This design comes from an exercise in tuning for small area and a short achievable clock period on the open sky130 flow, not from production work. RTL that was checked went through simulation tests only; none was proved equivalent to the original. Some runs may be left out. An edit can pass the tests and still lose a function that they never use. Function not checked in runs 1 to 8: the RTL went through the layout flow alone.

Run 1, routed metal per tile:
(1.5 px per um) The die is cut into 25 by 25 equal tiles; black is low, pale yellow is high, scaled to the fullest tile. Values are wire area over tile area, all layers added.
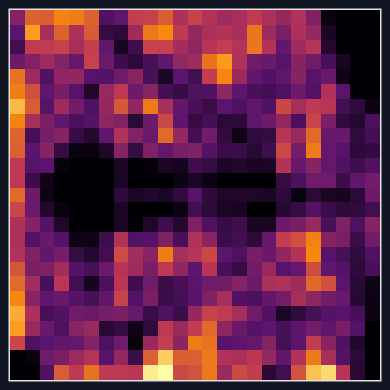
Run 1, I/O nets highlighted:
(2 px per um)
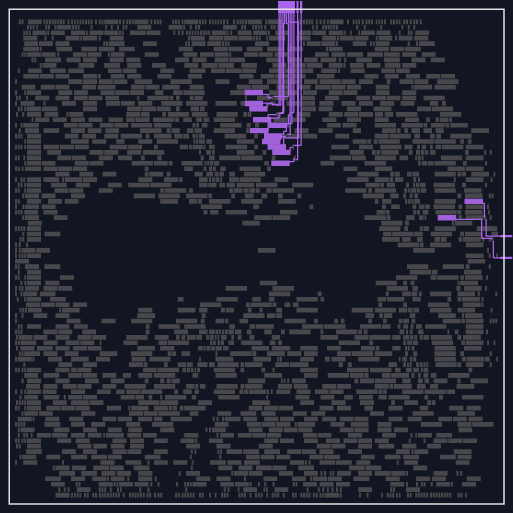
Run 1, met2 routing:
(2 px per um)
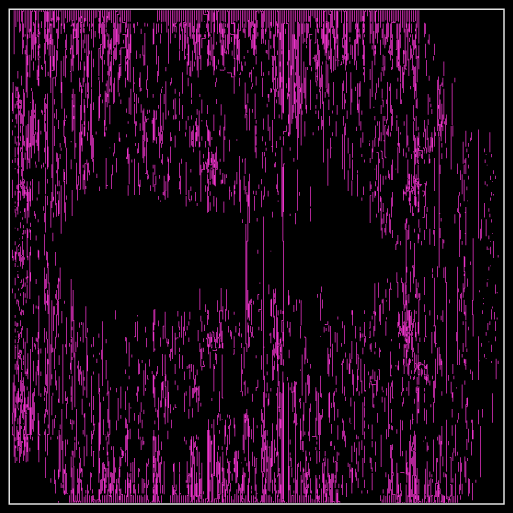
## flow/design.v in outline (module list and top-level ports)
// module DCIM: 1147 lines
module DCIM (
    input clk,
    input rst_n,
    input in_valid,
    input [127:0] in_data1,
    input [127:0] in_data2,
    input [127:0] in_data3,
    input [127:0] in_data4,
    output reg out_valid,
    output reg [12:0] O1,
    output reg [12:0] O2,
    output reg [12:0] O3,
    output reg [12:0] O4
);
  // ...
==> flow/flow/run.sh <==
#!/bin/bash
# Standard ORFS layout with two changes:
#  - SYNTH_ARGS=-noabc: skip the abc -fast inside Yosys's generic synth, so the
#    full adders written in the RTL reach extract_fa in their plain polarity
#    (no inverters around every full adder); the final liberty abc still runs.
#  - port buffers use buf_1.
set -euo pipefail
bash standard.sh SYNTH_ARGS=-noabc "BUFFER_PORTS_ARGS=-buffer_cell sky130_fd_sc_hd__buf_1" finish > flow_make.log 2>&1
==> flow/standard.sh <==
#!/bin/bash
# synth_recipe.tcl (not shown) runs the flow's synth.tcl, then flattens the netlist and writes it again
# the make line also repeats each setting of config.mk as NAME=value (left out here)
make -C /OpenROAD-flow-scripts/flow DESIGN_CONFIG=/design/flow/config.mk WORK_HOME=/design/flow/orfs CLKGATE_MAP_FILE= SYNTH_SCRIPT=/design/flow/synth_recipe.tcl "${@:-finish}"
==> flow/config.mk <==
export PLATFORM = sky130hd
export DESIGN_NAME = DCIM
export DESIGN_NICKNAME = DCIM
export VERILOG_FILES = /design/flow/design.v
export SDC_FILE = /design/flow/constraint.sdc
export NUM_CORES = 4
export LEC_CHECK = 0
export CAP_MARGIN = 20
export CORE_MARGIN = 2
export CORE_UTILIZATION = 40
export SLEW_MARGIN = 20
==> flow/constraint.sdc <==
create_clock -name core_clock -period 2.4 [get_ports {clk}]
set_input_delay 0.4800 -clock core_clock [delete_from_list [all_inputs] [get_ports {clk}]]
set_output_delay 0.4800 -clock core_clock [all_outputs]
set_load 0.01 [all_outputs]
==> run_summary.xml, run 1 <==
<?xml version="1.0" encoding="UTF-8"?>
<metrics>
  <group name="global_routing">
    <metric name="gr-usage-all-layers" unit="%">15.1</metric>
    <metric name="globalRouteMet2Util" unit="%">25.6</metric>
    <metric name="first_pass_grt_wire_length" unit="mm">71.7</metric>
    <metric name="grt_antenna_before_repair" unit="">1</metric>
    <metric name="met3_track_demand_over_resource_in_global_routing" unit="%">2.33</metric>
    <metric name="grt-busiest-layer" unit="">met2</metric>
  </group>
  <group name="floorplan">
    <metric name="die_area" unit="um^2">60800</metric>
    <metric name="placement_rows" unit="">88</metric>
  </group>
  <group name="setup_path">
    <metric name="crit_chain" unit="">ha_1, fa_1, a21o_1, a2bb2oi_2, a31oi_1, a21o_1, a21oi_2, xnor2_1</metric>
    <metric name="crit_type" unit="">flip-flop to flip-flop</metric>
    <metric name="worst-path-max-fanout" unit="">2</metric>
    <metric name="worst-path-stages" unit="">8</metric>
  </group>
  <group name="final_layout">
    <metric name="layout.clock_buffers" unit="">71</metric>
    <metric name="share_of_the_final_layout_cell_area_in_multi_input_gates" unit="%">47.3</metric>
    <metric name="multi_input_comb_cells" unit="">918</metric>
    <metric name="most_frequent_cells_in_the_layout" unit="">buf_1, fa_1, dfxtp_1</metric>
    <metric name="area_dominant_class" unit="">multi-input gates</metric>
    <metric name="mostFrequentLayoutCell" unit="">buf_1</metric>
    <metric name="antenna_cells" unit="">1</metric>
    <metric name="sequential_cell_total" unit="">415</metric>
    <metric name="buffer_area_share" unit="%">7.93</metric>
    <metric name="layout.nets" unit="">3066</metric>
    <metric name="fillCellCount" unit="">5023</metric>
  </group>
  <group name="yosys">
    <metric name="synth.mux.area_fraction" unit="%">0.0478</metric>
    <metric name="synth.cells.most_frequent" unit="">fa_1, dfxtp_1, edfxtp_1</metric>
    <metric name="postSynthRegisterBits" unit="">415</metric>
    <metric name="synth_seq_area_share" unit="%">43.2</metric>
    <metric name="yosys.area_share.simple" unit="%">4.77</metric>
    <metric name="syn-instance-count" unit="">1360</metric>
    <metric name="synth_compound_gate_area_share" unit="%">2.64</metric>
    <metric name="total_standard_cell_area_after_synthesis" unit="um^2">23600</metric>
    <metric name="ys_top_cells_by_area" unit="">fa_1, edfxtp_1, dfxtp_1, dfrtp_1, ha_1</metric>
    <metric name="synth_top_family_by_area" unit="">adder cells</metric>
  </group>
  <group name="clock_network">
    <metric name="path_clk_slew" unit="ns">0.06</metric>
    <metric name="skew_pair_late_insertion_delay" unit="ns">0.56</metric>
    <metric name="tritoncts.num_buffers" unit="">46</metric>
    <metric name="clock_buffer_depth" unit="">3</metric>
    <metric name="clock_tree.htree_level_count" unit="">2</metric>
    <metric name="cts_tree" unit="">done</metric>
  </group>
  <group name="run_status">
    <metric name="outcome" unit="">finished clean</metric>
  </group>
  <group name="routing">
    <metric name="total_number_of_vias" unit="">12500</metric>
    <metric name="drt_drc_violations_left" unit="">0</metric>
    <metric name="route.layer.met1.wl" unit="mm">18.4</metric>
    <metric name="totalWireLength" unit="mm">44.1</metric>
  </group>
  <group name="place">
    <metric name="total_placed_instance_area" unit="um^2">26900</metric>
    <metric name="hpwl" unit="mm">38.2</metric>
    <metric name="gp_congestion" unit="">0.868</metric>
    <metric name="placed_instances" unit="">2686</metric>
  </group>
  <group name="timing">
    <metric name="min_period_over_period" unit="%">93.3</metric>
    <metric name="unrepaired_setup_endpoints_after_global_routing" unit="">false</metric>
  </group>
  <group name="job">
    <metric name="timing.max_cap.violations" unit="">0</metric>
  </group>
</metrics>
## Picture notes: 'routed metal per tile'
fullest tile: 0.39
tiles over half the peak: 16%
nearly empty tiles: 8.8%
mean over tiles: 0.11

## Picture notes: 'I/O nets highlighted'
legend:
  purple:
    port: `O2`
    bits: 13
    direction: output
    end_cells: 13
    buffers: 13
    wire: 782 um

## Picture notes: 'met2 routing'
longest straight run: 81.6 um
wire length on this layer: 22.7 mm
nets with wire on the layer: 2738
main direction: vertical
share of all routed wire: 51%

Run 1, cell outlines without signal wires:
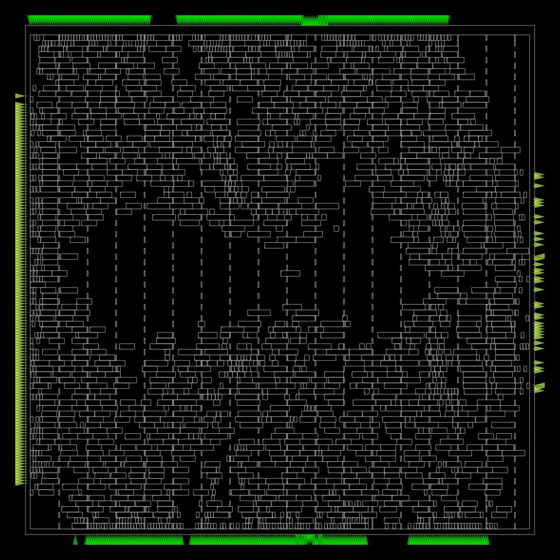

--- run 2: outline of the changes from run 1 ---
flow/design.v: 1147 -> 1147 lines; modules unchanged: 0
  DCIM: edited, 1147 -> 1147 lines
Run 2, cell outlines without signal wires:
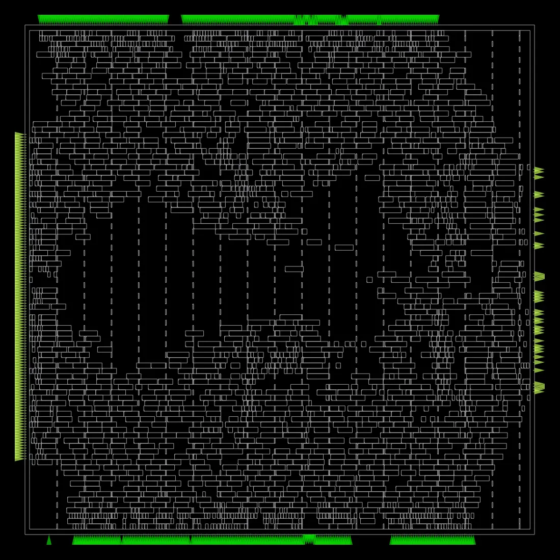
final cell utilization of the core: 48.2%
sequential cell area share: 39.4%
Seq Cell Count: 515
non-filler cells, final: 3040
number of placement rows: 93

Run 2, routed metal per tile:
(1.5 px per um) The die is cut into 26 by 26 equal tiles; black is low, pale yellow is high, scaled to the fullest tile. Values are wire area over tile area, all layers added.
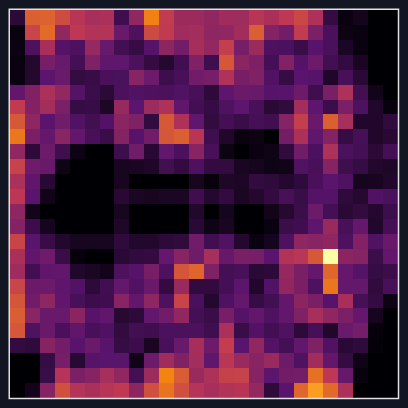
global router's overall resource usage: 14.4%
DRT Wirelength: 46.5 mm
average wire length per cell after detail routing: 15.3 um
total number of vias: 13600

==> run 2 against run 1 <==
Worst setup slack better by 0.044 ns. Area after synthesis up 10%. Still clean. Sequential cell count up 100. Cell area up 8.7%. Critical endpoint is now slot2[10]. Sequential share of layout area up 3.6 points. Largest cell class unchanged. Hold slack better by 0.29 ns. Global-route usage down 0.70 points. Cell count up 9.6%. Wire length up 5.3%.
==> run_summary.xml, run 2 <==
<?xml version="1.0" encoding="UTF-8"?>
<metrics>
  <group name="job">
    <metric name="timing.max_cap.violations" unit="">0</metric>
  </group>
  <group name="global_routing">
    <metric name="grt_pass1_vias" unit="">15800</metric>
    <metric name="first_pass_grt_wire_length" unit="mm">76.9</metric>
    <metric name="global_route.usage.met1" unit="%">18.3</metric>
    <metric name="grt_antenna_before_repair" unit="">1</metric>
    <metric name="met3_track_demand_over_resource_in_global_routing" unit="%">2.46</metric>
    <metric name="grt-busiest-layer" unit="">met2</metric>
  </group>
  <group name="final_layout">
    <metric name="layout.nets" unit="">3233</metric>
    <metric name="layout-drive-gt1-share" unit="%">5.22</metric>
    <metric name="layout.clock_buffers" unit="">73</metric>
    <metric name="antenna_cells" unit="">0</metric>
    <metric name="buffer_area_share" unit="%">7.42</metric>
    <metric name="most_frequent_cells_in_the_layout" unit="">buf_1, fa_1, dfxtp_1</metric>
    <metric name="area_dominant_class" unit="">multi-input gates</metric>
    <metric name="mostFrequentLayoutCell" unit="">buf_1</metric>
  </group>
  <group name="timing">
    <metric name="unrepaired_setup_endpoints_after_global_routing" unit="">false</metric>
    <metric name="min_period_over_period" unit="%">91.5</metric>
  </group>
  <group name="clock_network">
    <metric name="tritoncts.num_buffers" unit="">53</metric>
    <metric name="clock_tree.htree_level_count" unit="">2</metric>
    <metric name="skew_pair_late_insertion_delay" unit="ns">0.60</metric>
    <metric name="path_clk_slew" unit="ns">0.06</metric>
    <metric name="cts_tree" unit="">done</metric>
    <metric name="clock_buffer_depth" unit="">3</metric>
  </group>
  <group name="run_status">
    <metric name="outcome" unit="">finished clean</metric>
  </group>
  <group name="place">
    <metric name="hpwl" unit="mm">39.2</metric>
    <metric name="gp_congestion" unit="">0.902</metric>
    <metric name="placed_instances" unit="">2939</metric>
  </group>
  <group name="yosys">
    <metric name="total_standard_cell_area_after_synthesis" unit="um^2">25900</metric>
    <metric name="synth_compound_gate_area_share" unit="%">2.97</metric>
    <metric name="ys_top_cells_by_area" unit="">fa_1, dfxtp_1, edfxtp_1, dfrtp_1, ha_1</metric>
    <metric name="yosys.area_share.simple" unit="%">5.48</metric>
    <metric name="synth.mux.area_fraction" unit="%">0.237</metric>
    <metric name="synth_top_family_by_area" unit="">adder cells</metric>
    <metric name="syn_area_per_cell" unit="um^2">17.0</metric>
    <metric name="syn-instance-count" unit="">1525</metric>
    <metric name="synth.cells.most_frequent" unit="">fa_1, dfxtp_1, edfxtp_1</metric>
  </group>
  <group name="setup_path">
    <metric name="crit_chain" unit="">ha_1, fa_1, a211oi_1, o21bai_1, a211oi_1, a211oi_1, xor2_1</metric>
    <metric name="crit_type" unit="">flip-flop to flip-flop</metric>
    <metric name="worst-path-stages" unit="">7</metric>
  </group>
  <group name="routing">
    <metric name="drt_drc_violations_left" unit="">0</metric>
  </group>
  <group name="floorplan">
    <metric name="die_area" unit="um^2">66800</metric>
  </group>
</metrics>
Run 2, met2 routing:
(2 px per um)
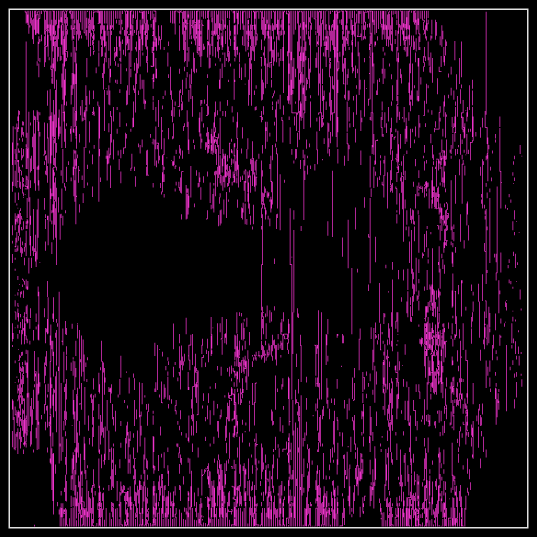
met2 routing resource usage after global routing: 25.1%

Run 2, I/O nets highlighted:
(2 px per um)
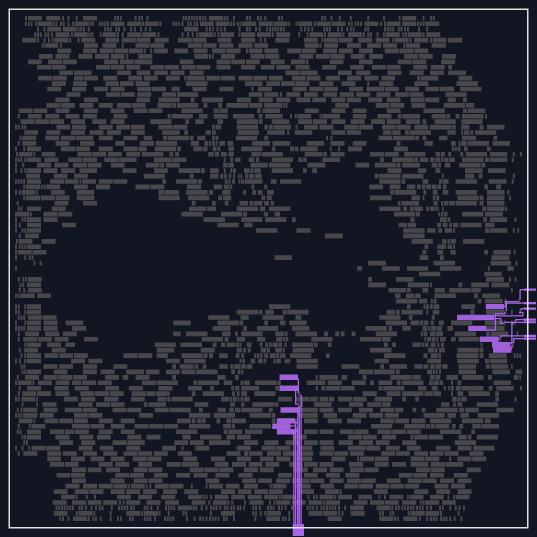

==> run 3: too many edits to list; what changed since run 2 <==
flow/design.v: 1147 -> 1633 lines; modules unchanged: 0
  DCIM: edited, 1147 -> 1633 lines
Run 3, I/O nets highlighted:
(2 px per um)
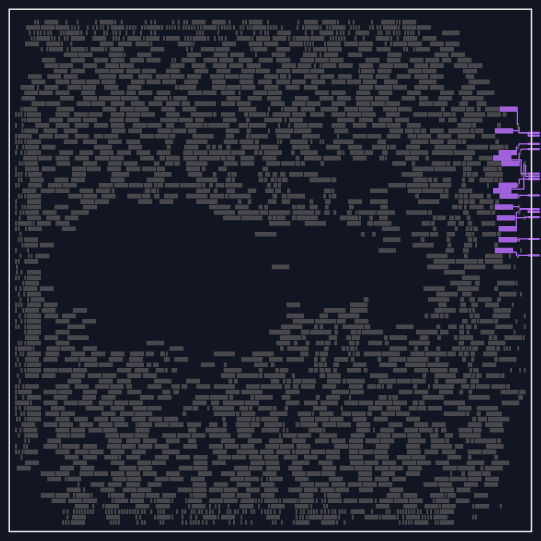
legend:
  purple:
    port: `O2`
    bits: 13
    direction: output
    end_cells: 13
    buffers: 13
    wire: 149 um

Run 3, cell outlines without signal wires:
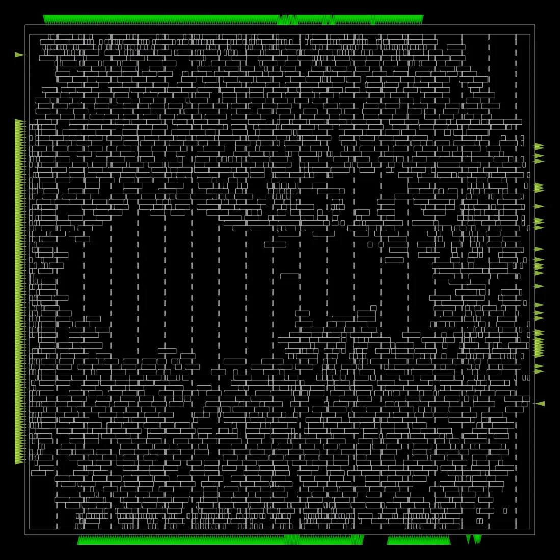
Seq Cell Count: 591
filler instances: 5685
final cell utilization of the core: 49.0%
well-tap cell count: 855
sequential cell area share: 41.4%

==> run 3 against run 2 <==
Still clean on timing, DRC and antenna. Via count down 3.5%. Count of clock-buffer cells in the layout increased by 24. Critical path depth unchanged. Sequential share of layout area is 2.0 points higher. Cell count is 0.30% lower. Register-to-register slack got worse by 0.08 ns. Worst setup slack got worse by 0.084 ns. Maximum frequency decreased by 3.7%. Critical endpoint is now P4[9]. Highest routed layer unchanged.
==> run_summary.xml, run 3 <==
<?xml version="1.0" encoding="UTF-8"?>
<metrics>
  <group name="run_status">
    <metric name="outcome" unit="">finished clean</metric>
  </group>
  <group name="global_routing">
    <metric name="grt_pass1_vias" unit="">15400</metric>
    <metric name="grt-busiest-layer" unit="">met2</metric>
    <metric name="first_pass_grt_wire_length" unit="mm">73.9</metric>
    <metric name="grt_start_max_net_pins" unit="">64</metric>
    <metric name="global_route.usage.met1" unit="%">16.6</metric>
    <metric name="gr-usage-all-layers" unit="%">13.7</metric>
    <metric name="met3_track_demand_over_resource_in_global_routing" unit="%">2.29</metric>
    <metric name="grt_antenna_before_repair" unit="">0</metric>
  </group>
  <group name="final_layout">
    <metric name="layout.clock_buffers" unit="">97</metric>
    <metric name="area_dominant_class" unit="">multi-input gates</metric>
    <metric name="multiInputGateArea" unit="um^2">13100</metric>
    <metric name="share_of_the_final_layout_cell_area_in_multi_input_gates" unit="%">41.4</metric>
    <metric name="layout-drive-gt1-share" unit="%">5.93</metric>
    <metric name="most_frequent_cells_in_the_layout" unit="">buf_1, fa_1, dfxtp_1</metric>
    <metric name="multi_input_comb_cells" unit="">886</metric>
    <metric name="antenna_cells" unit="">0</metric>
    <metric name="buffer_area_share" unit="%">7.09</metric>
    <metric name="post_layout_nonfiller_instances" unit="">3031</metric>
    <metric name="mostFrequentLayoutCell" unit="">buf_1</metric>
    <metric name="layout.nets" unit="">3226</metric>
  </group>
  <group name="clock_network">
    <metric name="clock_tree.htree_level_count" unit="">2</metric>
    <metric name="cts_tree" unit="">done</metric>
    <metric name="clkSinkCount" unit="">591</metric>
    <metric name="clock_buffer_depth" unit="">3</metric>
    <metric name="tritoncts.num_buffers" unit="">61</metric>
    <metric name="skew_pair_late_insertion_delay" unit="ns">0.61</metric>
    <metric name="cts_setup_buffers" unit="">0</metric>
    <metric name="path_clk_slew" unit="ns">0.06</metric>
  </group>
  <group name="routing">
    <metric name="drt_drc_violations_left" unit="">0</metric>
    <metric name="routedWlPerCell" unit="um">15.0</metric>
    <metric name="route.layer.met1.wl" unit="mm">18.2</metric>
    <metric name="total_number_of_vias" unit="">13200</metric>
    <metric name="totalWireLength" unit="mm">45.4</metric>
  </group>
  <group name="yosys">
    <metric name="total_standard_cell_area_after_synthesis" unit="um^2">26300</metric>
    <metric name="yosys.area_share.simple" unit="%">4.25</metric>
    <metric name="ys_top_cells_by_area" unit="">fa_1, dfxtp_1, edfxtp_1, dfrtp_1, ha_1</metric>
    <metric name="postSynthRegisterBits" unit="">591</metric>
    <metric name="synth-async-reset-ratio" unit="%">10.7</metric>
    <metric name="synth.cells.most_frequent" unit="">fa_1, dfxtp_1, and2_1</metric>
    <metric name="synth_seq_area_share" unit="%">49.9</metric>
    <metric name="syn_area_per_cell" unit="um^2">17.6</metric>
    <metric name="syn-instance-count" unit="">1497</metric>
    <metric name="synth_compound_gate_area_share" unit="%">1.80</metric>
    <metric name="synth_top_family_by_area" unit="">adder cells</metric>
    <metric name="synth.mux.area_fraction" unit="%">0.0428</metric>
  </group>
  <group name="place">
    <metric name="pre_cts_ws" unit="ns">-0.163</metric>
    <metric name="placed_instances" unit="">2916</metric>
    <metric name="total_placed_instance_area" unit="um^2">29500</metric>
    <metric name="gp_congestion" unit="">0.890</metric>
    <metric name="hpwl" unit="mm">38.0</metric>
  </group>
  <group name="setup_path">
    <metric name="crit_type" unit="">flip-flop to flip-flop</metric>
    <metric name="worst-path-max-fanout" unit="">3</metric>
    <metric name="worst-path-stages" unit="">7</metric>
    <metric name="required" unit="ns">2.87</metric>
  </group>
  <group name="timing">
    <metric name="min_period_over_period" unit="%">95.0</metric>
    <metric name="worst-slew-pin-transition" unit="ns">0.757</metric>
    <metric name="unrepaired_setup_endpoints_after_global_routing" unit="">true</metric>
  </group>
  <group name="job">
    <metric name="timing.max_cap.violations" unit="">0</metric>
  </group>
  <group name="floorplan">
    <metric name="die_area" unit="um^2">67800</metric>
    <metric name="placement_rows" unit="">93</metric>
  </group>
</metrics>
Run 3, routed metal per tile:
(1.5 px per um) The die is cut into 26 by 26 equal tiles; black is low, pale yellow is high, scaled to the fullest tile. Values are wire area over tile area, all layers added.
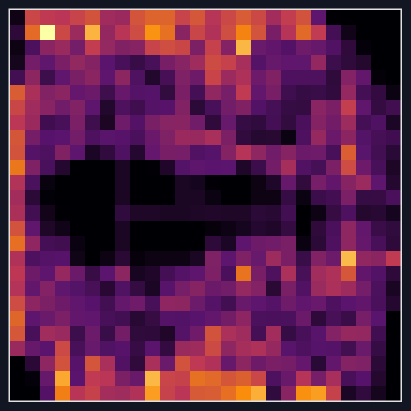
tiles over half the peak: 12%
emptiest ninth of the die: middle
mean over tiles: 0.11
nearly empty tiles: 11%

Run 3, met2 routing:
(2 px per um)
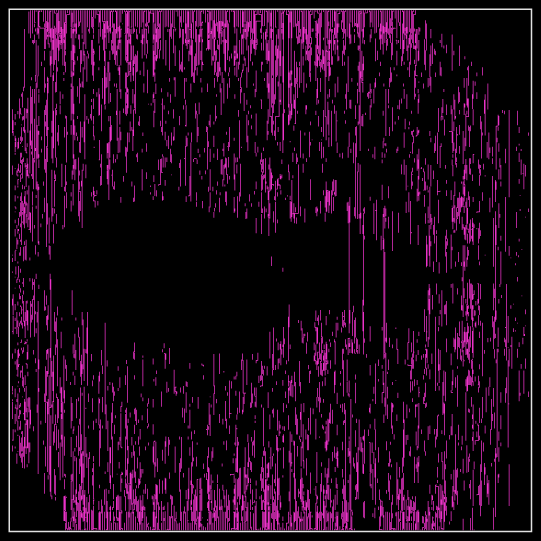

==> run 3 -> run 4 <==
--- a/flow/design.v
+++ b/flow/design.v
@@ -34,6 +34,6 @@
         out_valid <= l6;
-        O1 <= l6 ? P1 : 13'd0;
-        O2 <= l6 ? P2 : 13'd0;
-        O3 <= l6 ? P3 : 13'd0;
-        O4 <= l6 ? P4 : 13'd0;
+        O1 <= l6 ? Q1 : 13'd0;
+        O2 <= l6 ? Q2 : 13'd0;
+        O3 <= l6 ? Q3 : 13'd0;
+        O4 <= l6 ? Q4 : 13'd0;
     end
@@ -366,14 +366,2 @@
 wire R1_w_p6 = as1[6] ^ ac1[6];
-wire R1_w_g7 = as1[7] & ac1[7];
-wire R1_w_p7 = as1[7] ^ ac1[7];
-wire R1_w_g8 = as1[8] & ac1[8];
-wire R1_w_p8 = as1[8] ^ ac1[8];
-wire R1_w_g9 = as1[9] & ac1[9];
-wire R1_w_p9 = as1[9] ^ ac1[9];
-wire R1_w_g10 = as1[10] & ac1[10];
-wire R1_w_p10 = as1[10] ^ ac1[10];
-wire R1_w_g11 = as1[11] & ac1[11];
-wire R1_w_p11 = as1[11] ^ ac1[11];
-wire R1_w_g12 = as1[12] & ac1[12];
-wire R1_w_p12 = as1[12] ^ ac1[12];
 wire R1_w_G0_1 = R1_w_g1 | (R1_w_p1 & R1_w_g0);
@@ -384,8 +372,2 @@
 wire R1_w_P0_5 = R1_w_p5 & R1_w_p4;
-wire R1_w_G0_7 = R1_w_g7 | (R1_w_p7 & R1_w_g6);
-wire R1_w_P0_7 = R1_w_p7 & R1_w_p6;
-wire R1_w_G0_9 = R1_w_g9 | (R1_w_p9 & R1_w_g8);
-wire R1_w_P0_9 = R1_w_p9 & R1_w_p8;
-wire R1_w_G0_11 = R1_w_g11 | (R1_w_p11 & R1_w_g10);
-wire R1_w_P0_11 = R1_w_p11 & R1_w_p10;
 wire R1_w_G1_2 = R1_w_g2 | (R1_w_p2 & R1_w_G0_1);
@@ -396,8 +378,2 @@
 wire R1_w_P1_6 = R1_w_p6 & R1_w_P0_5;
-wire R1_w_G1_7 = R1_w_G0_7 | (R1_w_P0_7 & R1_w_G0_5);
-wire R1_w_P1_7 = R1_w_P0_7 & R1_w_P0_5;
-wire R1_w_G1_10 = R1_w_g10 | (R1_w_p10 & R1_w_G0_9);
-wire R1_w_P1_10 = R1_w_p10 & R1_w_P0_9;
-wire R1_w_G1_11 = R1_w_G0_11 | (R1_w_P0_11 & R1_w_G0_9);
-wire R1_w_P1_11 = R1_w_P0_11 & R1_w_P0_9;
 wire R1_w_G2_4 = R1_w_g4 | (R1_w_p4 & R1_w_G1_3);
@@ -408,17 +384,3 @@
 wire R1_w_P2_6 = R1_w_P1_6 & R1_w_P1_3;
-wire R1_w_G2_7 = R1_w_G1_7 | (R1_w_P1_7 & R1_w_G1_3);
-wire R1_w_P2_7 = R1_w_P1_7 & R1_w_P1_3;
-wire R1_w_G2_12 = R1_w_g12 | (R1_w_p12 & R1_w_G1_11);
-wire R1_w_P2_12 = R1_w_p12 & R1_w_P1_11;
-wire R1_w_G3_8 = R1_w_g8 | (R1_w_p8 & R1_w_G2_7);
-wire R1_w_P3_8 = R1_w_p8 & R1_w_P2_7;
-wire R1_w_G3_9 = R1_w_G0_9 | (R1_w_P0_9 & R1_w_G2_7);
-wire R1_w_P3_9 = R1_w_P0_9 & R1_w_P2_7;
-wire R1_w_G3_10 = R1_w_G1_10 | (R1_w_P1_10 & R1_w_G2_7);
-wire R1_w_P3_10 = R1_w_P1_10 & R1_w_P2_7;
-wire R1_w_G3_11 = R1_w_G1_11 | (R1_w_P1_11 & R1_w_G2_7);
-wire R1_w_P3_11 = R1_w_P1_11 & R1_w_P2_7;
-wire R1_w_G3_12 = R1_w_G2_12 | (R1_w_P2_12 & R1_w_G2_7);
-wire R1_w_P3_12 = R1_w_P2_12 & R1_w_P2_7;
-wire [12:0] R1_w;
+wire [7:0] R1_w;
 assign R1_w[0] = R1_w_p0;
@@ -430,10 +392,47 @@
 assign R1_w[6] = R1_w_p6 ^ R1_w_G2_5;
-assign R1_w[7] = R1_w_p7 ^ R1_w_G2_6;
-assign R1_w[8] = R1_w_p8 ^ R1_w_G2_7;
-assign R1_w[9] = R1_w_p9 ^ R1_w_G3_8;
-assign R1_w[10] = R1_w_p10 ^ R1_w_G3_9;
-assign R1_w[11] = R1_w_p11 ^ R1_w_G3_10;
-assign R1_w[12] = R1_w_p12 ^ R1_w_G3_11;
-reg [12:0] P1;
-always @(posedge clk) P1 <= R1_w;
+assign R1_w[7] = 1'b0 ^ R1_w_G2_6;
+reg [7:0] P1;
+reg [5:0] Ps1, Pc1;
+always @(posedge clk) begin P1 <= R1_w; Ps1 <= as1[12:7]; Pc1 <= ac1[12:7]; end
+wire H1_w_g0 = P1[7] & P1[7];
+wire H1_w_p0 = P1[7] ^ P1[7];
+wire H1_w_g1 = Ps1[0] & Pc1[0];
+wire H1_w_p1 = Ps1[0] ^ Pc1[0];
+wire H1_w_g2 = Ps1[1] & Pc1[1];
+wire H1_w_p2 = Ps1[1] ^ Pc1[1];
+wire H1_w_g3 = Ps1[2] & Pc1[2];
+wire H1_w_p3 = Ps1[2] ^ Pc1[2];
+wire H1_w_g4 = Ps1[3] & Pc1[3];
+wire H1_w_p4 = Ps1[3] ^ Pc1[3];
+wire H1_w_g5 = Ps1[4] & Pc1[4];
+wire H1_w_p5 = Ps1[4] ^ Pc1[4];
+wire H1_w_g6 = Ps1[5] & Pc1[5];
+wire H1_w_p6 = Ps1[5] ^ Pc1[5];
+wire H1_w_G0_1 = H1_w_g1 | (H1_w_p1 & H1_w_g0);
+wire H1_w_P0_1 = H1_w_p1 & H1_w_p0;
+wire H1_w_G0_3 = H1_w_g3 | (H1_w_p3 & H1_w_g2);
+wire H1_w_P0_3 = H1_w_p3 & H1_w_p2;
+wire H1_w_G0_5 = H1_w_g5 | (H1_w_p5 & H1_w_g4);
+wire H1_w_P0_5 = H1_w_p5 & H1_w_p4;
+wire H1_w_G1_2 = H1_w_g2 | (H1_w_p2 & H1_w_G0_1);
+wire H1_w_P1_2 = H1_w_p2 & H1_w_P0_1;
+wire H1_w_G1_3 = H1_w_G0_3 | (H1_w_P0_3 & H1_w_G0_1);
+wire H1_w_P1_3 = H1_w_P0_3 & H1_w_P0_1;
+wire H1_w_G1_6 = H1_w_g6 | (H1_w_p6 & H1_w_G0_5);
+wire H1_w_P1_6 = H1_w_p6 & H1_w_P0_5;
+wire H1_w_G2_4 = H1_w_g4 | (H1_w_p4 & H1_w_G1_3);
+wire H1_w_P2_4 = H1_w_p4 & H1_w_P1_3;
+wire H1_w_G2_5 = H1_w_G0_5 | (H1_w_P0_5 & H1_w_G1_3);
+wire H1_w_P2_5 = H1_w_P0_5 & H1_w_P1_3;
+wire H1_w_G2_6 = H1_w_G1_6 | (H1_w_P1_6 & H1_w_G1_3);
+wire H1_w_P2_6 = H1_w_P1_6 & H1_w_P1_3;
+wire [6:0] H1_w;
+assign H1_w[0] = H1_w_p0;
+assign H1_w[1] = H1_w_p1 ^ H1_w_g0;
+assign H1_w[2] = H1_w_p2 ^ H1_w_G0_1;
+assign H1_w[3] = H1_w_p3 ^ H1_w_G1_2;
+assign H1_w[4] = H1_w_p4 ^ H1_w_G1_3;
+assign H1_w[5] = H1_w_p5 ^ H1_w_G2_4;
+assign H1_w[6] = H1_w_p6 ^ H1_w_G2_5;
+wire [12:0] Q1 = {H1_w[6:1], P1[6:0]};
 wire c2_s1 = in_data2[0] ^ in_data2[4] ^ in_data2[8];
@@ -764,14 +763,2 @@
 wire R2_w_p6 = as2[6] ^ ac2[6];
-wire R2_w_g7 = as2[7] & ac2[7];
-wire R2_w_p7 = as2[7] ^ ac2[7];
-wire R2_w_g8 = as2[8] & ac2[8];
-wire R2_w_p8 = as2[8] ^ ac2[8];
-wire R2_w_g9 = as2[9] & ac2[9];
-wire R2_w_p9 = as2[9] ^ ac2[9];
-wire R2_w_g10 = as2[10] & ac2[10];
-wire R2_w_p10 = as2[10] ^ ac2[10];
-wire R2_w_g11 = as2[11] & ac2[11];
-wire R2_w_p11 = as2[11] ^ ac2[11];
-wire R2_w_g12 = as2[12] & ac2[12];
-wire R2_w_p12 = as2[12] ^ ac2[12];
 wire R2_w_G0_1 = R2_w_g1 | (R2_w_p1 & R2_w_g0);
@@ -782,8 +769,2 @@
 wire R2_w_P0_5 = R2_w_p5 & R2_w_p4;
-wire R2_w_G0_7 = R2_w_g7 | (R2_w_p7 & R2_w_g6);
-wire R2_w_P0_7 = R2_w_p7 & R2_w_p6;
-wire R2_w_G0_9 = R2_w_g9 | (R2_w_p9 & R2_w_g8);
-wire R2_w_P0_9 = R2_w_p9 & R2_w_p8;
-wire R2_w_G0_11 = R2_w_g11 | (R2_w_p11 & R2_w_g10);
-wire R2_w_P0_11 = R2_w_p11 & R2_w_p10;
 wire R2_w_G1_2 = R2_w_g2 | (R2_w_p2 & R2_w_G0_1);
@@ -794,8 +775,2 @@
 wire R2_w_P1_6 = R2_w_p6 & R2_w_P0_5;
-wire R2_w_G1_7 = R2_w_G0_7 | (R2_w_P0_7 & R2_w_G0_5);
-wire R2_w_P1_7 = R2_w_P0_7 & R2_w_P0_5;
-wire R2_w_G1_10 = R2_w_g10 | (R2_w_p10 & R2_w_G0_9);
-wire R2_w_P1_10 = R2_w_p10 & R2_w_P0_9;
-wire R2_w_G1_11 = R2_w_G0_11 | (R2_w_P0_11 & R2_w_G0_9);
-wire R2_w_P1_11 = R2_w_P0_11 & R2_w_P0_9;
 wire R2_w_G2_4 = R2_w_g4 | (R2_w_p4 & R2_w_G1_3);
@@ -806,17 +781,3 @@
 wire R2_w_P2_6 = R2_w_P1_6 & R2_w_P1_3;
-wire R2_w_G2_7 = R2_w_G1_7 | (R2_w_P1_7 & R2_w_G1_3);
-wire R2_w_P2_7 = R2_w_P1_7 & R2_w_P1_3;
-wire R2_w_G2_12 = R2_w_g12 | (R2_w_p12 & R2_w_G1_11);
-wire R2_w_P2_12 = R2_w_p12 & R2_w_P1_11;
-wire R2_w_G3_8 = R2_w_g8 | (R2_w_p8 & R2_w_G2_7);
-wire R2_w_P3_8 = R2_w_p8 & R2_w_P2_7;
-wire R2_w_G3_9 = R2_w_G0_9 | (R2_w_P0_9 & R2_w_G2_7);
-wire R2_w_P3_9 = R2_w_P0_9 & R2_w_P2_7;
-wire R2_w_G3_10 = R2_w_G1_10 | (R2_w_P1_10 & R2_w_G2_7);
-wire R2_w_P3_10 = R2_w_P1_10 & R2_w_P2_7;
-wire R2_w_G3_11 = R2_w_G1_11 | (R2_w_P1_11 & R2_w_G2_7);
-wire R2_w_P3_11 = R2_w_P1_11 & R2_w_P2_7;
-wire R2_w_G3_12 = R2_w_G2_12 | (R2_w_P2_12 & R2_w_G2_7);
-wire R2_w_P3_12 = R2_w_P2_12 & R2_w_P2_7;
-wire [12:0] R2_w;
+wire [7:0] R2_w;
 assign R2_w[0] = R2_w_p0;
@@ -828,10 +789,47 @@
 assign R2_w[6] = R2_w_p6 ^ R2_w_G2_5;
-assign R2_w[7] = R2_w_p7 ^ R2_w_G2_6;
-assign R2_w[8] = R2_w_p8 ^ R2_w_G2_7;
-assign R2_w[9] = R2_w_p9 ^ R2_w_G3_8;
-assign R2_w[10] = R2_w_p10 ^ R2_w_G3_9;
-assign R2_w[11] = R2_w_p11 ^ R2_w_G3_10;
-assign R2_w[12] = R2_w_p12 ^ R2_w_G3_11;
-reg [12:0] P2;
-always @(posedge clk) P2 <= R2_w;
+assign R2_w[7] = 1'b0 ^ R2_w_G2_6;
+reg [7:0] P2;
+reg [5:0] Ps2, Pc2;
+always @(posedge clk) begin P2 <= R2_w; Ps2 <= as2[12:7]; Pc2 <= ac2[12:7]; end
+wire H2_w_g0 = P2[7] & P2[7];
+wire H2_w_p0 = P2[7] ^ P2[7];
+wire H2_w_g1 = Ps2[0] & Pc2[0];
+wire H2_w_p1 = Ps2[0] ^ Pc2[0];
+wire H2_w_g2 = Ps2[1] & Pc2[1];
+wire H2_w_p2 = Ps2[1] ^ Pc2[1];
+wire H2_w_g3 = Ps2[2] & Pc2[2];
+wire H2_w_p3 = Ps2[2] ^ Pc2[2];
+wire H2_w_g4 = Ps2[3] & Pc2[3];
+wire H2_w_p4 = Ps2[3] ^ Pc2[3];
+wire H2_w_g5 = Ps2[4] & Pc2[4];
+wire H2_w_p5 = Ps2[4] ^ Pc2[4];
+wire H2_w_g6 = Ps2[5] & Pc2[5];
+wire H2_w_p6 = Ps2[5] ^ Pc2[5];
+wire H2_w_G0_1 = H2_w_g1 | (H2_w_p1 & H2_w_g0);
+wire H2_w_P0_1 = H2_w_p1 & H2_w_p0;
+wire H2_w_G0_3 = H2_w_g3 | (H2_w_p3 & H2_w_g2);
+wire H2_w_P0_3 = H2_w_p3 & H2_w_p2;
+wire H2_w_G0_5 = H2_w_g5 | (H2_w_p5 & H2_w_g4);
+wire H2_w_P0_5 = H2_w_p5 & H2_w_p4;
+wire H2_w_G1_2 = H2_w_g2 | (H2_w_p2 & H2_w_G0_1);
+wire H2_w_P1_2 = H2_w_p2 & H2_w_P0_1;
+wire H2_w_G1_3 = H2_w_G0_3 | (H2_w_P0_3 & H2_w_G0_1);
+wire H2_w_P1_3 = H2_w_P0_3 & H2_w_P0_1;
+wire H2_w_G1_6 = H2_w_g6 | (H2_w_p6 & H2_w_G0_5);
+wire H2_w_P1_6 = H2_w_p6 & H2_w_P0_5;
+wire H2_w_G2_4 = H2_w_g4 | (H2_w_p4 & H2_w_G1_3);
+wire H2_w_P2_4 = H2_w_p4 & H2_w_P1_3;
+wire H2_w_G2_5 = H2_w_G0_5 | (H2_w_P0_5 & H2_w_G1_3);
+wire H2_w_P2_5 = H2_w_P0_5 & H2_w_P1_3;
+wire H2_w_G2_6 = H2_w_G1_6 | (H2_w_P1_6 & H2_w_G1_3);
+wire H2_w_P2_6 = H2_w_P1_6 & H2_w_P1_3;
+wire [6:0] H2_w;
+assign H2_w[0] = H2_w_p0;
+assign H2_w[1] = H2_w_p1 ^ H2_w_g0;
+assign H2_w[2] = H2_w_p2 ^ H2_w_G0_1;
+assign H2_w[3] = H2_w_p3 ^ H2_w_G1_2;
+assign H2_w[4] = H2_w_p4 ^ H2_w_G1_3;
+assign H2_w[5] = H2_w_p5 ^ H2_w_G2_4;
+assign H2_w[6] = H2_w_p6 ^ H2_w_G2_5;
+wire [12:0] Q2 = {H2_w[6:1], P2[6:0]};
 wire c3_s1 = in_data3[0] ^ in_data3[4] ^ in_data3[8];
@@ -1162,14 +1160,2 @@
 wire R3_w_p6 = as3[6] ^ ac3[6];
-wire R3_w_g7 = as3[7] & ac3[7];
-wire R3_w_p7 = as3[7] ^ ac3[7];
-wire R3_w_g8 = as3[8] & ac3[8];
-wire R3_w_p8 = as3[8] ^ ac3[8];
-wire R3_w_g9 = as3[9] & ac3[9];
-wire R3_w_p9 = as3[9] ^ ac3[9];
-wire R3_w_g10 = as3[10] & ac3[10];
-wire R3_w_p10 = as3[10] ^ ac3[10];
-wire R3_w_g11 = as3[11] & ac3[11];
-wire R3_w_p11 = as3[11] ^ ac3[11];
-wire R3_w_g12 = as3[12] & ac3[12];
-wire R3_w_p12 = as3[12] ^ ac3[12];
 wire R3_w_G0_1 = R3_w_g1 | (R3_w_p1 & R3_w_g0);
@@ -1180,8 +1166,2 @@
 wire R3_w_P0_5 = R3_w_p5 & R3_w_p4;
-wire R3_w_G0_7 = R3_w_g7 | (R3_w_p7 & R3_w_g6);
-wire R3_w_P0_7 = R3_w_p7 & R3_w_p6;
-wire R3_w_G0_9 = R3_w_g9 | (R3_w_p9 & R3_w_g8);
-wire R3_w_P0_9 = R3_w_p9 & R3_w_p8;
-wire R3_w_G0_11 = R3_w_g11 | (R3_w_p11 & R3_w_g10);
-wire R3_w_P0_11 = R3_w_p11 & R3_w_p10;
 wire R3_w_G1_2 = R3_w_g2 | (R3_w_p2 & R3_w_G0_1);
@@ -1192,8 +1172,2 @@
 wire R3_w_P1_6 = R3_w_p6 & R3_w_P0_5;
-wire R3_w_G1_7 = R3_w_G0_7 | (R3_w_P0_7 & R3_w_G0_5);
-wire R3_w_P1_7 = R3_w_P0_7 & R3_w_P0_5;
-wire R3_w_G1_10 = R3_w_g10 | (R3_w_p10 & R3_w_G0_9);
-wire R3_w_P1_10 = R3_w_p10 & R3_w_P0_9;
-wire R3_w_G1_11 = R3_w_G0_11 | (R3_w_P0_11 & R3_w_G0_9);
-wire R3_w_P1_11 = R3_w_P0_11 & R3_w_P0_9;
 wire R3_w_G2_4 = R3_w_g4 | (R3_w_p4 & R3_w_G1_3);
@@ -1204,17 +1178,3 @@
 wire R3_w_P2_6 = R3_w_P1_6 & R3_w_P1_3;
-wire R3_w_G2_7 = R3_w_G1_7 | (R3_w_P1_7 & R3_w_G1_3);
-wire R3_w_P2_7 = R3_w_P1_7 & R3_w_P1_3;
-wire R3_w_G2_12 = R3_w_g12 | (R3_w_p12 & R3_w_G1_11);
-wire R3_w_P2_12 = R3_w_p12 & R3_w_P1_11;
-wire R3_w_G3_8 = R3_w_g8 | (R3_w_p8 & R3_w_G2_7);
-wire R3_w_P3_8 = R3_w_p8 & R3_w_P2_7;
-wire R3_w_G3_9 = R3_w_G0_9 | (R3_w_P0_9 & R3_w_G2_7);
-wire R3_w_P3_9 = R3_w_P0_9 & R3_w_P2_7;
-wire R3_w_G3_10 = R3_w_G1_10 | (R3_w_P1_10 & R3_w_G2_7);
-wire R3_w_P3_10 = R3_w_P1_10 & R3_w_P2_7;
-wire R3_w_G3_11 = R3_w_G1_11 | (R3_w_P1_11 & R3_w_G2_7);
-wire R3_w_P3_11 = R3_w_P1_11 & R3_w_P2_7;
-wire R3_w_G3_12 = R3_w_G2_12 | (R3_w_P2_12 & R3_w_G2_7);
-wire R3_w_P3_12 = R3_w_P2_12 & R3_w_P2_7;
-wire [12:0] R3_w;
+wire [7:0] R3_w;
 assign R3_w[0] = R3_w_p0;
@@ -1226,10 +1186,47 @@
 assign R3_w[6] = R3_w_p6 ^ R3_w_G2_5;
-assign R3_w[7] = R3_w_p7 ^ R3_w_G2_6;
-assign R3_w[8] = R3_w_p8 ^ R3_w_G2_7;
-assign R3_w[9] = R3_w_p9 ^ R3_w_G3_8;
-assign R3_w[10] = R3_w_p10 ^ R3_w_G3_9;
-assign R3_w[11] = R3_w_p11 ^ R3_w_G3_10;
-assign R3_w[12] = R3_w_p12 ^ R3_w_G3_11;
-reg [12:0] P3;
-always @(posedge clk) P3 <= R3_w;
+assign R3_w[7] = 1'b0 ^ R3_w_G2_6;
+reg [7:0] P3;
+reg [5:0] Ps3, Pc3;
+always @(posedge clk) begin P3 <= R3_w; Ps3 <= as3[12:7]; Pc3 <= ac3[12:7]; end
+wire H3_w_g0 = P3[7] & P3[7];
+wire H3_w_p0 = P3[7] ^ P3[7];
+wire H3_w_g1 = Ps3[0] & Pc3[0];
+wire H3_w_p1 = Ps3[0] ^ Pc3[0];
+wire H3_w_g2 = Ps3[1] & Pc3[1];
+wire H3_w_p2 = Ps3[1] ^ Pc3[1];
+wire H3_w_g3 = Ps3[2] & Pc3[2];
+wire H3_w_p3 = Ps3[2] ^ Pc3[2];
+wire H3_w_g4 = Ps3[3] & Pc3[3];
+wire H3_w_p4 = Ps3[3] ^ Pc3[3];
+wire H3_w_g5 = Ps3[4] & Pc3[4];
+wire H3_w_p5 = Ps3[4] ^ Pc3[4];
+wire H3_w_g6 = Ps3[5] & Pc3[5];
+wire H3_w_p6 = Ps3[5] ^ Pc3[5];
+wire H3_w_G0_1 = H3_w_g1 | (H3_w_p1 & H3_w_g0);
+wire H3_w_P0_1 = H3_w_p1 & H3_w_p0;
+wire H3_w_G0_3 = H3_w_g3 | (H3_w_p3 & H3_w_g2);
+wire H3_w_P0_3 = H3_w_p3 & H3_w_p2;
+wire H3_w_G0_5 = H3_w_g5 | (H3_w_p5 & H3_w_g4);
+wire H3_w_P0_5 = H3_w_p5 & H3_w_p4;
+wire H3_w_G1_2 = H3_w_g2 | (H3_w_p2 & H3_w_G0_1);
+wire H3_w_P1_2 = H3_w_p2 & H3_w_P0_1;
+wire H3_w_G1_3 = H3_w_G0_3 | (H3_w_P0_3 & H3_w_G0_1);
+wire H3_w_P1_3 = H3_w_P0_3 & H3_w_P0_1;
+wire H3_w_G1_6 = H3_w_g6 | (H3_w_p6 & H3_w_G0_5);
+wire H3_w_P1_6 = H3_w_p6 & H3_w_P0_5;
+wire H3_w_G2_4 = H3_w_g4 | (H3_w_p4 & H3_w_G1_3);
+wire H3_w_P2_4 = H3_w_p4 & H3_w_P1_3;
+wire H3_w_G2_5 = H3_w_G0_5 | (H3_w_P0_5 & H3_w_G1_3);
+wire H3_w_P2_5 = H3_w_P0_5 & H3_w_P1_3;
+wire H3_w_G2_6 = H3_w_G1_6 | (H3_w_P1_6 & H3_w_G1_3);
+wire H3_w_P2_6 = H3_w_P1_6 & H3_w_P1_3;
+wire [6:0] H3_w;
+assign H3_w[0] = H3_w_p0;
+assign H3_w[1] = H3_w_p1 ^ H3_w_g0;
+assign H3_w[2] = H3_w_p2 ^ H3_w_G0_1;
+assign H3_w[3] = H3_w_p3 ^ H3_w_G1_2;
+assign H3_w[4] = H3_w_p4 ^ H3_w_G1_3;
+assign H3_w[5] = H3_w_p5 ^ H3_w_G2_4;
+assign H3_w[6] = H3_w_p6 ^ H3_w_G2_5;
+wire [12:0] Q3 = {H3_w[6:1], P3[6:0]};
 wire c4_s1 = in_data4[0] ^ in_data4[4] ^ in_data4[8];
@@ -1560,14 +1557,2 @@
 wire R4_w_p6 = as4[6] ^ ac4[6];
-wire R4_w_g7 = as4[7] & ac4[7];
-wire R4_w_p7 = as4[7] ^ ac4[7];
-wire R4_w_g8 = as4[8] & ac4[8];
-wire R4_w_p8 = as4[8] ^ ac4[8];
-wire R4_w_g9 = as4[9] & ac4[9];
-wire R4_w_p9 = as4[9] ^ ac4[9];
-wire R4_w_g10 = as4[10] & ac4[10];
-wire R4_w_p10 = as4[10] ^ ac4[10];
-wire R4_w_g11 = as4[11] & ac4[11];
-wire R4_w_p11 = as4[11] ^ ac4[11];
-wire R4_w_g12 = as4[12] & ac4[12];
-wire R4_w_p12 = as4[12] ^ ac4[12];
 wire R4_w_G0_1 = R4_w_g1 | (R4_w_p1 & R4_w_g0);
@@ -1578,8 +1563,2 @@
 wire R4_w_P0_5 = R4_w_p5 & R4_w_p4;
-wire R4_w_G0_7 = R4_w_g7 | (R4_w_p7 & R4_w_g6);
-wire R4_w_P0_7 = R4_w_p7 & R4_w_p6;
-wire R4_w_G0_9 = R4_w_g9 | (R4_w_p9 & R4_w_g8);
-wire R4_w_P0_9 = R4_w_p9 & R4_w_p8;
-wire R4_w_G0_11 = R4_w_g11 | (R4_w_p11 & R4_w_g10);
-wire R4_w_P0_11 = R4_w_p11 & R4_w_p10;
 wire R4_w_G1_2 = R4_w_g2 | (R4_w_p2 & R4_w_G0_1);
@@ -1590,8 +1569,2 @@
 wire R4_w_P1_6 = R4_w_p6 & R4_w_P0_5;
-wire R4_w_G1_7 = R4_w_G0_7 | (R4_w_P0_7 & R4_w_G0_5);
-wire R4_w_P1_7 = R4_w_P0_7 & R4_w_P0_5;
-wire R4_w_G1_10 = R4_w_g10 | (R4_w_p10 & R4_w_G0_9);
-wire R4_w_P1_10 = R4_w_p10 & R4_w_P0_9;
-wire R4_w_G1_11 = R4_w_G0_11 | (R4_w_P0_11 & R4_w_G0_9);
-wire R4_w_P1_11 = R4_w_P0_11 & R4_w_P0_9;
 wire R4_w_G2_4 = R4_w_g4 | (R4_w_p4 & R4_w_G1_3);
@@ -1602,17 +1575,3 @@
 wire R4_w_P2_6 = R4_w_P1_6 & R4_w_P1_3;
-wire R4_w_G2_7 = R4_w_G1_7 | (R4_w_P1_7 & R4_w_G1_3);
-wire R4_w_P2_7 = R4_w_P1_7 & R4_w_P1_3;
-wire R4_w_G2_12 = R4_w_g12 | (R4_w_p12 & R4_w_G1_11);
-wire R4_w_P2_12 = R4_w_p12 & R4_w_P1_11;
-wire R4_w_G3_8 = R4_w_g8 | (R4_w_p8 & R4_w_G2_7);
-wire R4_w_P3_8 = R4_w_p8 & R4_w_P2_7;
-wire R4_w_G3_9 = R4_w_G0_9 | (R4_w_P0_9 & R4_w_G2_7);
-wire R4_w_P3_9 = R4_w_P0_9 & R4_w_P2_7;
-wire R4_w_G3_10 = R4_w_G1_10 | (R4_w_P1_10 & R4_w_G2_7);
-wire R4_w_P3_10 = R4_w_P1_10 & R4_w_P2_7;
-wire R4_w_G3_11 = R4_w_G1_11 | (R4_w_P1_11 & R4_w_G2_7);
-wire R4_w_P3_11 = R4_w_P1_11 & R4_w_P2_7;
-wire R4_w_G3_12 = R4_w_G2_12 | (R4_w_P2_12 & R4_w_G2_7);
-wire R4_w_P3_12 = R4_w_P2_12 & R4_w_P2_7;
-wire [12:0] R4_w;
+wire [7:0] R4_w;
 assign R4_w[0] = R4_w_p0;
@@ -1624,10 +1583,47 @@
 assign R4_w[6] = R4_w_p6 ^ R4_w_G2_5;
-assign R4_w[7] = R4_w_p7 ^ R4_w_G2_6;
-assign R4_w[8] = R4_w_p8 ^ R4_w_G2_7;
-assign R4_w[9] = R4_w_p9 ^ R4_w_G3_8;
-assign R4_w[10] = R4_w_p10 ^ R4_w_G3_9;
-assign R4_w[11] = R4_w_p11 ^ R4_w_G3_10;
-assign R4_w[12] = R4_w_p12 ^ R4_w_G3_11;
-reg [12:0] P4;
-always @(posedge clk) P4 <= R4_w;
+assign R4_w[7] = 1'b0 ^ R4_w_G2_6;
+reg [7:0] P4;
+reg [5:0] Ps4, Pc4;
+always @(posedge clk) begin P4 <= R4_w; Ps4 <= as4[12:7]; Pc4 <= ac4[12:7]; end
+wire H4_w_g0 = P4[7] & P4[7];
+wire H4_w_p0 = P4[7] ^ P4[7];
+wire H4_w_g1 = Ps4[0] & Pc4[0];
+wire H4_w_p1 = Ps4[0] ^ Pc4[0];
+wire H4_w_g2 = Ps4[1] & Pc4[1];
+wire H4_w_p2 = Ps4[1] ^ Pc4[1];
+wire H4_w_g3 = Ps4[2] & Pc4[2];
+wire H4_w_p3 = Ps4[2] ^ Pc4[2];
+wire H4_w_g4 = Ps4[3] & Pc4[3];
+wire H4_w_p4 = Ps4[3] ^ Pc4[3];
+wire H4_w_g5 = Ps4[4] & Pc4[4];
+wire H4_w_p5 = Ps4[4] ^ Pc4[4];
+wire H4_w_g6 = Ps4[5] & Pc4[5];
+wire H4_w_p6 = Ps4[5] ^ Pc4[5];
+wire H4_w_G0_1 = H4_w_g1 | (H4_w_p1 & H4_w_g0);
+wire H4_w_P0_1 = H4_w_p1 & H4_w_p0;
+wire H4_w_G0_3 = H4_w_g3 | (H4_w_p3 & H4_w_g2);
+wire H4_w_P0_3 = H4_w_p3 & H4_w_p2;
+wire H4_w_G0_5 = H4_w_g5 | (H4_w_p5 & H4_w_g4);
+wire H4_w_P0_5 = H4_w_p5 & H4_w_p4;
+wire H4_w_G1_2 = H4_w_g2 | (H4_w_p2 & H4_w_G0_1);
+wire H4_w_P1_2 = H4_w_p2 & H4_w_P0_1;
+wire H4_w_G1_3 = H4_w_G0_3 | (H4_w_P0_3 & H4_w_G0_1);
+wire H4_w_P1_3 = H4_w_P0_3 & H4_w_P0_1;
+wire H4_w_G1_6 = H4_w_g6 | (H4_w_p6 & H4_w_G0_5);
+wire H4_w_P1_6 = H4_w_p6 & H4_w_P0_5;
+wire H4_w_G2_4 = H4_w_g4 | (H4_w_p4 & H4_w_G1_3);
+wire H4_w_P2_4 = H4_w_p4 & H4_w_P1_3;
+wire H4_w_G2_5 = H4_w_G0_5 | (H4_w_P0_5 & H4_w_G1_3);
+wire H4_w_P2_5 = H4_w_P0_5 & H4_w_P1_3;
+wire H4_w_G2_6 = H4_w_G1_6 | (H4_w_P1_6 & H4_w_G1_3);
+wire H4_w_P2_6 = H4_w_P1_6 & H4_w_P1_3;
+wire [6:0] H4_w;
+assign H4_w[0] = H4_w_p0;
+assign H4_w[1] = H4_w_p1 ^ H4_w_g0;
+assign H4_w[2] = H4_w_p2 ^ H4_w_G0_1;
+assign H4_w[3] = H4_w_p3 ^ H4_w_G1_2;
+assign H4_w[4] = H4_w_p4 ^ H4_w_G1_3;
+assign H4_w[5] = H4_w_p5 ^ H4_w_G2_4;
+assign H4_w[6] = H4_w_p6 ^ H4_w_G2_5;
+wire [12:0] Q4 = {H4_w[6:1], P4[6:0]};
 endmodule
Run 4, met2 routing:
(2 px per um)
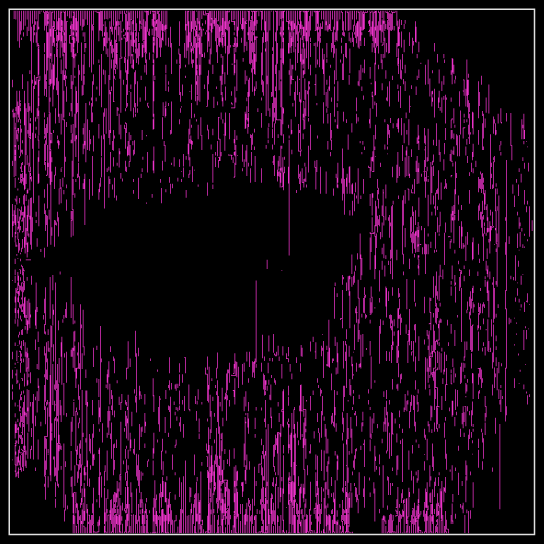
wire length on this layer: 24.0 mm
nets with wire on the layer: 2834

Run 4, I/O nets highlighted:
(2 px per um)
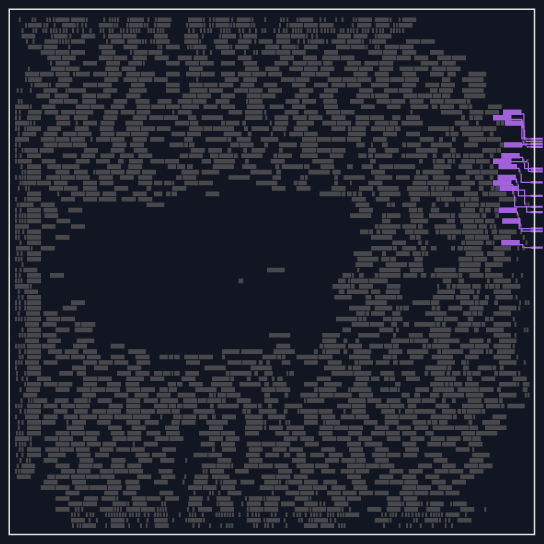
legend:
  purple:
    port: `O2`
    bits: 13
    direction: output
    end_cells: 13
    buffers: 13
    wire: 180 um

==> run 4 against run 3 <==
Largest cell class is now registers. Worst setup slack better by 0.26 ns. Area after synthesis is 1.2% higher. Maximum frequency is 13% higher. Clock skew is 0.013 ns lower. Still clean on timing, DRC and antenna. Die area is 1.2% higher. Register-to-register slack better by 0.26 ns.
==> run_summary.xml, run 4 <==
<?xml version="1.0" encoding="UTF-8"?>
<metrics>
  <group name="final_layout">
    <metric name="area_dominant_class" unit="">registers</metric>
    <metric name="antenna_cells" unit="">1</metric>
    <metric name="post_layout_nonfiller_instances" unit="">3013</metric>
    <metric name="mostFrequentLayoutCell" unit="">buf_1</metric>
    <metric name="layout.clock_buffers" unit="">103</metric>
    <metric name="buffer_area_share" unit="%">6.94</metric>
    <metric name="most_frequent_cells_in_the_layout" unit="">buf_1, fa_1, dfxtp_1</metric>
    <metric name="layout-drive-gt1-share" unit="%">5.63</metric>
    <metric name="share_of_the_final_layout_cell_area_in_multi_input_gates" unit="%">40.2</metric>
    <metric name="area_growth_syn_to_layout" unit="%">20.3</metric>
    <metric name="multiInputGateArea" unit="um^2">12900</metric>
    <metric name="multi_input_comb_cells" unit="">826</metric>
    <metric name="layout.nets" unit="">3200</metric>
  </group>
  <group name="global_routing">
    <metric name="grt_pass1_vias" unit="">15300</metric>
    <metric name="global_route.usage.met1" unit="%">17.7</metric>
    <metric name="grt-busiest-layer" unit="">met2</metric>
    <metric name="globalRouteMet2Util" unit="%">23.5</metric>
    <metric name="first_pass_grt_wire_length" unit="mm">74.2</metric>
    <metric name="gr-usage-all-layers" unit="%">13.8</metric>
    <metric name="grt_antenna_before_repair" unit="">2</metric>
    <metric name="grt_start_max_net_pins" unit="">64</metric>
    <metric name="met3_track_demand_over_resource_in_global_routing" unit="%">3.04</metric>
  </group>
  <group name="routing">
    <metric name="total_number_of_vias" unit="">13000</metric>
    <metric name="drt_drc_violations_left" unit="">0</metric>
    <metric name="totalWireLength" unit="mm">46.0</metric>
    <metric name="route.layer.met1.wl" unit="mm">18.9</metric>
    <metric name="routedWlPerCell" unit="um">15.3</metric>
  </group>
  <group name="clock_network">
    <metric name="tritoncts.num_buffers" unit="">66</metric>
    <metric name="path_clk_slew" unit="ns">0.06</metric>
    <metric name="clock_buffer_depth" unit="">3</metric>
    <metric name="skew_pair_late_insertion_delay" unit="ns">0.60</metric>
    <metric name="clock_tree.root_cell" unit="">clkbuf_16</metric>
    <metric name="clock_tree.htree_level_count" unit="">3</metric>
    <metric name="clkSinkCount" unit="">619</metric>
    <metric name="cts_setup_buffers" unit="">0</metric>
    <metric name="cts_tree" unit="">done</metric>
  </group>
  <group name="run_status">
    <metric name="outcome" unit="">finished clean</metric>
  </group>
  <group name="yosys">
    <metric name="synth-async-reset-ratio" unit="%">10.2</metric>
    <metric name="synth_seq_area_share" unit="%">51.4</metric>
    <metric name="synth_top_family_by_area" unit="">adder cells</metric>
    <metric name="postSynthRegisterBits" unit="">619</metric>
    <metric name="syn-instance-count" unit="">1467</metric>
    <metric name="synth_compound_gate_area_share" unit="%">1.27</metric>
    <metric name="synth.mux.area_fraction" unit="%">0.0423</metric>
    <metric name="yosys.area_share.simple" unit="%">3.62</metric>
    <metric name="ys_top_cells_by_area" unit="">fa_1, dfxtp_1, edfxtp_1, dfrtp_1, ha_1</metric>
    <metric name="total_standard_cell_area_after_synthesis" unit="um^2">26600</metric>
    <metric name="yosys.area.top_type_share" unit="%">38.2</metric>
    <metric name="syn_area_per_cell" unit="um^2">18.1</metric>
    <metric name="synth_xor_xnor_area_share" unit="%">1.35</metric>
  </group>
  <group name="place">
    <metric name="pre_cts_ws" unit="ns">-0.178</metric>
    <metric name="gp_congestion" unit="">0.864</metric>
    <metric name="total_placed_instance_area" unit="um^2">29800</metric>
    <metric name="hpwl" unit="mm">38.3</metric>
    <metric name="placed_instances" unit="">2890</metric>
  </group>
  <group name="setup_path">
    <metric name="reg2regPathDepth" unit="">3</metric>
    <metric name="critical_path.slowest_cell" unit="">dfrtp_2</metric>
    <metric name="crit_type" unit="">flip-flop to flip-flop</metric>
    <metric name="crit_chain" unit="">buf_4, and2_1, fa_1</metric>
    <metric name="worst-path-stages" unit="">3</metric>
    <metric name="required" unit="ns">2.72</metric>
    <metric name="worst-path-max-fanout" unit="">44</metric>
  </group>
  <group name="job">
    <metric name="timing.max_cap.violations" unit="">0</metric>
  </group>
  <group name="timing">
    <metric name="unrepaired_setup_endpoints_after_global_routing" unit="">false</metric>
    <metric name="worst-slew-pin-transition" unit="ns">0.652</metric>
    <metric name="min_period_over_period" unit="%">84.4</metric>
    <metric name="report.final.hold_viol_count" unit="">0</metric>
  </group>
  <group name="floorplan">
    <metric name="die_area" unit="um^2">68600</metric>
    <metric name="placement_rows" unit="">94</metric>
  </group>
</metrics>
Run 4, cell outlines without signal wires:
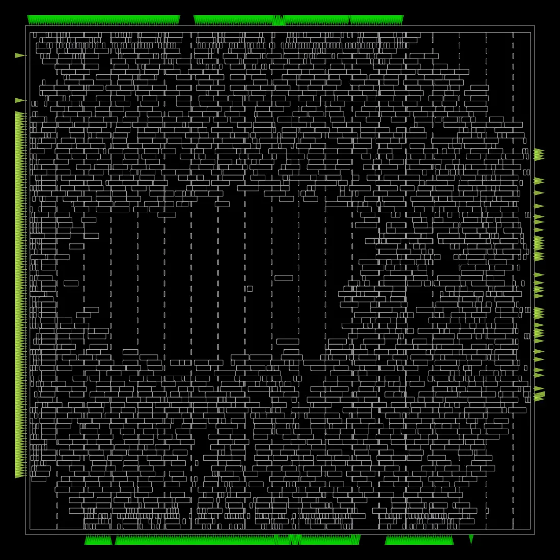
Seq Cell Count: 619
well-tap cell count: 864
final cell utilization of the core: 48.6%
filler instances: 5747
sequential cell area share: 42.7%

Run 4, routed metal per tile:
(1.5 px per um) The die is cut into 26 by 26 equal tiles; black is low, pale yellow is high, scaled to the fullest tile. Values are wire area over tile area, all layers added.
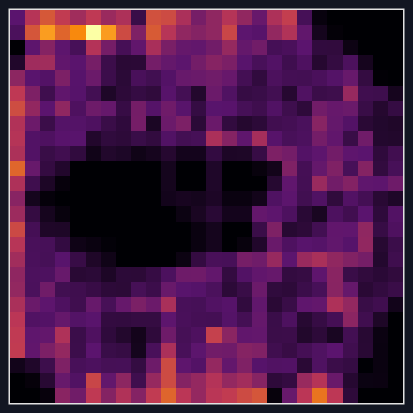

==> run 5: too many edits to list; what changed since run 4 <==
flow/design.v: 1629 -> 1633 lines; modules unchanged: 0
  DCIM: edited, 1629 -> 1633 lines
Run 5, routed metal per tile:
(1.5 px per um) The die is cut into 26 by 26 equal tiles; black is low, pale yellow is high, scaled to the fullest tile. Values are wire area over tile area, all layers added.
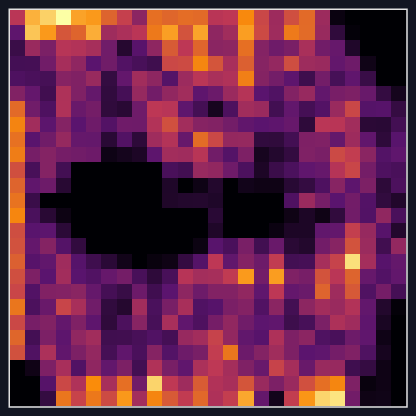
fullest tile: 0.34
densest ninth of the die: top middle
nearly empty tiles: 13%

Run 5, selected gate families:
(2 px per um)
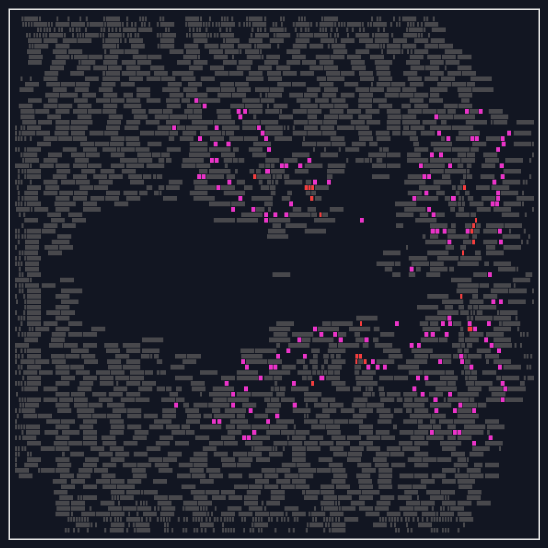
legend:
  magenta:
    family: AND and OR gates
    cells: 148
  red:
    family: NOR gates
    cells: 20

==> run 5 against run 4 <==
Still clean. Global-route usage is 0.13 points higher. Die area is 1.8% higher. Area after synthesis is 1.8% higher. Wire length hardly changed. Hold slack worse by 0.11 ns. Maximum frequency is 11% lower. Worst setup slack worse by 0.25 ns. Core utilization is 0.078 points higher. Register-to-register slack worse by 0.25 ns.
==> run_summary.xml, run 5 <==
<?xml version="1.0" encoding="UTF-8"?>
<metrics>
  <group name="run_status">
    <metric name="outcome" unit="">finished clean</metric>
  </group>
  <group name="final_layout">
    <metric name="multiInputGateArea" unit="um^2">13100</metric>
    <metric name="fillCellCount" unit="">5747</metric>
    <metric name="antenna_cells" unit="">0</metric>
    <metric name="buffer_area_share" unit="%">6.89</metric>
    <metric name="layout.clock_buffers" unit="">91</metric>
    <metric name="area_growth_syn_to_layout" unit="%">20.7</metric>
    <metric name="mostFrequentLayoutCell" unit="">buf_1</metric>
    <metric name="share_of_the_final_layout_cell_area_in_multi_input_gates" unit="%">40.1</metric>
    <metric name="layout-drive-gt1-share" unit="%">6.17</metric>
  </group>
  <group name="global_routing">
    <metric name="globalRouteMet2Util" unit="%">24.5</metric>
    <metric name="gr-usage-all-layers" unit="%">13.9</metric>
    <metric name="grt_antenna_before_repair" unit="">0</metric>
    <metric name="first_pass_grt_wire_length" unit="mm">77.9</metric>
    <metric name="grt_start_max_net_pins" unit="">82</metric>
    <metric name="grt-busiest-layer" unit="">met2</metric>
    <metric name="grt_pass1_vias" unit="">16100</metric>
    <metric name="global_route.usage.met1" unit="%">17.2</metric>
  </group>
  <group name="yosys">
    <metric name="synth_top_family_by_area" unit="">adder cells</metric>
    <metric name="synth.cells.most_frequent" unit="">fa_1, dfxtp_1, and2_1</metric>
    <metric name="ys_top_cells_by_area" unit="">fa_1, dfxtp_1, edfxtp_1, dfrtp_1, ha_1</metric>
    <metric name="syn-instance-count" unit="">1537</metric>
    <metric name="synth_xor_xnor_area_share" unit="%">1.58</metric>
    <metric name="total_standard_cell_area_after_synthesis" unit="um^2">27100</metric>
    <metric name="synth.mux.area_fraction" unit="%">0.0785</metric>
  </group>
  <group name="clock_network">
    <metric name="cts_tree" unit="">done</metric>
    <metric name="clkSinkCount" unit="">631</metric>
    <metric name="cts_setup_buffers" unit="">0</metric>
    <metric name="clock_buffer_depth" unit="">3</metric>
    <metric name="skew_pair_late_insertion_delay" unit="ns">0.58</metric>
    <metric name="clock_tree.root_cell" unit="">clkbuf_16</metric>
    <metric name="tritoncts.num_buffers" unit="">66</metric>
  </group>
  <group name="place">
    <metric name="hpwl" unit="mm">38.3</metric>
    <metric name="pre_cts_ws" unit="ns">-0.00781</metric>
    <metric name="total_placed_instance_area" unit="um^2">30400</metric>
    <metric name="gp_congestion" unit="">0.882</metric>
    <metric name="placed_instances" unit="">2974</metric>
  </group>
  <group name="timing">
    <metric name="min_period_over_period" unit="%">94.9</metric>
    <metric name="worst-slew-pin-transition" unit="ns">0.533</metric>
    <metric name="report.final.hold_viol_count" unit="">0</metric>
  </group>
  <group name="routing">
    <metric name="routedWlPerCell" unit="um">14.9</metric>
    <metric name="totalWireLength" unit="mm">46.0</metric>
    <metric name="drt_drc_violations_left" unit="">0</metric>
  </group>
  <group name="floorplan">
    <metric name="taps" unit="">873</metric>
    <metric name="die_area" unit="um^2">69800</metric>
    <metric name="placement_rows" unit="">95</metric>
  </group>
  <group name="setup_path">
    <metric name="critical_path.slowest_cell" unit="">fa_1</metric>
    <metric name="crit_type" unit="">flip-flop to flip-flop</metric>
    <metric name="worst-path-max-fanout" unit="">3</metric>
    <metric name="crit_chain" unit="">ha_1, fa_1, a211oi_2, o21bai_1, a21o_1, fa_1, xor2_1</metric>
    <metric name="required" unit="ns">2.85</metric>
  </group>
</metrics>
Run 5, cell outlines without signal wires:
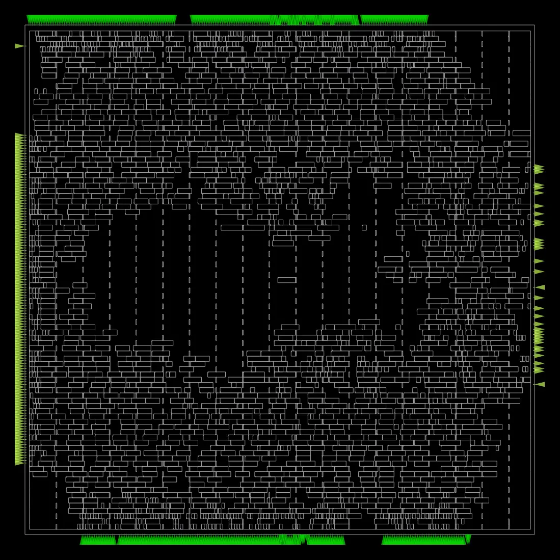
final cell utilization of the core: 48.7%
floorplan core area: 67200 um^2
sequential cell area share: 42.6%
non-filler cells, final: 3093

Run 5, I/O nets highlighted:
(2 px per um)
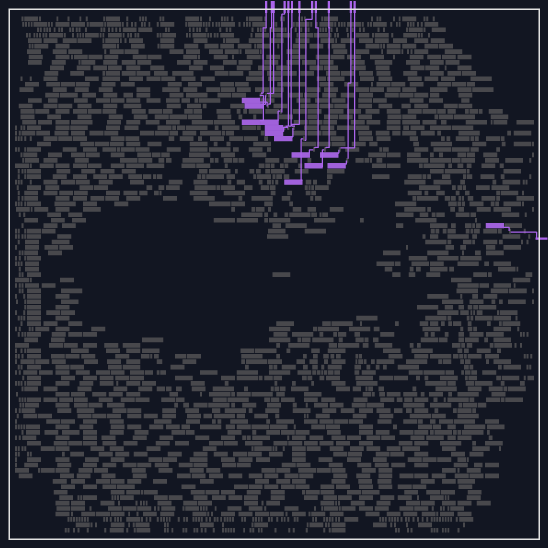

## Run 6: large edit since run 5, in outline
flow/design.v: 1633 -> 1629 lines; modules unchanged: 0
  DCIM: edited, 1633 -> 1629 lines
Run 6, I/O nets highlighted:
(2 px per um)
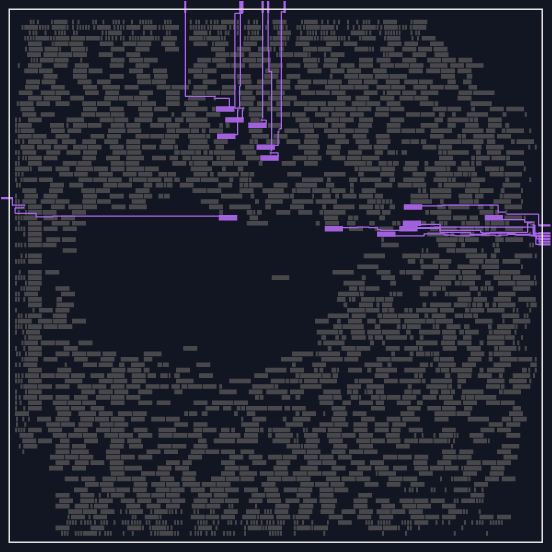
legend:
  purple:
    port: `O2`
    bits: 13
    direction: output
    end_cells: 13
    buffers: 13
    wire: 956 um

Run 6, routed metal per tile:
(1.5 px per um) The die is cut into 27 by 27 equal tiles; black is low, pale yellow is high, scaled to the fullest tile. Values are wire area over tile area, all layers added.
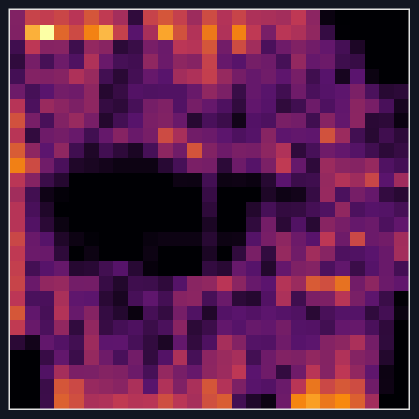
mean over tiles: 0.10
emptiest ninth of the die: middle
tiles over half the peak: 8.9%
fullest tile: 0.40
nearly empty tiles: 13%

Run 6, cell outlines without signal wires:
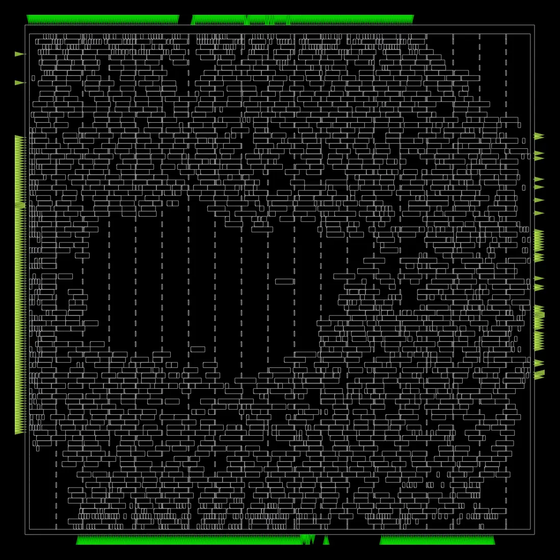
final cell utilization of the core: 48.7%
sequential cell area share: 44.0%

==> run 6 against run 5 <==
Global-route usage increased by 0.068 points. First-iteration DRC count decreased by 22%. Critical endpoint is now O2[11]. Count of clock-buffer cells in the layout rose by 3. Worst setup slack better by 0.29 ns.
==> run_summary.xml, run 6 <==
<?xml version="1.0" encoding="UTF-8"?>
<metrics>
  <group name="floorplan">
    <metric name="floorplan_core_area" unit="um^2">67500</metric>
    <metric name="die_area" unit="um^2">70600</metric>
    <metric name="placement_rows" unit="">95</metric>
    <metric name="taps" unit="">873</metric>
  </group>
  <group name="yosys">
    <metric name="synth_seq_area_share" unit="%">52.8</metric>
    <metric name="synth_compound_gate_area_share" unit="%">1.23</metric>
    <metric name="number_of_enable_type_register_cells_in_the_synthesized_netlist" unit="">96</metric>
    <metric name="synth.cells.most_frequent" unit="">fa_1, dfxtp_1, and2_1</metric>
    <metric name="synth_top_family_by_area" unit="">adder cells</metric>
    <metric name="total_standard_cell_area_after_synthesis" unit="um^2">27400</metric>
    <metric name="syn_nets" unit="">2611</metric>
    <metric name="yosys.area_share.simple" unit="%">3.49</metric>
    <metric name="syn_area_per_cell" unit="um^2">18.2</metric>
    <metric name="postSynthRegisterBits" unit="">659</metric>
    <metric name="synth-async-reset-ratio" unit="%">9.56</metric>
    <metric name="synth_xor_xnor_area_share" unit="%">1.31</metric>
    <metric name="synth.mux.area_fraction" unit="%">0.0411</metric>
    <metric name="syn-instance-count" unit="">1507</metric>
  </group>
  <group name="final_layout">
    <metric name="layout.nets" unit="">3243</metric>
    <metric name="area_growth_syn_to_layout" unit="%">19.9</metric>
    <metric name="layout.clock_buffers" unit="">94</metric>
    <metric name="sequential_cell_total" unit="">659</metric>
    <metric name="fillCellCount" unit="">5805</metric>
    <metric name="antenna_cells" unit="">0</metric>
    <metric name="area_dominant_class" unit="">registers</metric>
    <metric name="multi_input_comb_cells" unit="">826</metric>
    <metric name="buffer_area_share" unit="%">6.78</metric>
    <metric name="layout-drive-gt1-share" unit="%">5.76</metric>
    <metric name="mostFrequentLayoutCell" unit="">buf_1</metric>
    <metric name="multiInputGateArea" unit="um^2">12800</metric>
    <metric name="share_of_the_final_layout_cell_area_in_multi_input_gates" unit="%">39.1</metric>
    <metric name="post_layout_nonfiller_instances" unit="">3060</metric>
  </group>
  <group name="clock_network">
    <metric name="clkSinkCount" unit="">659</metric>
    <metric name="clock_tree.root_cell" unit="">clkbuf_16</metric>
    <metric name="clock_tree.htree_level_count" unit="">3</metric>
    <metric name="cts_tree" unit="">done</metric>
    <metric name="skew_pair_late_insertion_delay" unit="ns">0.60</metric>
    <metric name="tritoncts.num_buffers" unit="">68</metric>
    <metric name="clock_buffer_depth" unit="">3</metric>
    <metric name="cts_setup_buffers" unit="">0</metric>
  </group>
  <group name="routing">
    <metric name="drt_drc_violations_left" unit="">0</metric>
    <metric name="routedWlPerCell" unit="um">15.3</metric>
    <metric name="total_number_of_vias" unit="">13100</metric>
    <metric name="route.layer.met1.wl" unit="mm">19.7</metric>
    <metric name="totalWireLength" unit="mm">46.8</metric>
  </group>
  <group name="setup_path">
    <metric name="worst-path-max-fanout" unit="">2</metric>
    <metric name="crit_chain" unit="">fa_1, a21o_1, a21o_1, fa_1, xor2_1, and2_1</metric>
    <metric name="required" unit="ns">2.87</metric>
    <metric name="crit_type" unit="">flip-flop to flip-flop</metric>
    <metric name="worst-path-stages" unit="">6</metric>
    <metric name="critical_path.slowest_cell" unit="">fa_1</metric>
    <metric name="reg2regPathDepth" unit="">6</metric>
  </group>
  <group name="global_routing">
    <metric name="grt-busiest-layer" unit="">met2</metric>
    <metric name="gr-usage-all-layers" unit="%">14.0</metric>
    <metric name="met3_track_demand_over_resource_in_global_routing" unit="%">2.78</metric>
    <metric name="grt_antenna_before_repair" unit="">0</metric>
    <metric name="globalRoute.totalOverflow" unit="">0</metric>
    <metric name="grt_start_max_net_pins" unit="">54</metric>
  </group>
  <group name="run_status">
    <metric name="outcome" unit="">finished clean</metric>
  </group>
  <group name="place">
    <metric name="hpwl" unit="mm">39.0</metric>
    <metric name="pre_cts_ws" unit="ns">0.151</metric>
    <metric name="gp_congestion" unit="">0.933</metric>
    <metric name="placed_instances" unit="">2940</metric>
  </group>
  <group name="job">
    <metric name="timing.max_cap.violations" unit="">0</metric>
  </group>
  <group name="timing">
    <metric name="unrepaired_setup_endpoints_after_global_routing" unit="">false</metric>
    <metric name="report.final.hold_viol_count" unit="">0</metric>
  </group>
</metrics>
Run 6, selected gate families:
(2 px per um)
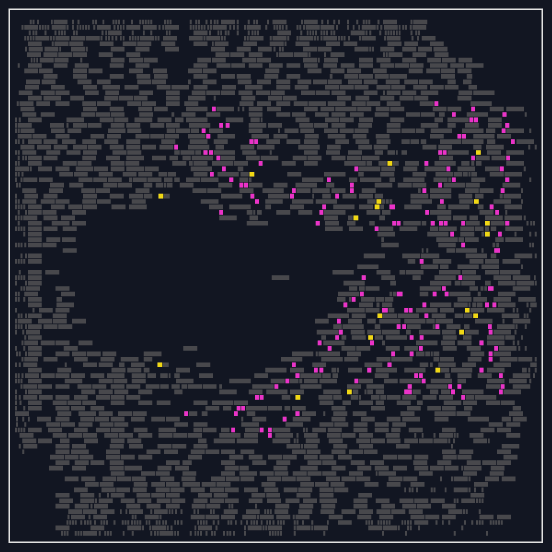

==> run 7: too many edits to list; what changed since run 6 <==
flow/design.v: 1629 -> 1797 lines; modules unchanged: 0
  DCIM: edited, 1629 -> 1797 lines
--- a/flow/config.mk
+++ b/flow/config.mk
@@ -9,3 +9,5 @@
 export CORE_MARGIN = 2
 export CORE_UTILIZATION = 40
+export CTS_BUF_LIST = sky130_fd_sc_hd__clkbuf_8
+export CTS_CLUSTER_SIZE = 24
 export SLEW_MARGIN = 20
Run 7, selected gate families:
(2 px per um)
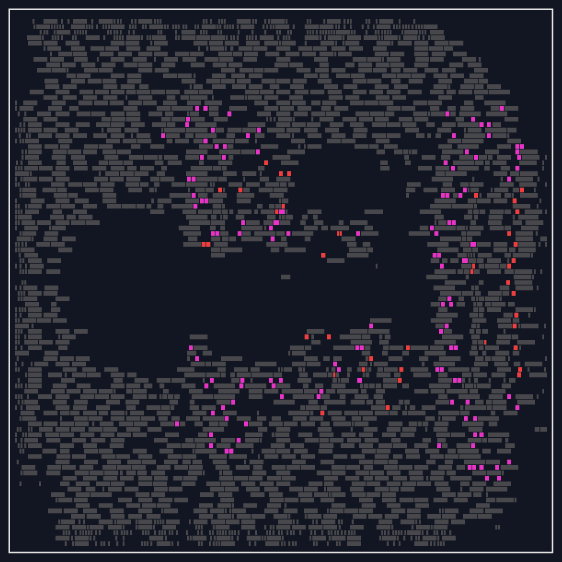
legend:
  magenta:
    family: AND and OR gates
    cells: 118
  red:
    family: NOR gates
    cells: 40

Run 7, I/O nets highlighted:
(2 px per um)
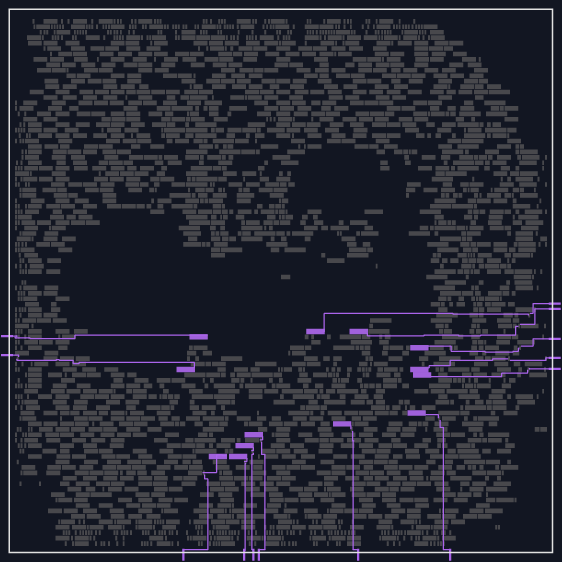
legend:
  purple:
    port: `O2`
    bits: 13
    direction: output
    end_cells: 13
    buffers: 13
    wire: 1010 um

Run 7, cell outlines without signal wires:
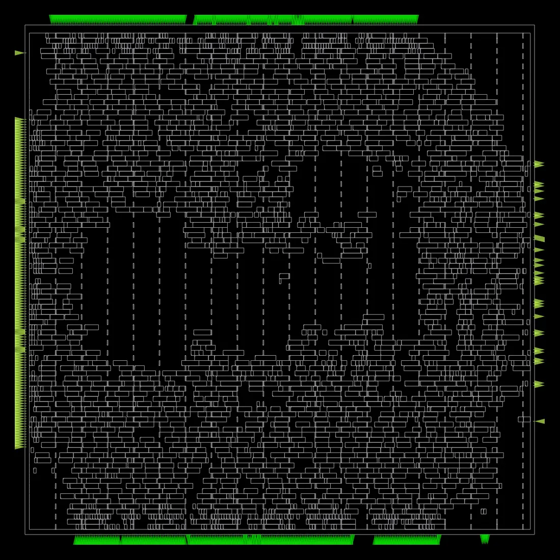
filler instances: 6107
number of placement rows: 97
Seq Cell Count: 663
non-filler cells, final: 3324
well-tap cell count: 940

==> run 7 against run 6 <==
Non-clock buffer count grew 1. Global-route usage decreased by 0.13 points. Largest cell class unchanged.
==> run_summary.xml, run 7 <==
<?xml version="1.0" encoding="UTF-8"?>
<metrics>
  <group name="setup_path">
    <metric name="crit_type" unit="">flip-flop to flip-flop</metric>
    <metric name="reg2regPathDepth" unit="">7</metric>
    <metric name="critical_path.slowest_cell" unit="">fa_1</metric>
    <metric name="worst-path-stages" unit="">7</metric>
    <metric name="required" unit="ns">2.95</metric>
    <metric name="worst-path-max-fanout" unit="">3</metric>
    <metric name="crit_chain" unit="">ha_1, fa_1, a21o_1, nand2_1, nand2b_1, fa_1, xor2_1</metric>
  </group>
  <group name="global_routing">
    <metric name="first_pass_grt_wire_length" unit="mm">81.4</metric>
    <metric name="gr-usage-all-layers" unit="%">13.8</metric>
    <metric name="met3_track_demand_over_resource_in_global_routing" unit="%">3.09</metric>
    <metric name="globalRouteMet2Util" unit="%">23.9</metric>
    <metric name="grt-busiest-layer" unit="">met2</metric>
    <metric name="grt_antenna_before_repair" unit="">1</metric>
    <metric name="globalRoute.totalOverflow" unit="">0</metric>
  </group>
  <group name="clock_network">
    <metric name="clock_buffer_depth" unit="">3</metric>
    <metric name="clock_tree.htree_level_count" unit="">3</metric>
    <metric name="skew_pair_late_insertion_delay" unit="ns">0.68</metric>
    <metric name="cts_setup_buffers" unit="">0</metric>
    <metric name="tritoncts.num_buffers" unit="">105</metric>
    <metric name="clock_tree.root_cell" unit="">clkbuf_8</metric>
    <metric name="clkSinkCount" unit="">663</metric>
  </group>
  <group name="yosys">
    <metric name="yosys.area.top_type_share" unit="%">36.3</metric>
    <metric name="synth.cells.most_frequent" unit="">fa_1, dfxtp_1, and2_1</metric>
    <metric name="total_standard_cell_area_after_synthesis" unit="um^2">28500</metric>
    <metric name="synth_seq_area_share" unit="%">51.1</metric>
    <metric name="synth_xor_xnor_area_share" unit="%">1.66</metric>
    <metric name="postSynthRegisterBits" unit="">663</metric>
    <metric name="synth_top_family_by_area" unit="">adder cells</metric>
    <metric name="syn_area_per_cell" unit="um^2">17.4</metric>
    <metric name="synth.mux.area_fraction" unit="%">1.09</metric>
    <metric name="syn-instance-count" unit="">1634</metric>
    <metric name="yosys.area_share.simple" unit="%">3.79</metric>
    <metric name="synth-async-reset-ratio" unit="%">9.50</metric>
    <metric name="ys_top_cells_by_area" unit="">fa_1, dfxtp_1, edfxtp_1, dfrtp_1, ha_1</metric>
  </group>
  <group name="final_layout">
    <metric name="multiInputGateArea" unit="um^2">13800</metric>
    <metric name="layout.clock_buffers" unit="">123</metric>
    <metric name="mostFrequentLayoutCell" unit="">buf_1</metric>
    <metric name="buffer_area_share" unit="%">6.63</metric>
    <metric name="share_of_the_final_layout_cell_area_in_multi_input_gates" unit="%">40.6</metric>
    <metric name="layout-drive-gt1-share" unit="%">7.26</metric>
    <metric name="area_growth_syn_to_layout" unit="%">19.1</metric>
    <metric name="multi_input_comb_cells" unit="">927</metric>
    <metric name="final_util" unit="%">48.3</metric>
    <metric name="antenna_cells" unit="">1</metric>
    <metric name="layout.nets" unit="">3419</metric>
  </group>
  <group name="routing">
    <metric name="totalWireLength" unit="mm">48.7</metric>
    <metric name="drt_drc_violations_left" unit="">0</metric>
    <metric name="total_number_of_vias" unit="">14200</metric>
    <metric name="routedWlPerCell" unit="um">14.6</metric>
  </group>
  <group name="place">
    <metric name="gp_congestion" unit="">0.863</metric>
    <metric name="pre_cts_ws" unit="ns">0.198</metric>
    <metric name="placed_instances" unit="">3130</metric>
  </group>
  <group name="run_status">
    <metric name="outcome" unit="">finished clean</metric>
  </group>
  <group name="timing">
    <metric name="worst-slew-pin-transition" unit="ns">0.789</metric>
    <metric name="report.final.hold_viol_count" unit="">0</metric>
    <metric name="min_period_over_period" unit="%">87.6</metric>
    <metric name="unrepaired_setup_endpoints_after_global_routing" unit="">false</metric>
  </group>
  <group name="job">
    <metric name="timing.max_cap.violations" unit="">0</metric>
  </group>
</metrics>
Run 7, met2 routing:
(1.5 px per um)
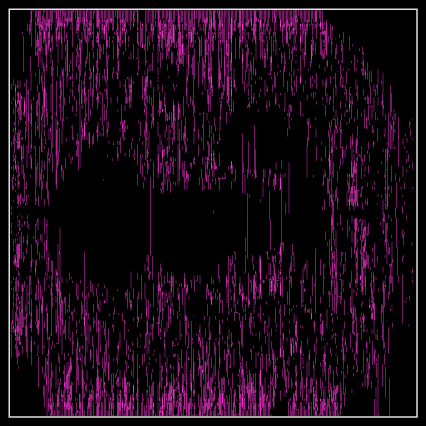

==> run 7 -> run 8 <==
--- a/flow/config.mk
+++ b/flow/config.mk
@@ -10,4 +10,2 @@
 export CORE_UTILIZATION = 40
-export CTS_BUF_LIST = sky130_fd_sc_hd__clkbuf_8
-export CTS_CLUSTER_SIZE = 24
 export SLEW_MARGIN = 20
Run 8, met2 routing:
(1.5 px per um)
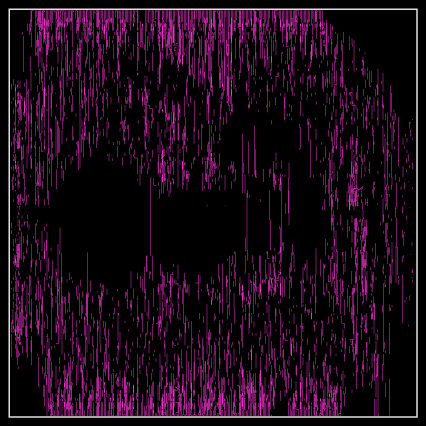
DRT Wirelength: 48.6 mm
total number of vias: 14000
met2 routing resource usage after global routing: 24.0%

Run 8, routed metal per tile:
(1.5 px per um) The die is cut into 27 by 27 equal tiles; black is low, pale yellow is high, scaled to the fullest tile. Values are wire area over tile area, all layers added.
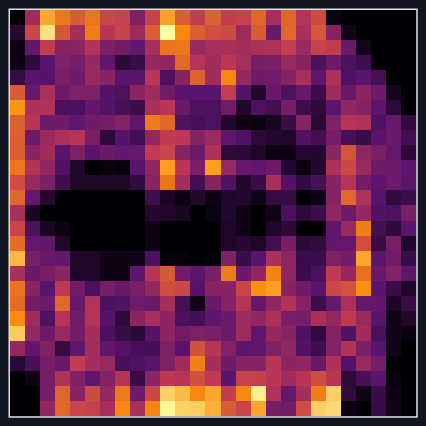
tiles over half the peak: 17%
densest ninth of the die: bottom middle
emptiest ninth of the die: left middle
mean over tiles: 0.10
fullest tile: 0.34
nearly empty tiles: 10%

==> run 8 against run 7 <==
Via count shrank 1.4%. Sequential cell count is the same. Cell area is 0.92% higher. Wire length shrank 0.13%. Critical path depth is the same. Global-route usage about the same. Critical path type unchanged.
==> run_summary.xml, run 8 <==
<?xml version="1.0" encoding="UTF-8"?>
<metrics>
  <group name="run_status">
    <metric name="outcome" unit="">finished clean</metric>
  </group>
  <group name="place">
    <metric name="total_placed_instance_area" unit="um^2">31800</metric>
    <metric name="gp_congestion" unit="">0.863</metric>
    <metric name="hpwl" unit="mm">39.7</metric>
    <metric name="placed_instances" unit="">3130</metric>
    <metric name="pre_cts_ws" unit="ns">0.198</metric>
  </group>
  <group name="yosys">
    <metric name="synth_xor_xnor_area_share" unit="%">1.66</metric>
    <metric name="postSynthRegisterBits" unit="">663</metric>
    <metric name="syn-instance-count" unit="">1634</metric>
    <metric name="synth_top_family_by_area" unit="">adder cells</metric>
    <metric name="yosys.cell_count.top_type" unit="">fa_1</metric>
    <metric name="synth_compound_gate_area_share" unit="%">1.62</metric>
    <metric name="yosys.area.top_type_share" unit="%">36.3</metric>
    <metric name="total_standard_cell_area_after_synthesis" unit="um^2">28500</metric>
    <metric name="ys_top_cells_by_area" unit="">fa_1, dfxtp_1, edfxtp_1, dfrtp_1, ha_1</metric>
    <metric name="syn_area_per_cell" unit="um^2">17.4</metric>
    <metric name="yosys.area_share.simple" unit="%">3.79</metric>
    <metric name="synth.cells.most_frequent" unit="">fa_1, dfxtp_1, and2_1</metric>
    <metric name="synth.mux.area_fraction" unit="%">1.09</metric>
    <metric name="number_of_enable_type_register_cells_in_the_synthesized_netlist" unit="">96</metric>
    <metric name="synth_seq_area_share" unit="%">51.1</metric>
    <metric name="syn_nets" unit="">2754</metric>
    <metric name="synth-async-reset-ratio" unit="%">9.50</metric>
  </group>
  <group name="final_layout">
    <metric name="sequential_cell_total" unit="">663</metric>
    <metric name="final.signal_buffer_count" unit="">577</metric>
    <metric name="final_util" unit="%">48.7</metric>
    <metric name="area_dominant_class" unit="">registers</metric>
    <metric name="share_of_the_final_layout_cell_area_in_multi_input_gates" unit="%">40.2</metric>
    <metric name="fillCellCount" unit="">6025</metric>
    <metric name="layout-drive-gt1-share" unit="%">5.83</metric>
    <metric name="post_layout_nonfiller_instances" unit="">3257</metric>
    <metric name="mostFrequentLayoutCell" unit="">buf_1</metric>
    <metric name="multi_input_comb_cells" unit="">927</metric>
    <metric name="buffer_area_share" unit="%">6.57</metric>
    <metric name="most_frequent_cells_in_the_layout" unit="">buf_1, fa_1, dfxtp_1</metric>
    <metric name="layout.clock_buffers" unit="">104</metric>
    <metric name="area_growth_syn_to_layout" unit="%">20.2</metric>
    <metric name="antenna_cells" unit="">0</metric>
    <metric name="multiInputGateArea" unit="um^2">13800</metric>
    <metric name="layout.nets" unit="">3385</metric>
    <metric name="sequential_cell_area_share" unit="%">42.5</metric>
  </group>
  <group name="setup_path">
    <metric name="worst-path-max-fanout" unit="">3</metric>
    <metric name="worst-path-stages" unit="">7</metric>
    <metric name="timing.reg2reg.setup_slack" unit="ns">0.29</metric>
    <metric name="crit_chain" unit="">ha_1, fa_1, a21o_1, nand2_1, nand2b_1, fa_1, xor2_1</metric>
    <metric name="crit_type" unit="">flip-flop to flip-flop</metric>
    <metric name="critPathCaptureType" unit="">flip-flop</metric>
    <metric name="worst_path_top_cell_family_by_delay" unit="">adder cells</metric>
    <metric name="critical_path.slowest_cell" unit="">fa_1</metric>
    <metric name="cp_common_cell" unit="">fa_1</metric>
    <metric name="reg2regPathDepth" unit="">7</metric>
    <metric name="required" unit="ns">2.86</metric>
  </group>
  <group name="timing">
    <metric name="report.final.hold_viol_count" unit="">0</metric>
    <metric name="max_clock_freq" unit="MHz">473</metric>
    <metric name="min_period_over_period" unit="%">88.0</metric>
    <metric name="clock_skew" unit="ns">0.0243</metric>
    <metric name="postLayoutSetupSlackWorst" unit="ns">0.288</metric>
    <metric name="unrepaired_setup_endpoints_after_global_routing" unit="">false</metric>
    <metric name="hold-worst-slack" unit="ns">0.200</metric>
    <metric name="worst-slew-pin-transition" unit="ns">0.787</metric>
    <metric name="setup_violations" unit="">0</metric>
  </group>
  <group name="global_routing">
    <metric name="met3_track_demand_over_resource_in_global_routing" unit="%">2.99</metric>
    <metric name="global_route.usage.met1" unit="%">16.9</metric>
    <metric name="grt_antenna_before_repair" unit="">0</metric>
    <metric name="grt_pass1_vias" unit="">16700</metric>
    <metric name="globalRoute.totalOverflow" unit="">0</metric>
    <metric name="gr-usage-all-layers" unit="%">13.8</metric>
    <metric name="grt-busiest-layer" unit="">met2</metric>
    <metric name="first_pass_grt_wire_length" unit="mm">81.1</metric>
    <metric name="grt_start_max_net_pins" unit="">64</metric>
  </group>
  <group name="floorplan">
    <metric name="die_height" unit="um">271</metric>
    <metric name="die_area" unit="um^2">73400</metric>
    <metric name="boundaryPins" unit="">568</metric>
    <metric name="placement_rows" unit="">97</metric>
    <metric name="floorplan_core_area" unit="um^2">70300</metric>
    <metric name="taps" unit="">940</metric>
  </group>
  <group name="clock_network">
    <metric name="holdBufCountCts" unit="">2</metric>
    <metric name="tritoncts.num_buffers" unit="">71</metric>
    <metric name="clock_tree.htree_level_count" unit="">3</metric>
    <metric name="clock_buffer_depth" unit="">3</metric>
    <metric name="clock_tree.root_cell" unit="">clkbuf_16</metric>
    <metric name="skew_pair_late_insertion_delay" unit="ns">0.59</metric>
    <metric name="path_clk_slew" unit="ns">0.06</metric>
    <metric name="clkSinkCount" unit="">663</metric>
    <metric name="cts_tree" unit="">done</metric>
    <metric name="cts_setup_buffers" unit="">0</metric>
  </group>
  <group name="routing">
    <metric name="vias_per_cell" unit="">4.31</metric>
    <metric name="routedWlPerCell" unit="um">14.9</metric>
    <metric name="route.layer.met1.wl" unit="mm">19.4</metric>
    <metric name="drt_drc_violations_left" unit="">0</metric>
  </group>
  <group name="min_path">
    <metric name="worstHoldPathType" unit="">input port to flip-flop</metric>
  </group>
  <group name="job">
    <metric name="timing.max_cap.violations" unit="">0</metric>
  </group>
</metrics>
Run 8, selected gate families:
(2 px per um)
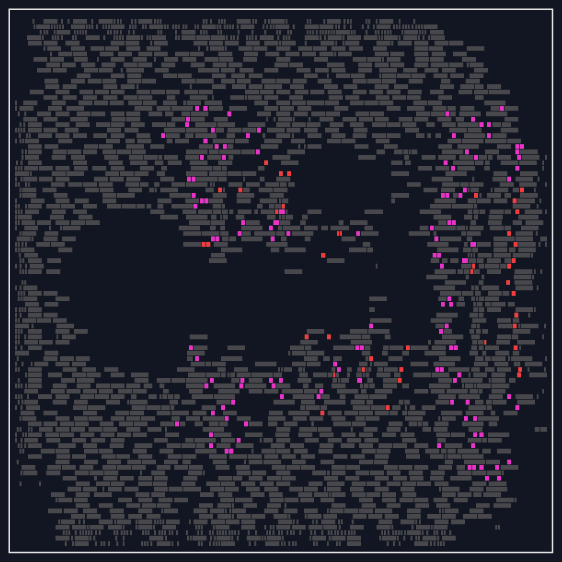
legend:
  red:
    family: NOR gates
    cells: 40
  magenta:
    family: AND and OR gates
    cells: 118

Run 8, cell outlines without signal wires:
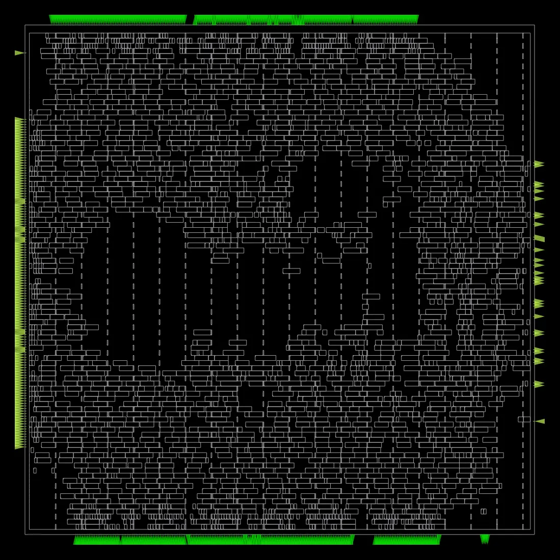

## Run 9: large edit since run 8, in outline
flow/design.v: 1797 -> 1817 lines; modules unchanged: 0
  DCIM: edited, 1797 -> 1817 lines
Run 9, cell outlines without signal wires:
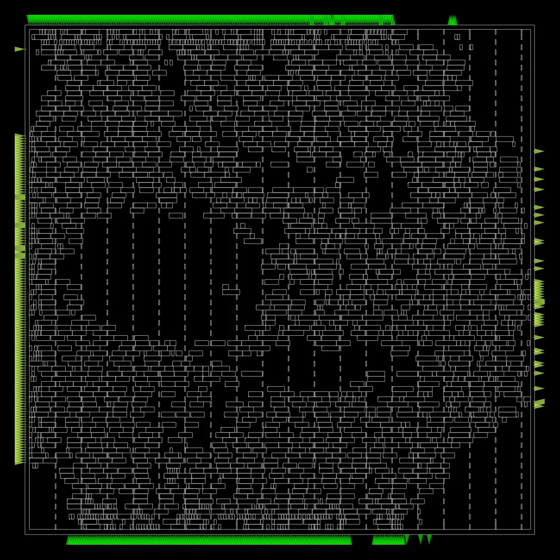
sequential cell area share: 43.0%
floorplan core area: 71200 um^2
Seq Cell Count: 675
non-filler cells, final: 3240
final cell utilization of the core: 48.3%

Run 9, met2 routing:
(1.5 px per um)
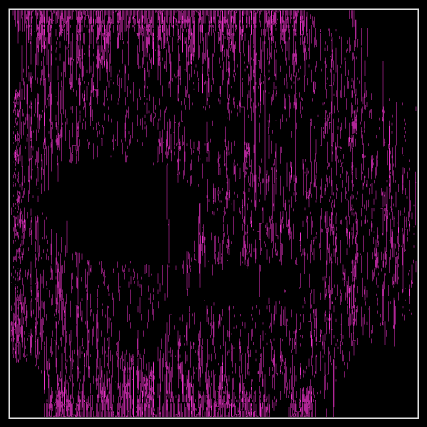
met2 routing resource usage after global routing: 23.6%
DRT Wirelength: 50.3 mm

==> run 9 against run 8 <==
Cell count is 0.52% lower. Clock skew is 0.0027 ns higher. Critical path depth is 4 lower. Synthesized cell count is 1.9% lower. Non-clock buffer count is 1 lower. First-iteration DRC count is 35% higher.
==> run_summary.xml, run 9 <==
<?xml version="1.0" encoding="UTF-8"?>
<metrics>
  <group name="run_status">
    <metric name="outcome" unit="">finished clean</metric>
  </group>
  <group name="setup_path">
    <metric name="worst-path-max-fanout" unit="">43</metric>
    <metric name="critPathCaptureType" unit="">flip-flop</metric>
    <metric name="timing.reg2reg.setup_slack" unit="ns">0.58</metric>
    <metric name="reg2regPathDepth" unit="">3</metric>
    <metric name="worst_path_top_cell_family_by_delay" unit="">flip-flops</metric>
    <metric name="crit_type" unit="">flip-flop to flip-flop</metric>
    <metric name="worst-path-stages" unit="">3</metric>
    <metric name="critical_path.slowest_cell" unit="">dfrtp_2</metric>
    <metric name="required" unit="ns">2.71</metric>
  </group>
  <group name="timing">
    <metric name="setup_violations" unit="">0</metric>
    <metric name="postLayoutSetupSlackWorst" unit="ns">0.578</metric>
    <metric name="min_period_over_period" unit="%">75.9</metric>
    <metric name="report.final.hold_viol_count" unit="">0</metric>
    <metric name="unrepaired_setup_endpoints_after_global_routing" unit="">false</metric>
    <metric name="max_clock_freq" unit="MHz">549</metric>
    <metric name="clock_skew" unit="ns">0.0270</metric>
    <metric name="worst-slew-pin-transition" unit="ns">0.509</metric>
  </group>
  <group name="final_layout">
    <metric name="area_dominant_class" unit="">registers</metric>
    <metric name="area_growth_syn_to_layout" unit="%">20.2</metric>
    <metric name="layout-drive-gt1-share" unit="%">6.03</metric>
    <metric name="buffer_area_share" unit="%">6.51</metric>
    <metric name="multiInputGateArea" unit="um^2">13600</metric>
    <metric name="antenna_cells" unit="">1</metric>
    <metric name="most_frequent_cells_in_the_layout" unit="">buf_1, fa_1, dfxtp_1</metric>
    <metric name="multi_input_comb_cells" unit="">874</metric>
    <metric name="fillCellCount" unit="">6159</metric>
    <metric name="layout.nets" unit="">3362</metric>
    <metric name="share_of_the_final_layout_cell_area_in_multi_input_gates" unit="%">39.6</metric>
  </group>
  <group name="clock_network">
    <metric name="clock_tree.root_cell" unit="">clkbuf_16</metric>
    <metric name="clock_buffer_depth" unit="">3</metric>
    <metric name="cts_tree" unit="">done</metric>
    <metric name="path_clk_slew" unit="ns">0.06</metric>
    <metric name="clock_tree.htree_level_count" unit="">3</metric>
    <metric name="clkSinkCount" unit="">675</metric>
    <metric name="tritoncts.num_buffers" unit="">71</metric>
    <metric name="holdBufCountCts" unit="">2</metric>
    <metric name="skew_pair_late_insertion_delay" unit="ns">0.59</metric>
  </group>
  <group name="floorplan">
    <metric name="die_height" unit="um">272</metric>
    <metric name="placement_rows" unit="">98</metric>
    <metric name="die_area" unit="um^2">73800</metric>
    <metric name="taps" unit="">950</metric>
  </group>
  <group name="yosys">
    <metric name="synth_top_family_by_area" unit="">adder cells</metric>
    <metric name="yosys.area.top_type_share" unit="%">36.6</metric>
    <metric name="synth_xor_xnor_area_share" unit="%">1.38</metric>
    <metric name="synth.cells.most_frequent" unit="">fa_1, dfxtp_1, and2_1</metric>
    <metric name="synth-async-reset-ratio" unit="%">9.33</metric>
    <metric name="yosys.cell_count.top_type" unit="">fa_1</metric>
    <metric name="synth_seq_area_share" unit="%">51.6</metric>
    <metric name="yosys.area_share.simple" unit="%">3.17</metric>
    <metric name="postSynthRegisterBits" unit="">675</metric>
    <metric name="synth_compound_gate_area_share" unit="%">1.03</metric>
    <metric name="synth.mux.area_fraction" unit="%">1.47</metric>
    <metric name="total_standard_cell_area_after_synthesis" unit="um^2">28700</metric>
    <metric name="syn_nets" unit="">2731</metric>
  </group>
  <group name="min_path">
    <metric name="worstHoldPathType" unit="">input port to flip-flop</metric>
  </group>
  <group name="place">
    <metric name="pre_cts_ws" unit="ns">0.179</metric>
    <metric name="placed_instances" unit="">3109</metric>
    <metric name="total_placed_instance_area" unit="um^2">32000</metric>
    <metric name="hpwl" unit="mm">41.8</metric>
  </group>
  <group name="global_routing">
    <metric name="grt-busiest-layer" unit="">met2</metric>
    <metric name="grt_antenna_before_repair" unit="">2</metric>
    <metric name="met3_track_demand_over_resource_in_global_routing" unit="%">3.33</metric>
    <metric name="grt_pass1_vias" unit="">16200</metric>
    <metric name="gr-usage-all-layers" unit="%">14.1</metric>
    <metric name="globalRoute.totalOverflow" unit="">0</metric>
    <metric name="first_pass_grt_wire_length" unit="mm">81.3</metric>
    <metric name="global_route.usage.met1" unit="%">18.1</metric>
    <metric name="grt_start_max_net_pins" unit="">49</metric>
  </group>
  <group name="routing">
    <metric name="route.layer.met1.wl" unit="mm">20.7</metric>
    <metric name="drt_drc_violations_left" unit="">0</metric>
    <metric name="vias_per_cell" unit="">4.28</metric>
    <metric name="routedWlPerCell" unit="um">15.5</metric>
  </group>
</metrics>
Run 9, routed metal per tile:
(1.5 px per um) The die is cut into 27 by 27 equal tiles; black is low, pale yellow is high, scaled to the fullest tile. Values are wire area over tile area, all layers added.
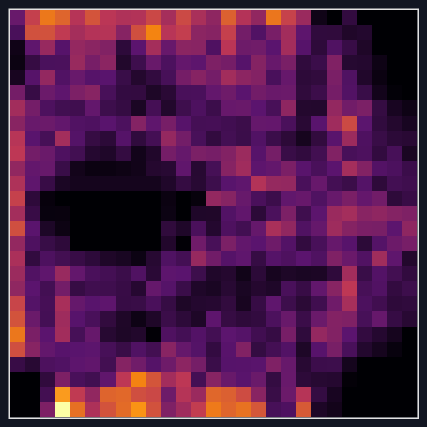
fullest tile: 0.47
tiles over half the peak: 6.4%
mean over tiles: 0.11
nearly empty tiles: 10%

Run 9, selected gate families:
(2 px per um)
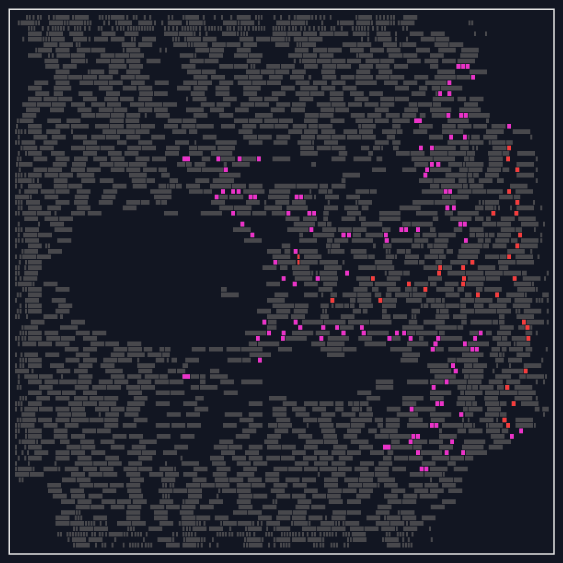

==> run 9 -> run 10 <==
--- a/flow/config.mk
+++ b/flow/config.mk
@@ -10,2 +10,3 @@
 export CORE_UTILIZATION = 40
+export SETUP_SLACK_MARGIN = 0.8
 export SLEW_MARGIN = 20
Run 10, selected gate families:
(2 px per um)
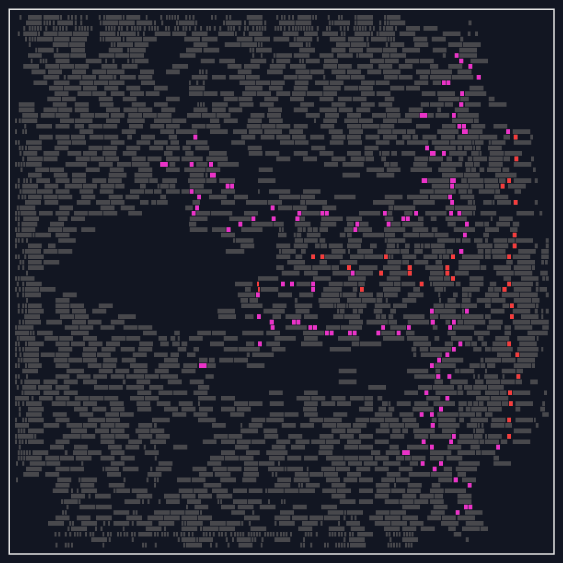
share of the final layout cell area in multi-input gates: 40.0%
commonest non-fill, non-tap cell in the layout: buf_1
non-filler cells, final: 3276

Run 10, met2 routing:
(1.5 px per um)
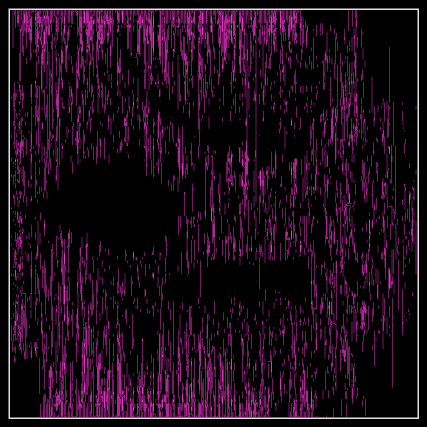
total number of vias: 14100
met2 routing resource usage after global routing: 25.0%
DRT Wirelength: 53.0 mm

==> run 10 against run 9 <==
Clock skew rose by 0.0012 ns. Global-route usage is 0.53 points higher. Wire length increased by 5.3%. Cell area is 3.8% higher. Sequential cell count unchanged. Largest cell class unchanged. Critical endpoint is now O2[5].
==> run_summary.xml, run 10 <==
<?xml version="1.0" encoding="UTF-8"?>
<metrics>
  <group name="final_layout">
    <metric name="antenna_cells" unit="">2</metric>
    <metric name="layout.nets" unit="">3400</metric>
    <metric name="layout.clock_buffers" unit="">101</metric>
    <metric name="layout-drive-gt1-share" unit="%">20.8</metric>
    <metric name="sequential_cell_area_share" unit="%">41.4</metric>
    <metric name="fillCellCount" unit="">6008</metric>
    <metric name="final.signal_buffer_count" unit="">612</metric>
    <metric name="area_dominant_class" unit="">registers</metric>
    <metric name="sequential_cell_total" unit="">675</metric>
    <metric name="multiInputGateArea" unit="um^2">14300</metric>
    <metric name="final_util" unit="%">50.2</metric>
    <metric name="area_growth_syn_to_layout" unit="%">24.7</metric>
    <metric name="multi_input_comb_cells" unit="">874</metric>
    <metric name="most_frequent_cells_in_the_layout" unit="">buf_1, dfxtp_1, fa_1</metric>
  </group>
  <group name="place">
    <metric name="hpwl" unit="mm">43.0</metric>
    <metric name="gp_congestion" unit="">0.958</metric>
    <metric name="pre_cts_ws" unit="ns">0.235</metric>
    <metric name="placed_instances" unit="">3110</metric>
    <metric name="total_placed_instance_area" unit="um^2">32500</metric>
  </group>
  <group name="yosys">
    <metric name="synth-async-reset-ratio" unit="%">9.33</metric>
    <metric name="number_of_enable_type_register_cells_in_the_synthesized_netlist" unit="">96</metric>
    <metric name="synth.cells.most_frequent" unit="">fa_1, dfxtp_1, and2_1</metric>
    <metric name="syn_area_per_cell" unit="um^2">17.9</metric>
    <metric name="synth_seq_area_share" unit="%">51.6</metric>
    <metric name="syn-instance-count" unit="">1603</metric>
    <metric name="postSynthRegisterBits" unit="">675</metric>
    <metric name="synth_largest_area_cell" unit="">fa_1</metric>
    <metric name="yosys.area.top_type_share" unit="%">36.6</metric>
    <metric name="synth_xor_xnor_area_share" unit="%">1.38</metric>
    <metric name="synth.mux.area_fraction" unit="%">1.47</metric>
    <metric name="yosys.cell_count.top_type" unit="">fa_1</metric>
    <metric name="total_standard_cell_area_after_synthesis" unit="um^2">28700</metric>
    <metric name="syn_nets" unit="">2731</metric>
  </group>
  <group name="timing">
    <metric name="clock_skew" unit="ns">0.0282</metric>
    <metric name="report.final.hold_viol_count" unit="">0</metric>
    <metric name="min_period_over_period" unit="%">69.2</metric>
    <metric name="hold-worst-slack" unit="ns">0.209</metric>
    <metric name="setup_violations" unit="">0</metric>
    <metric name="worst-slew-pin-transition" unit="ns">0.717</metric>
    <metric name="postLayoutSetupSlackWorst" unit="ns">0.738</metric>
    <metric name="unrepaired_setup_endpoints_after_global_routing" unit="">true</metric>
    <metric name="max_clock_freq" unit="MHz">602</metric>
  </group>
  <group name="clock_network">
    <metric name="clock_tree.root_cell" unit="">clkbuf_16</metric>
    <metric name="clkSinkCount" unit="">675</metric>
    <metric name="clock_buffer_depth" unit="">3</metric>
    <metric name="cts_setup_buffers" unit="">28</metric>
    <metric name="cts_tree" unit="">done</metric>
    <metric name="clock_tree.htree_level_count" unit="">3</metric>
    <metric name="path_clk_slew" unit="ns">0.06</metric>
    <metric name="holdBufCountCts" unit="">2</metric>
    <metric name="tritoncts.num_buffers" unit="">73</metric>
  </group>
  <group name="setup_path">
    <metric name="worst_path_top_cell_family_by_delay" unit="">flip-flops</metric>
    <metric name="critical_path.slowest_cell" unit="">dfrtp_1</metric>
    <metric name="worst-path-stages" unit="">1</metric>
    <metric name="reg2regPathDepth" unit="">4</metric>
    <metric name="critPathCaptureType" unit="">output pin</metric>
    <metric name="required" unit="ns">1.92</metric>
  </group>
  <group name="global_routing">
    <metric name="grt_start_max_net_pins" unit="">49</metric>
    <metric name="first_pass_grt_wire_length" unit="mm">84.2</metric>
    <metric name="global_route.usage.met1" unit="%">18.3</metric>
    <metric name="grt-busiest-layer" unit="">met2</metric>
    <metric name="grt_pass1_vias" unit="">16500</metric>
    <metric name="met3_track_demand_over_resource_in_global_routing" unit="%">3.28</metric>
    <metric name="grt_antenna_before_repair" unit="">0</metric>
    <metric name="globalRoute.totalOverflow" unit="">0</metric>
  </group>
  <group name="min_path">
    <metric name="worstHoldPathType" unit="">input port to flip-flop</metric>
  </group>
  <group name="routing">
    <metric name="routedWlPerCell" unit="um">16.2</metric>
    <metric name="route.layer.met1.wl" unit="mm">21.6</metric>
    <metric name="drt_drc_violations_left" unit="">0</metric>
    <metric name="route.met3.wl" unit="mm">2.51</metric>
    <metric name="vias_per_cell" unit="">4.29</metric>
  </group>
  <group name="floorplan">
    <metric name="die_area" unit="um^2">73800</metric>
    <metric name="taps" unit="">950</metric>
    <metric name="die_height" unit="um">272</metric>
    <metric name="placement_rows" unit="">98</metric>
    <metric name="floorplan_core_area" unit="um^2">71200</metric>
  </group>
  <group name="job">
    <metric name="timing.max_cap.violations" unit="">0</metric>
  </group>
  <group name="run_status">
    <metric name="outcome" unit="">finished clean</metric>
  </group>
</metrics>
Run 10, routed metal per tile:
(1.5 px per um) The die is cut into 27 by 27 equal tiles; black is low, pale yellow is high, scaled to the fullest tile. Values are wire area over tile area, all layers added.
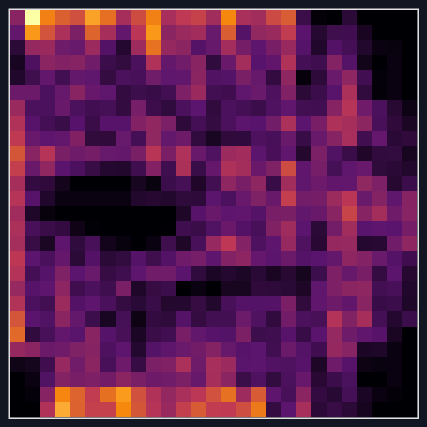
fullest tile: 0.45
nearly empty tiles: 7.4%
mean over tiles: 0.11
tiles over half the peak: 6.7%


==> screenshots <==
Selected gate families.
(2 px per um)
shot_01.png
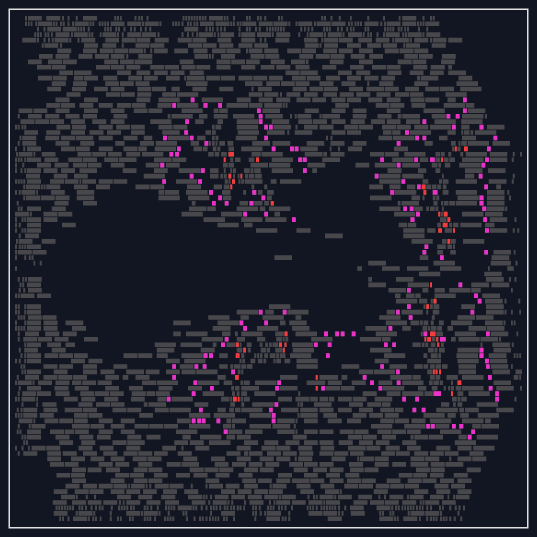
shot_02.png
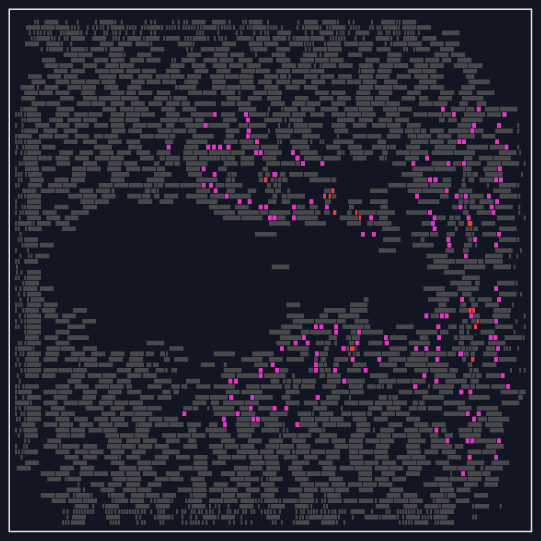
For run 3, see shot_02.png.
For run 2, see shot_01.png.

Key to shot_02.png:
legend:
  magenta:
    family: AND and OR gates
    cells: 155
  red:
    family: NOR gates
    cells: 14

## separate check: timing with driven ports
Ports are ideal in the flow. The routed layouts listed here were re-timed in OpenROAD.
Step 1 sets driving cells, clkbuf_16 on the clock port and buf_2 on the other inputs (assumed; they add their load-dependent delay and slew).
Step 2 times the ports against the registers' clock, not the clock port: input delays grow and output delays shrink by t, the midpoint of the rising clock arrivals with the driver on.
Three values: no drivers, after step 1, after step 2; two values: the first two.
run | shift t [ns] | slack for setup (ns) | latest minus earliest clock arrival (ns)
run 1 | 0.607 | 0.160 / 0.160 / -0.235 | 0.019 / 0.019
run 2 | 0.639 | 0.204 / 0.204 / -0.177 | 0.033 / 0.033
run 3 | 0.653 | 0.119 / 0.119 / -0.169 | 0.035 / 0.035
run 4 | 0.643 | 0.375 / 0.375 / -0.177 | 0.032 / 0.033
run 5 | 0.627 | 0.121 / 0.121 / 0.121 | 0.031 / 0.031
run 6 | 0.647 | 0.411 / 0.411 / 0.130 | 0.024 / 0.025
run 7 | 0.716 | 0.297 / 0.297 / 0.199 | 0.037 / 0.037
run 8 | 0.637 | 0.288 / 0.288 / 0.202 | 0.026 / 0.025
run 9 | 0.647 | 0.578 / 0.578 / 0.161 | 0.028 / 0.028
run 10 | 0.641 | 0.738 / 0.676 / 0.228 | 0.030 / 0.029
With both steps, setup timing fails in run 1, run 2, run 3 and run 4, where it was met with ideal ports. The setup slack of run 4, which loses most, moves by 0.000 ns with the drivers and by -0.552 ns with both steps.
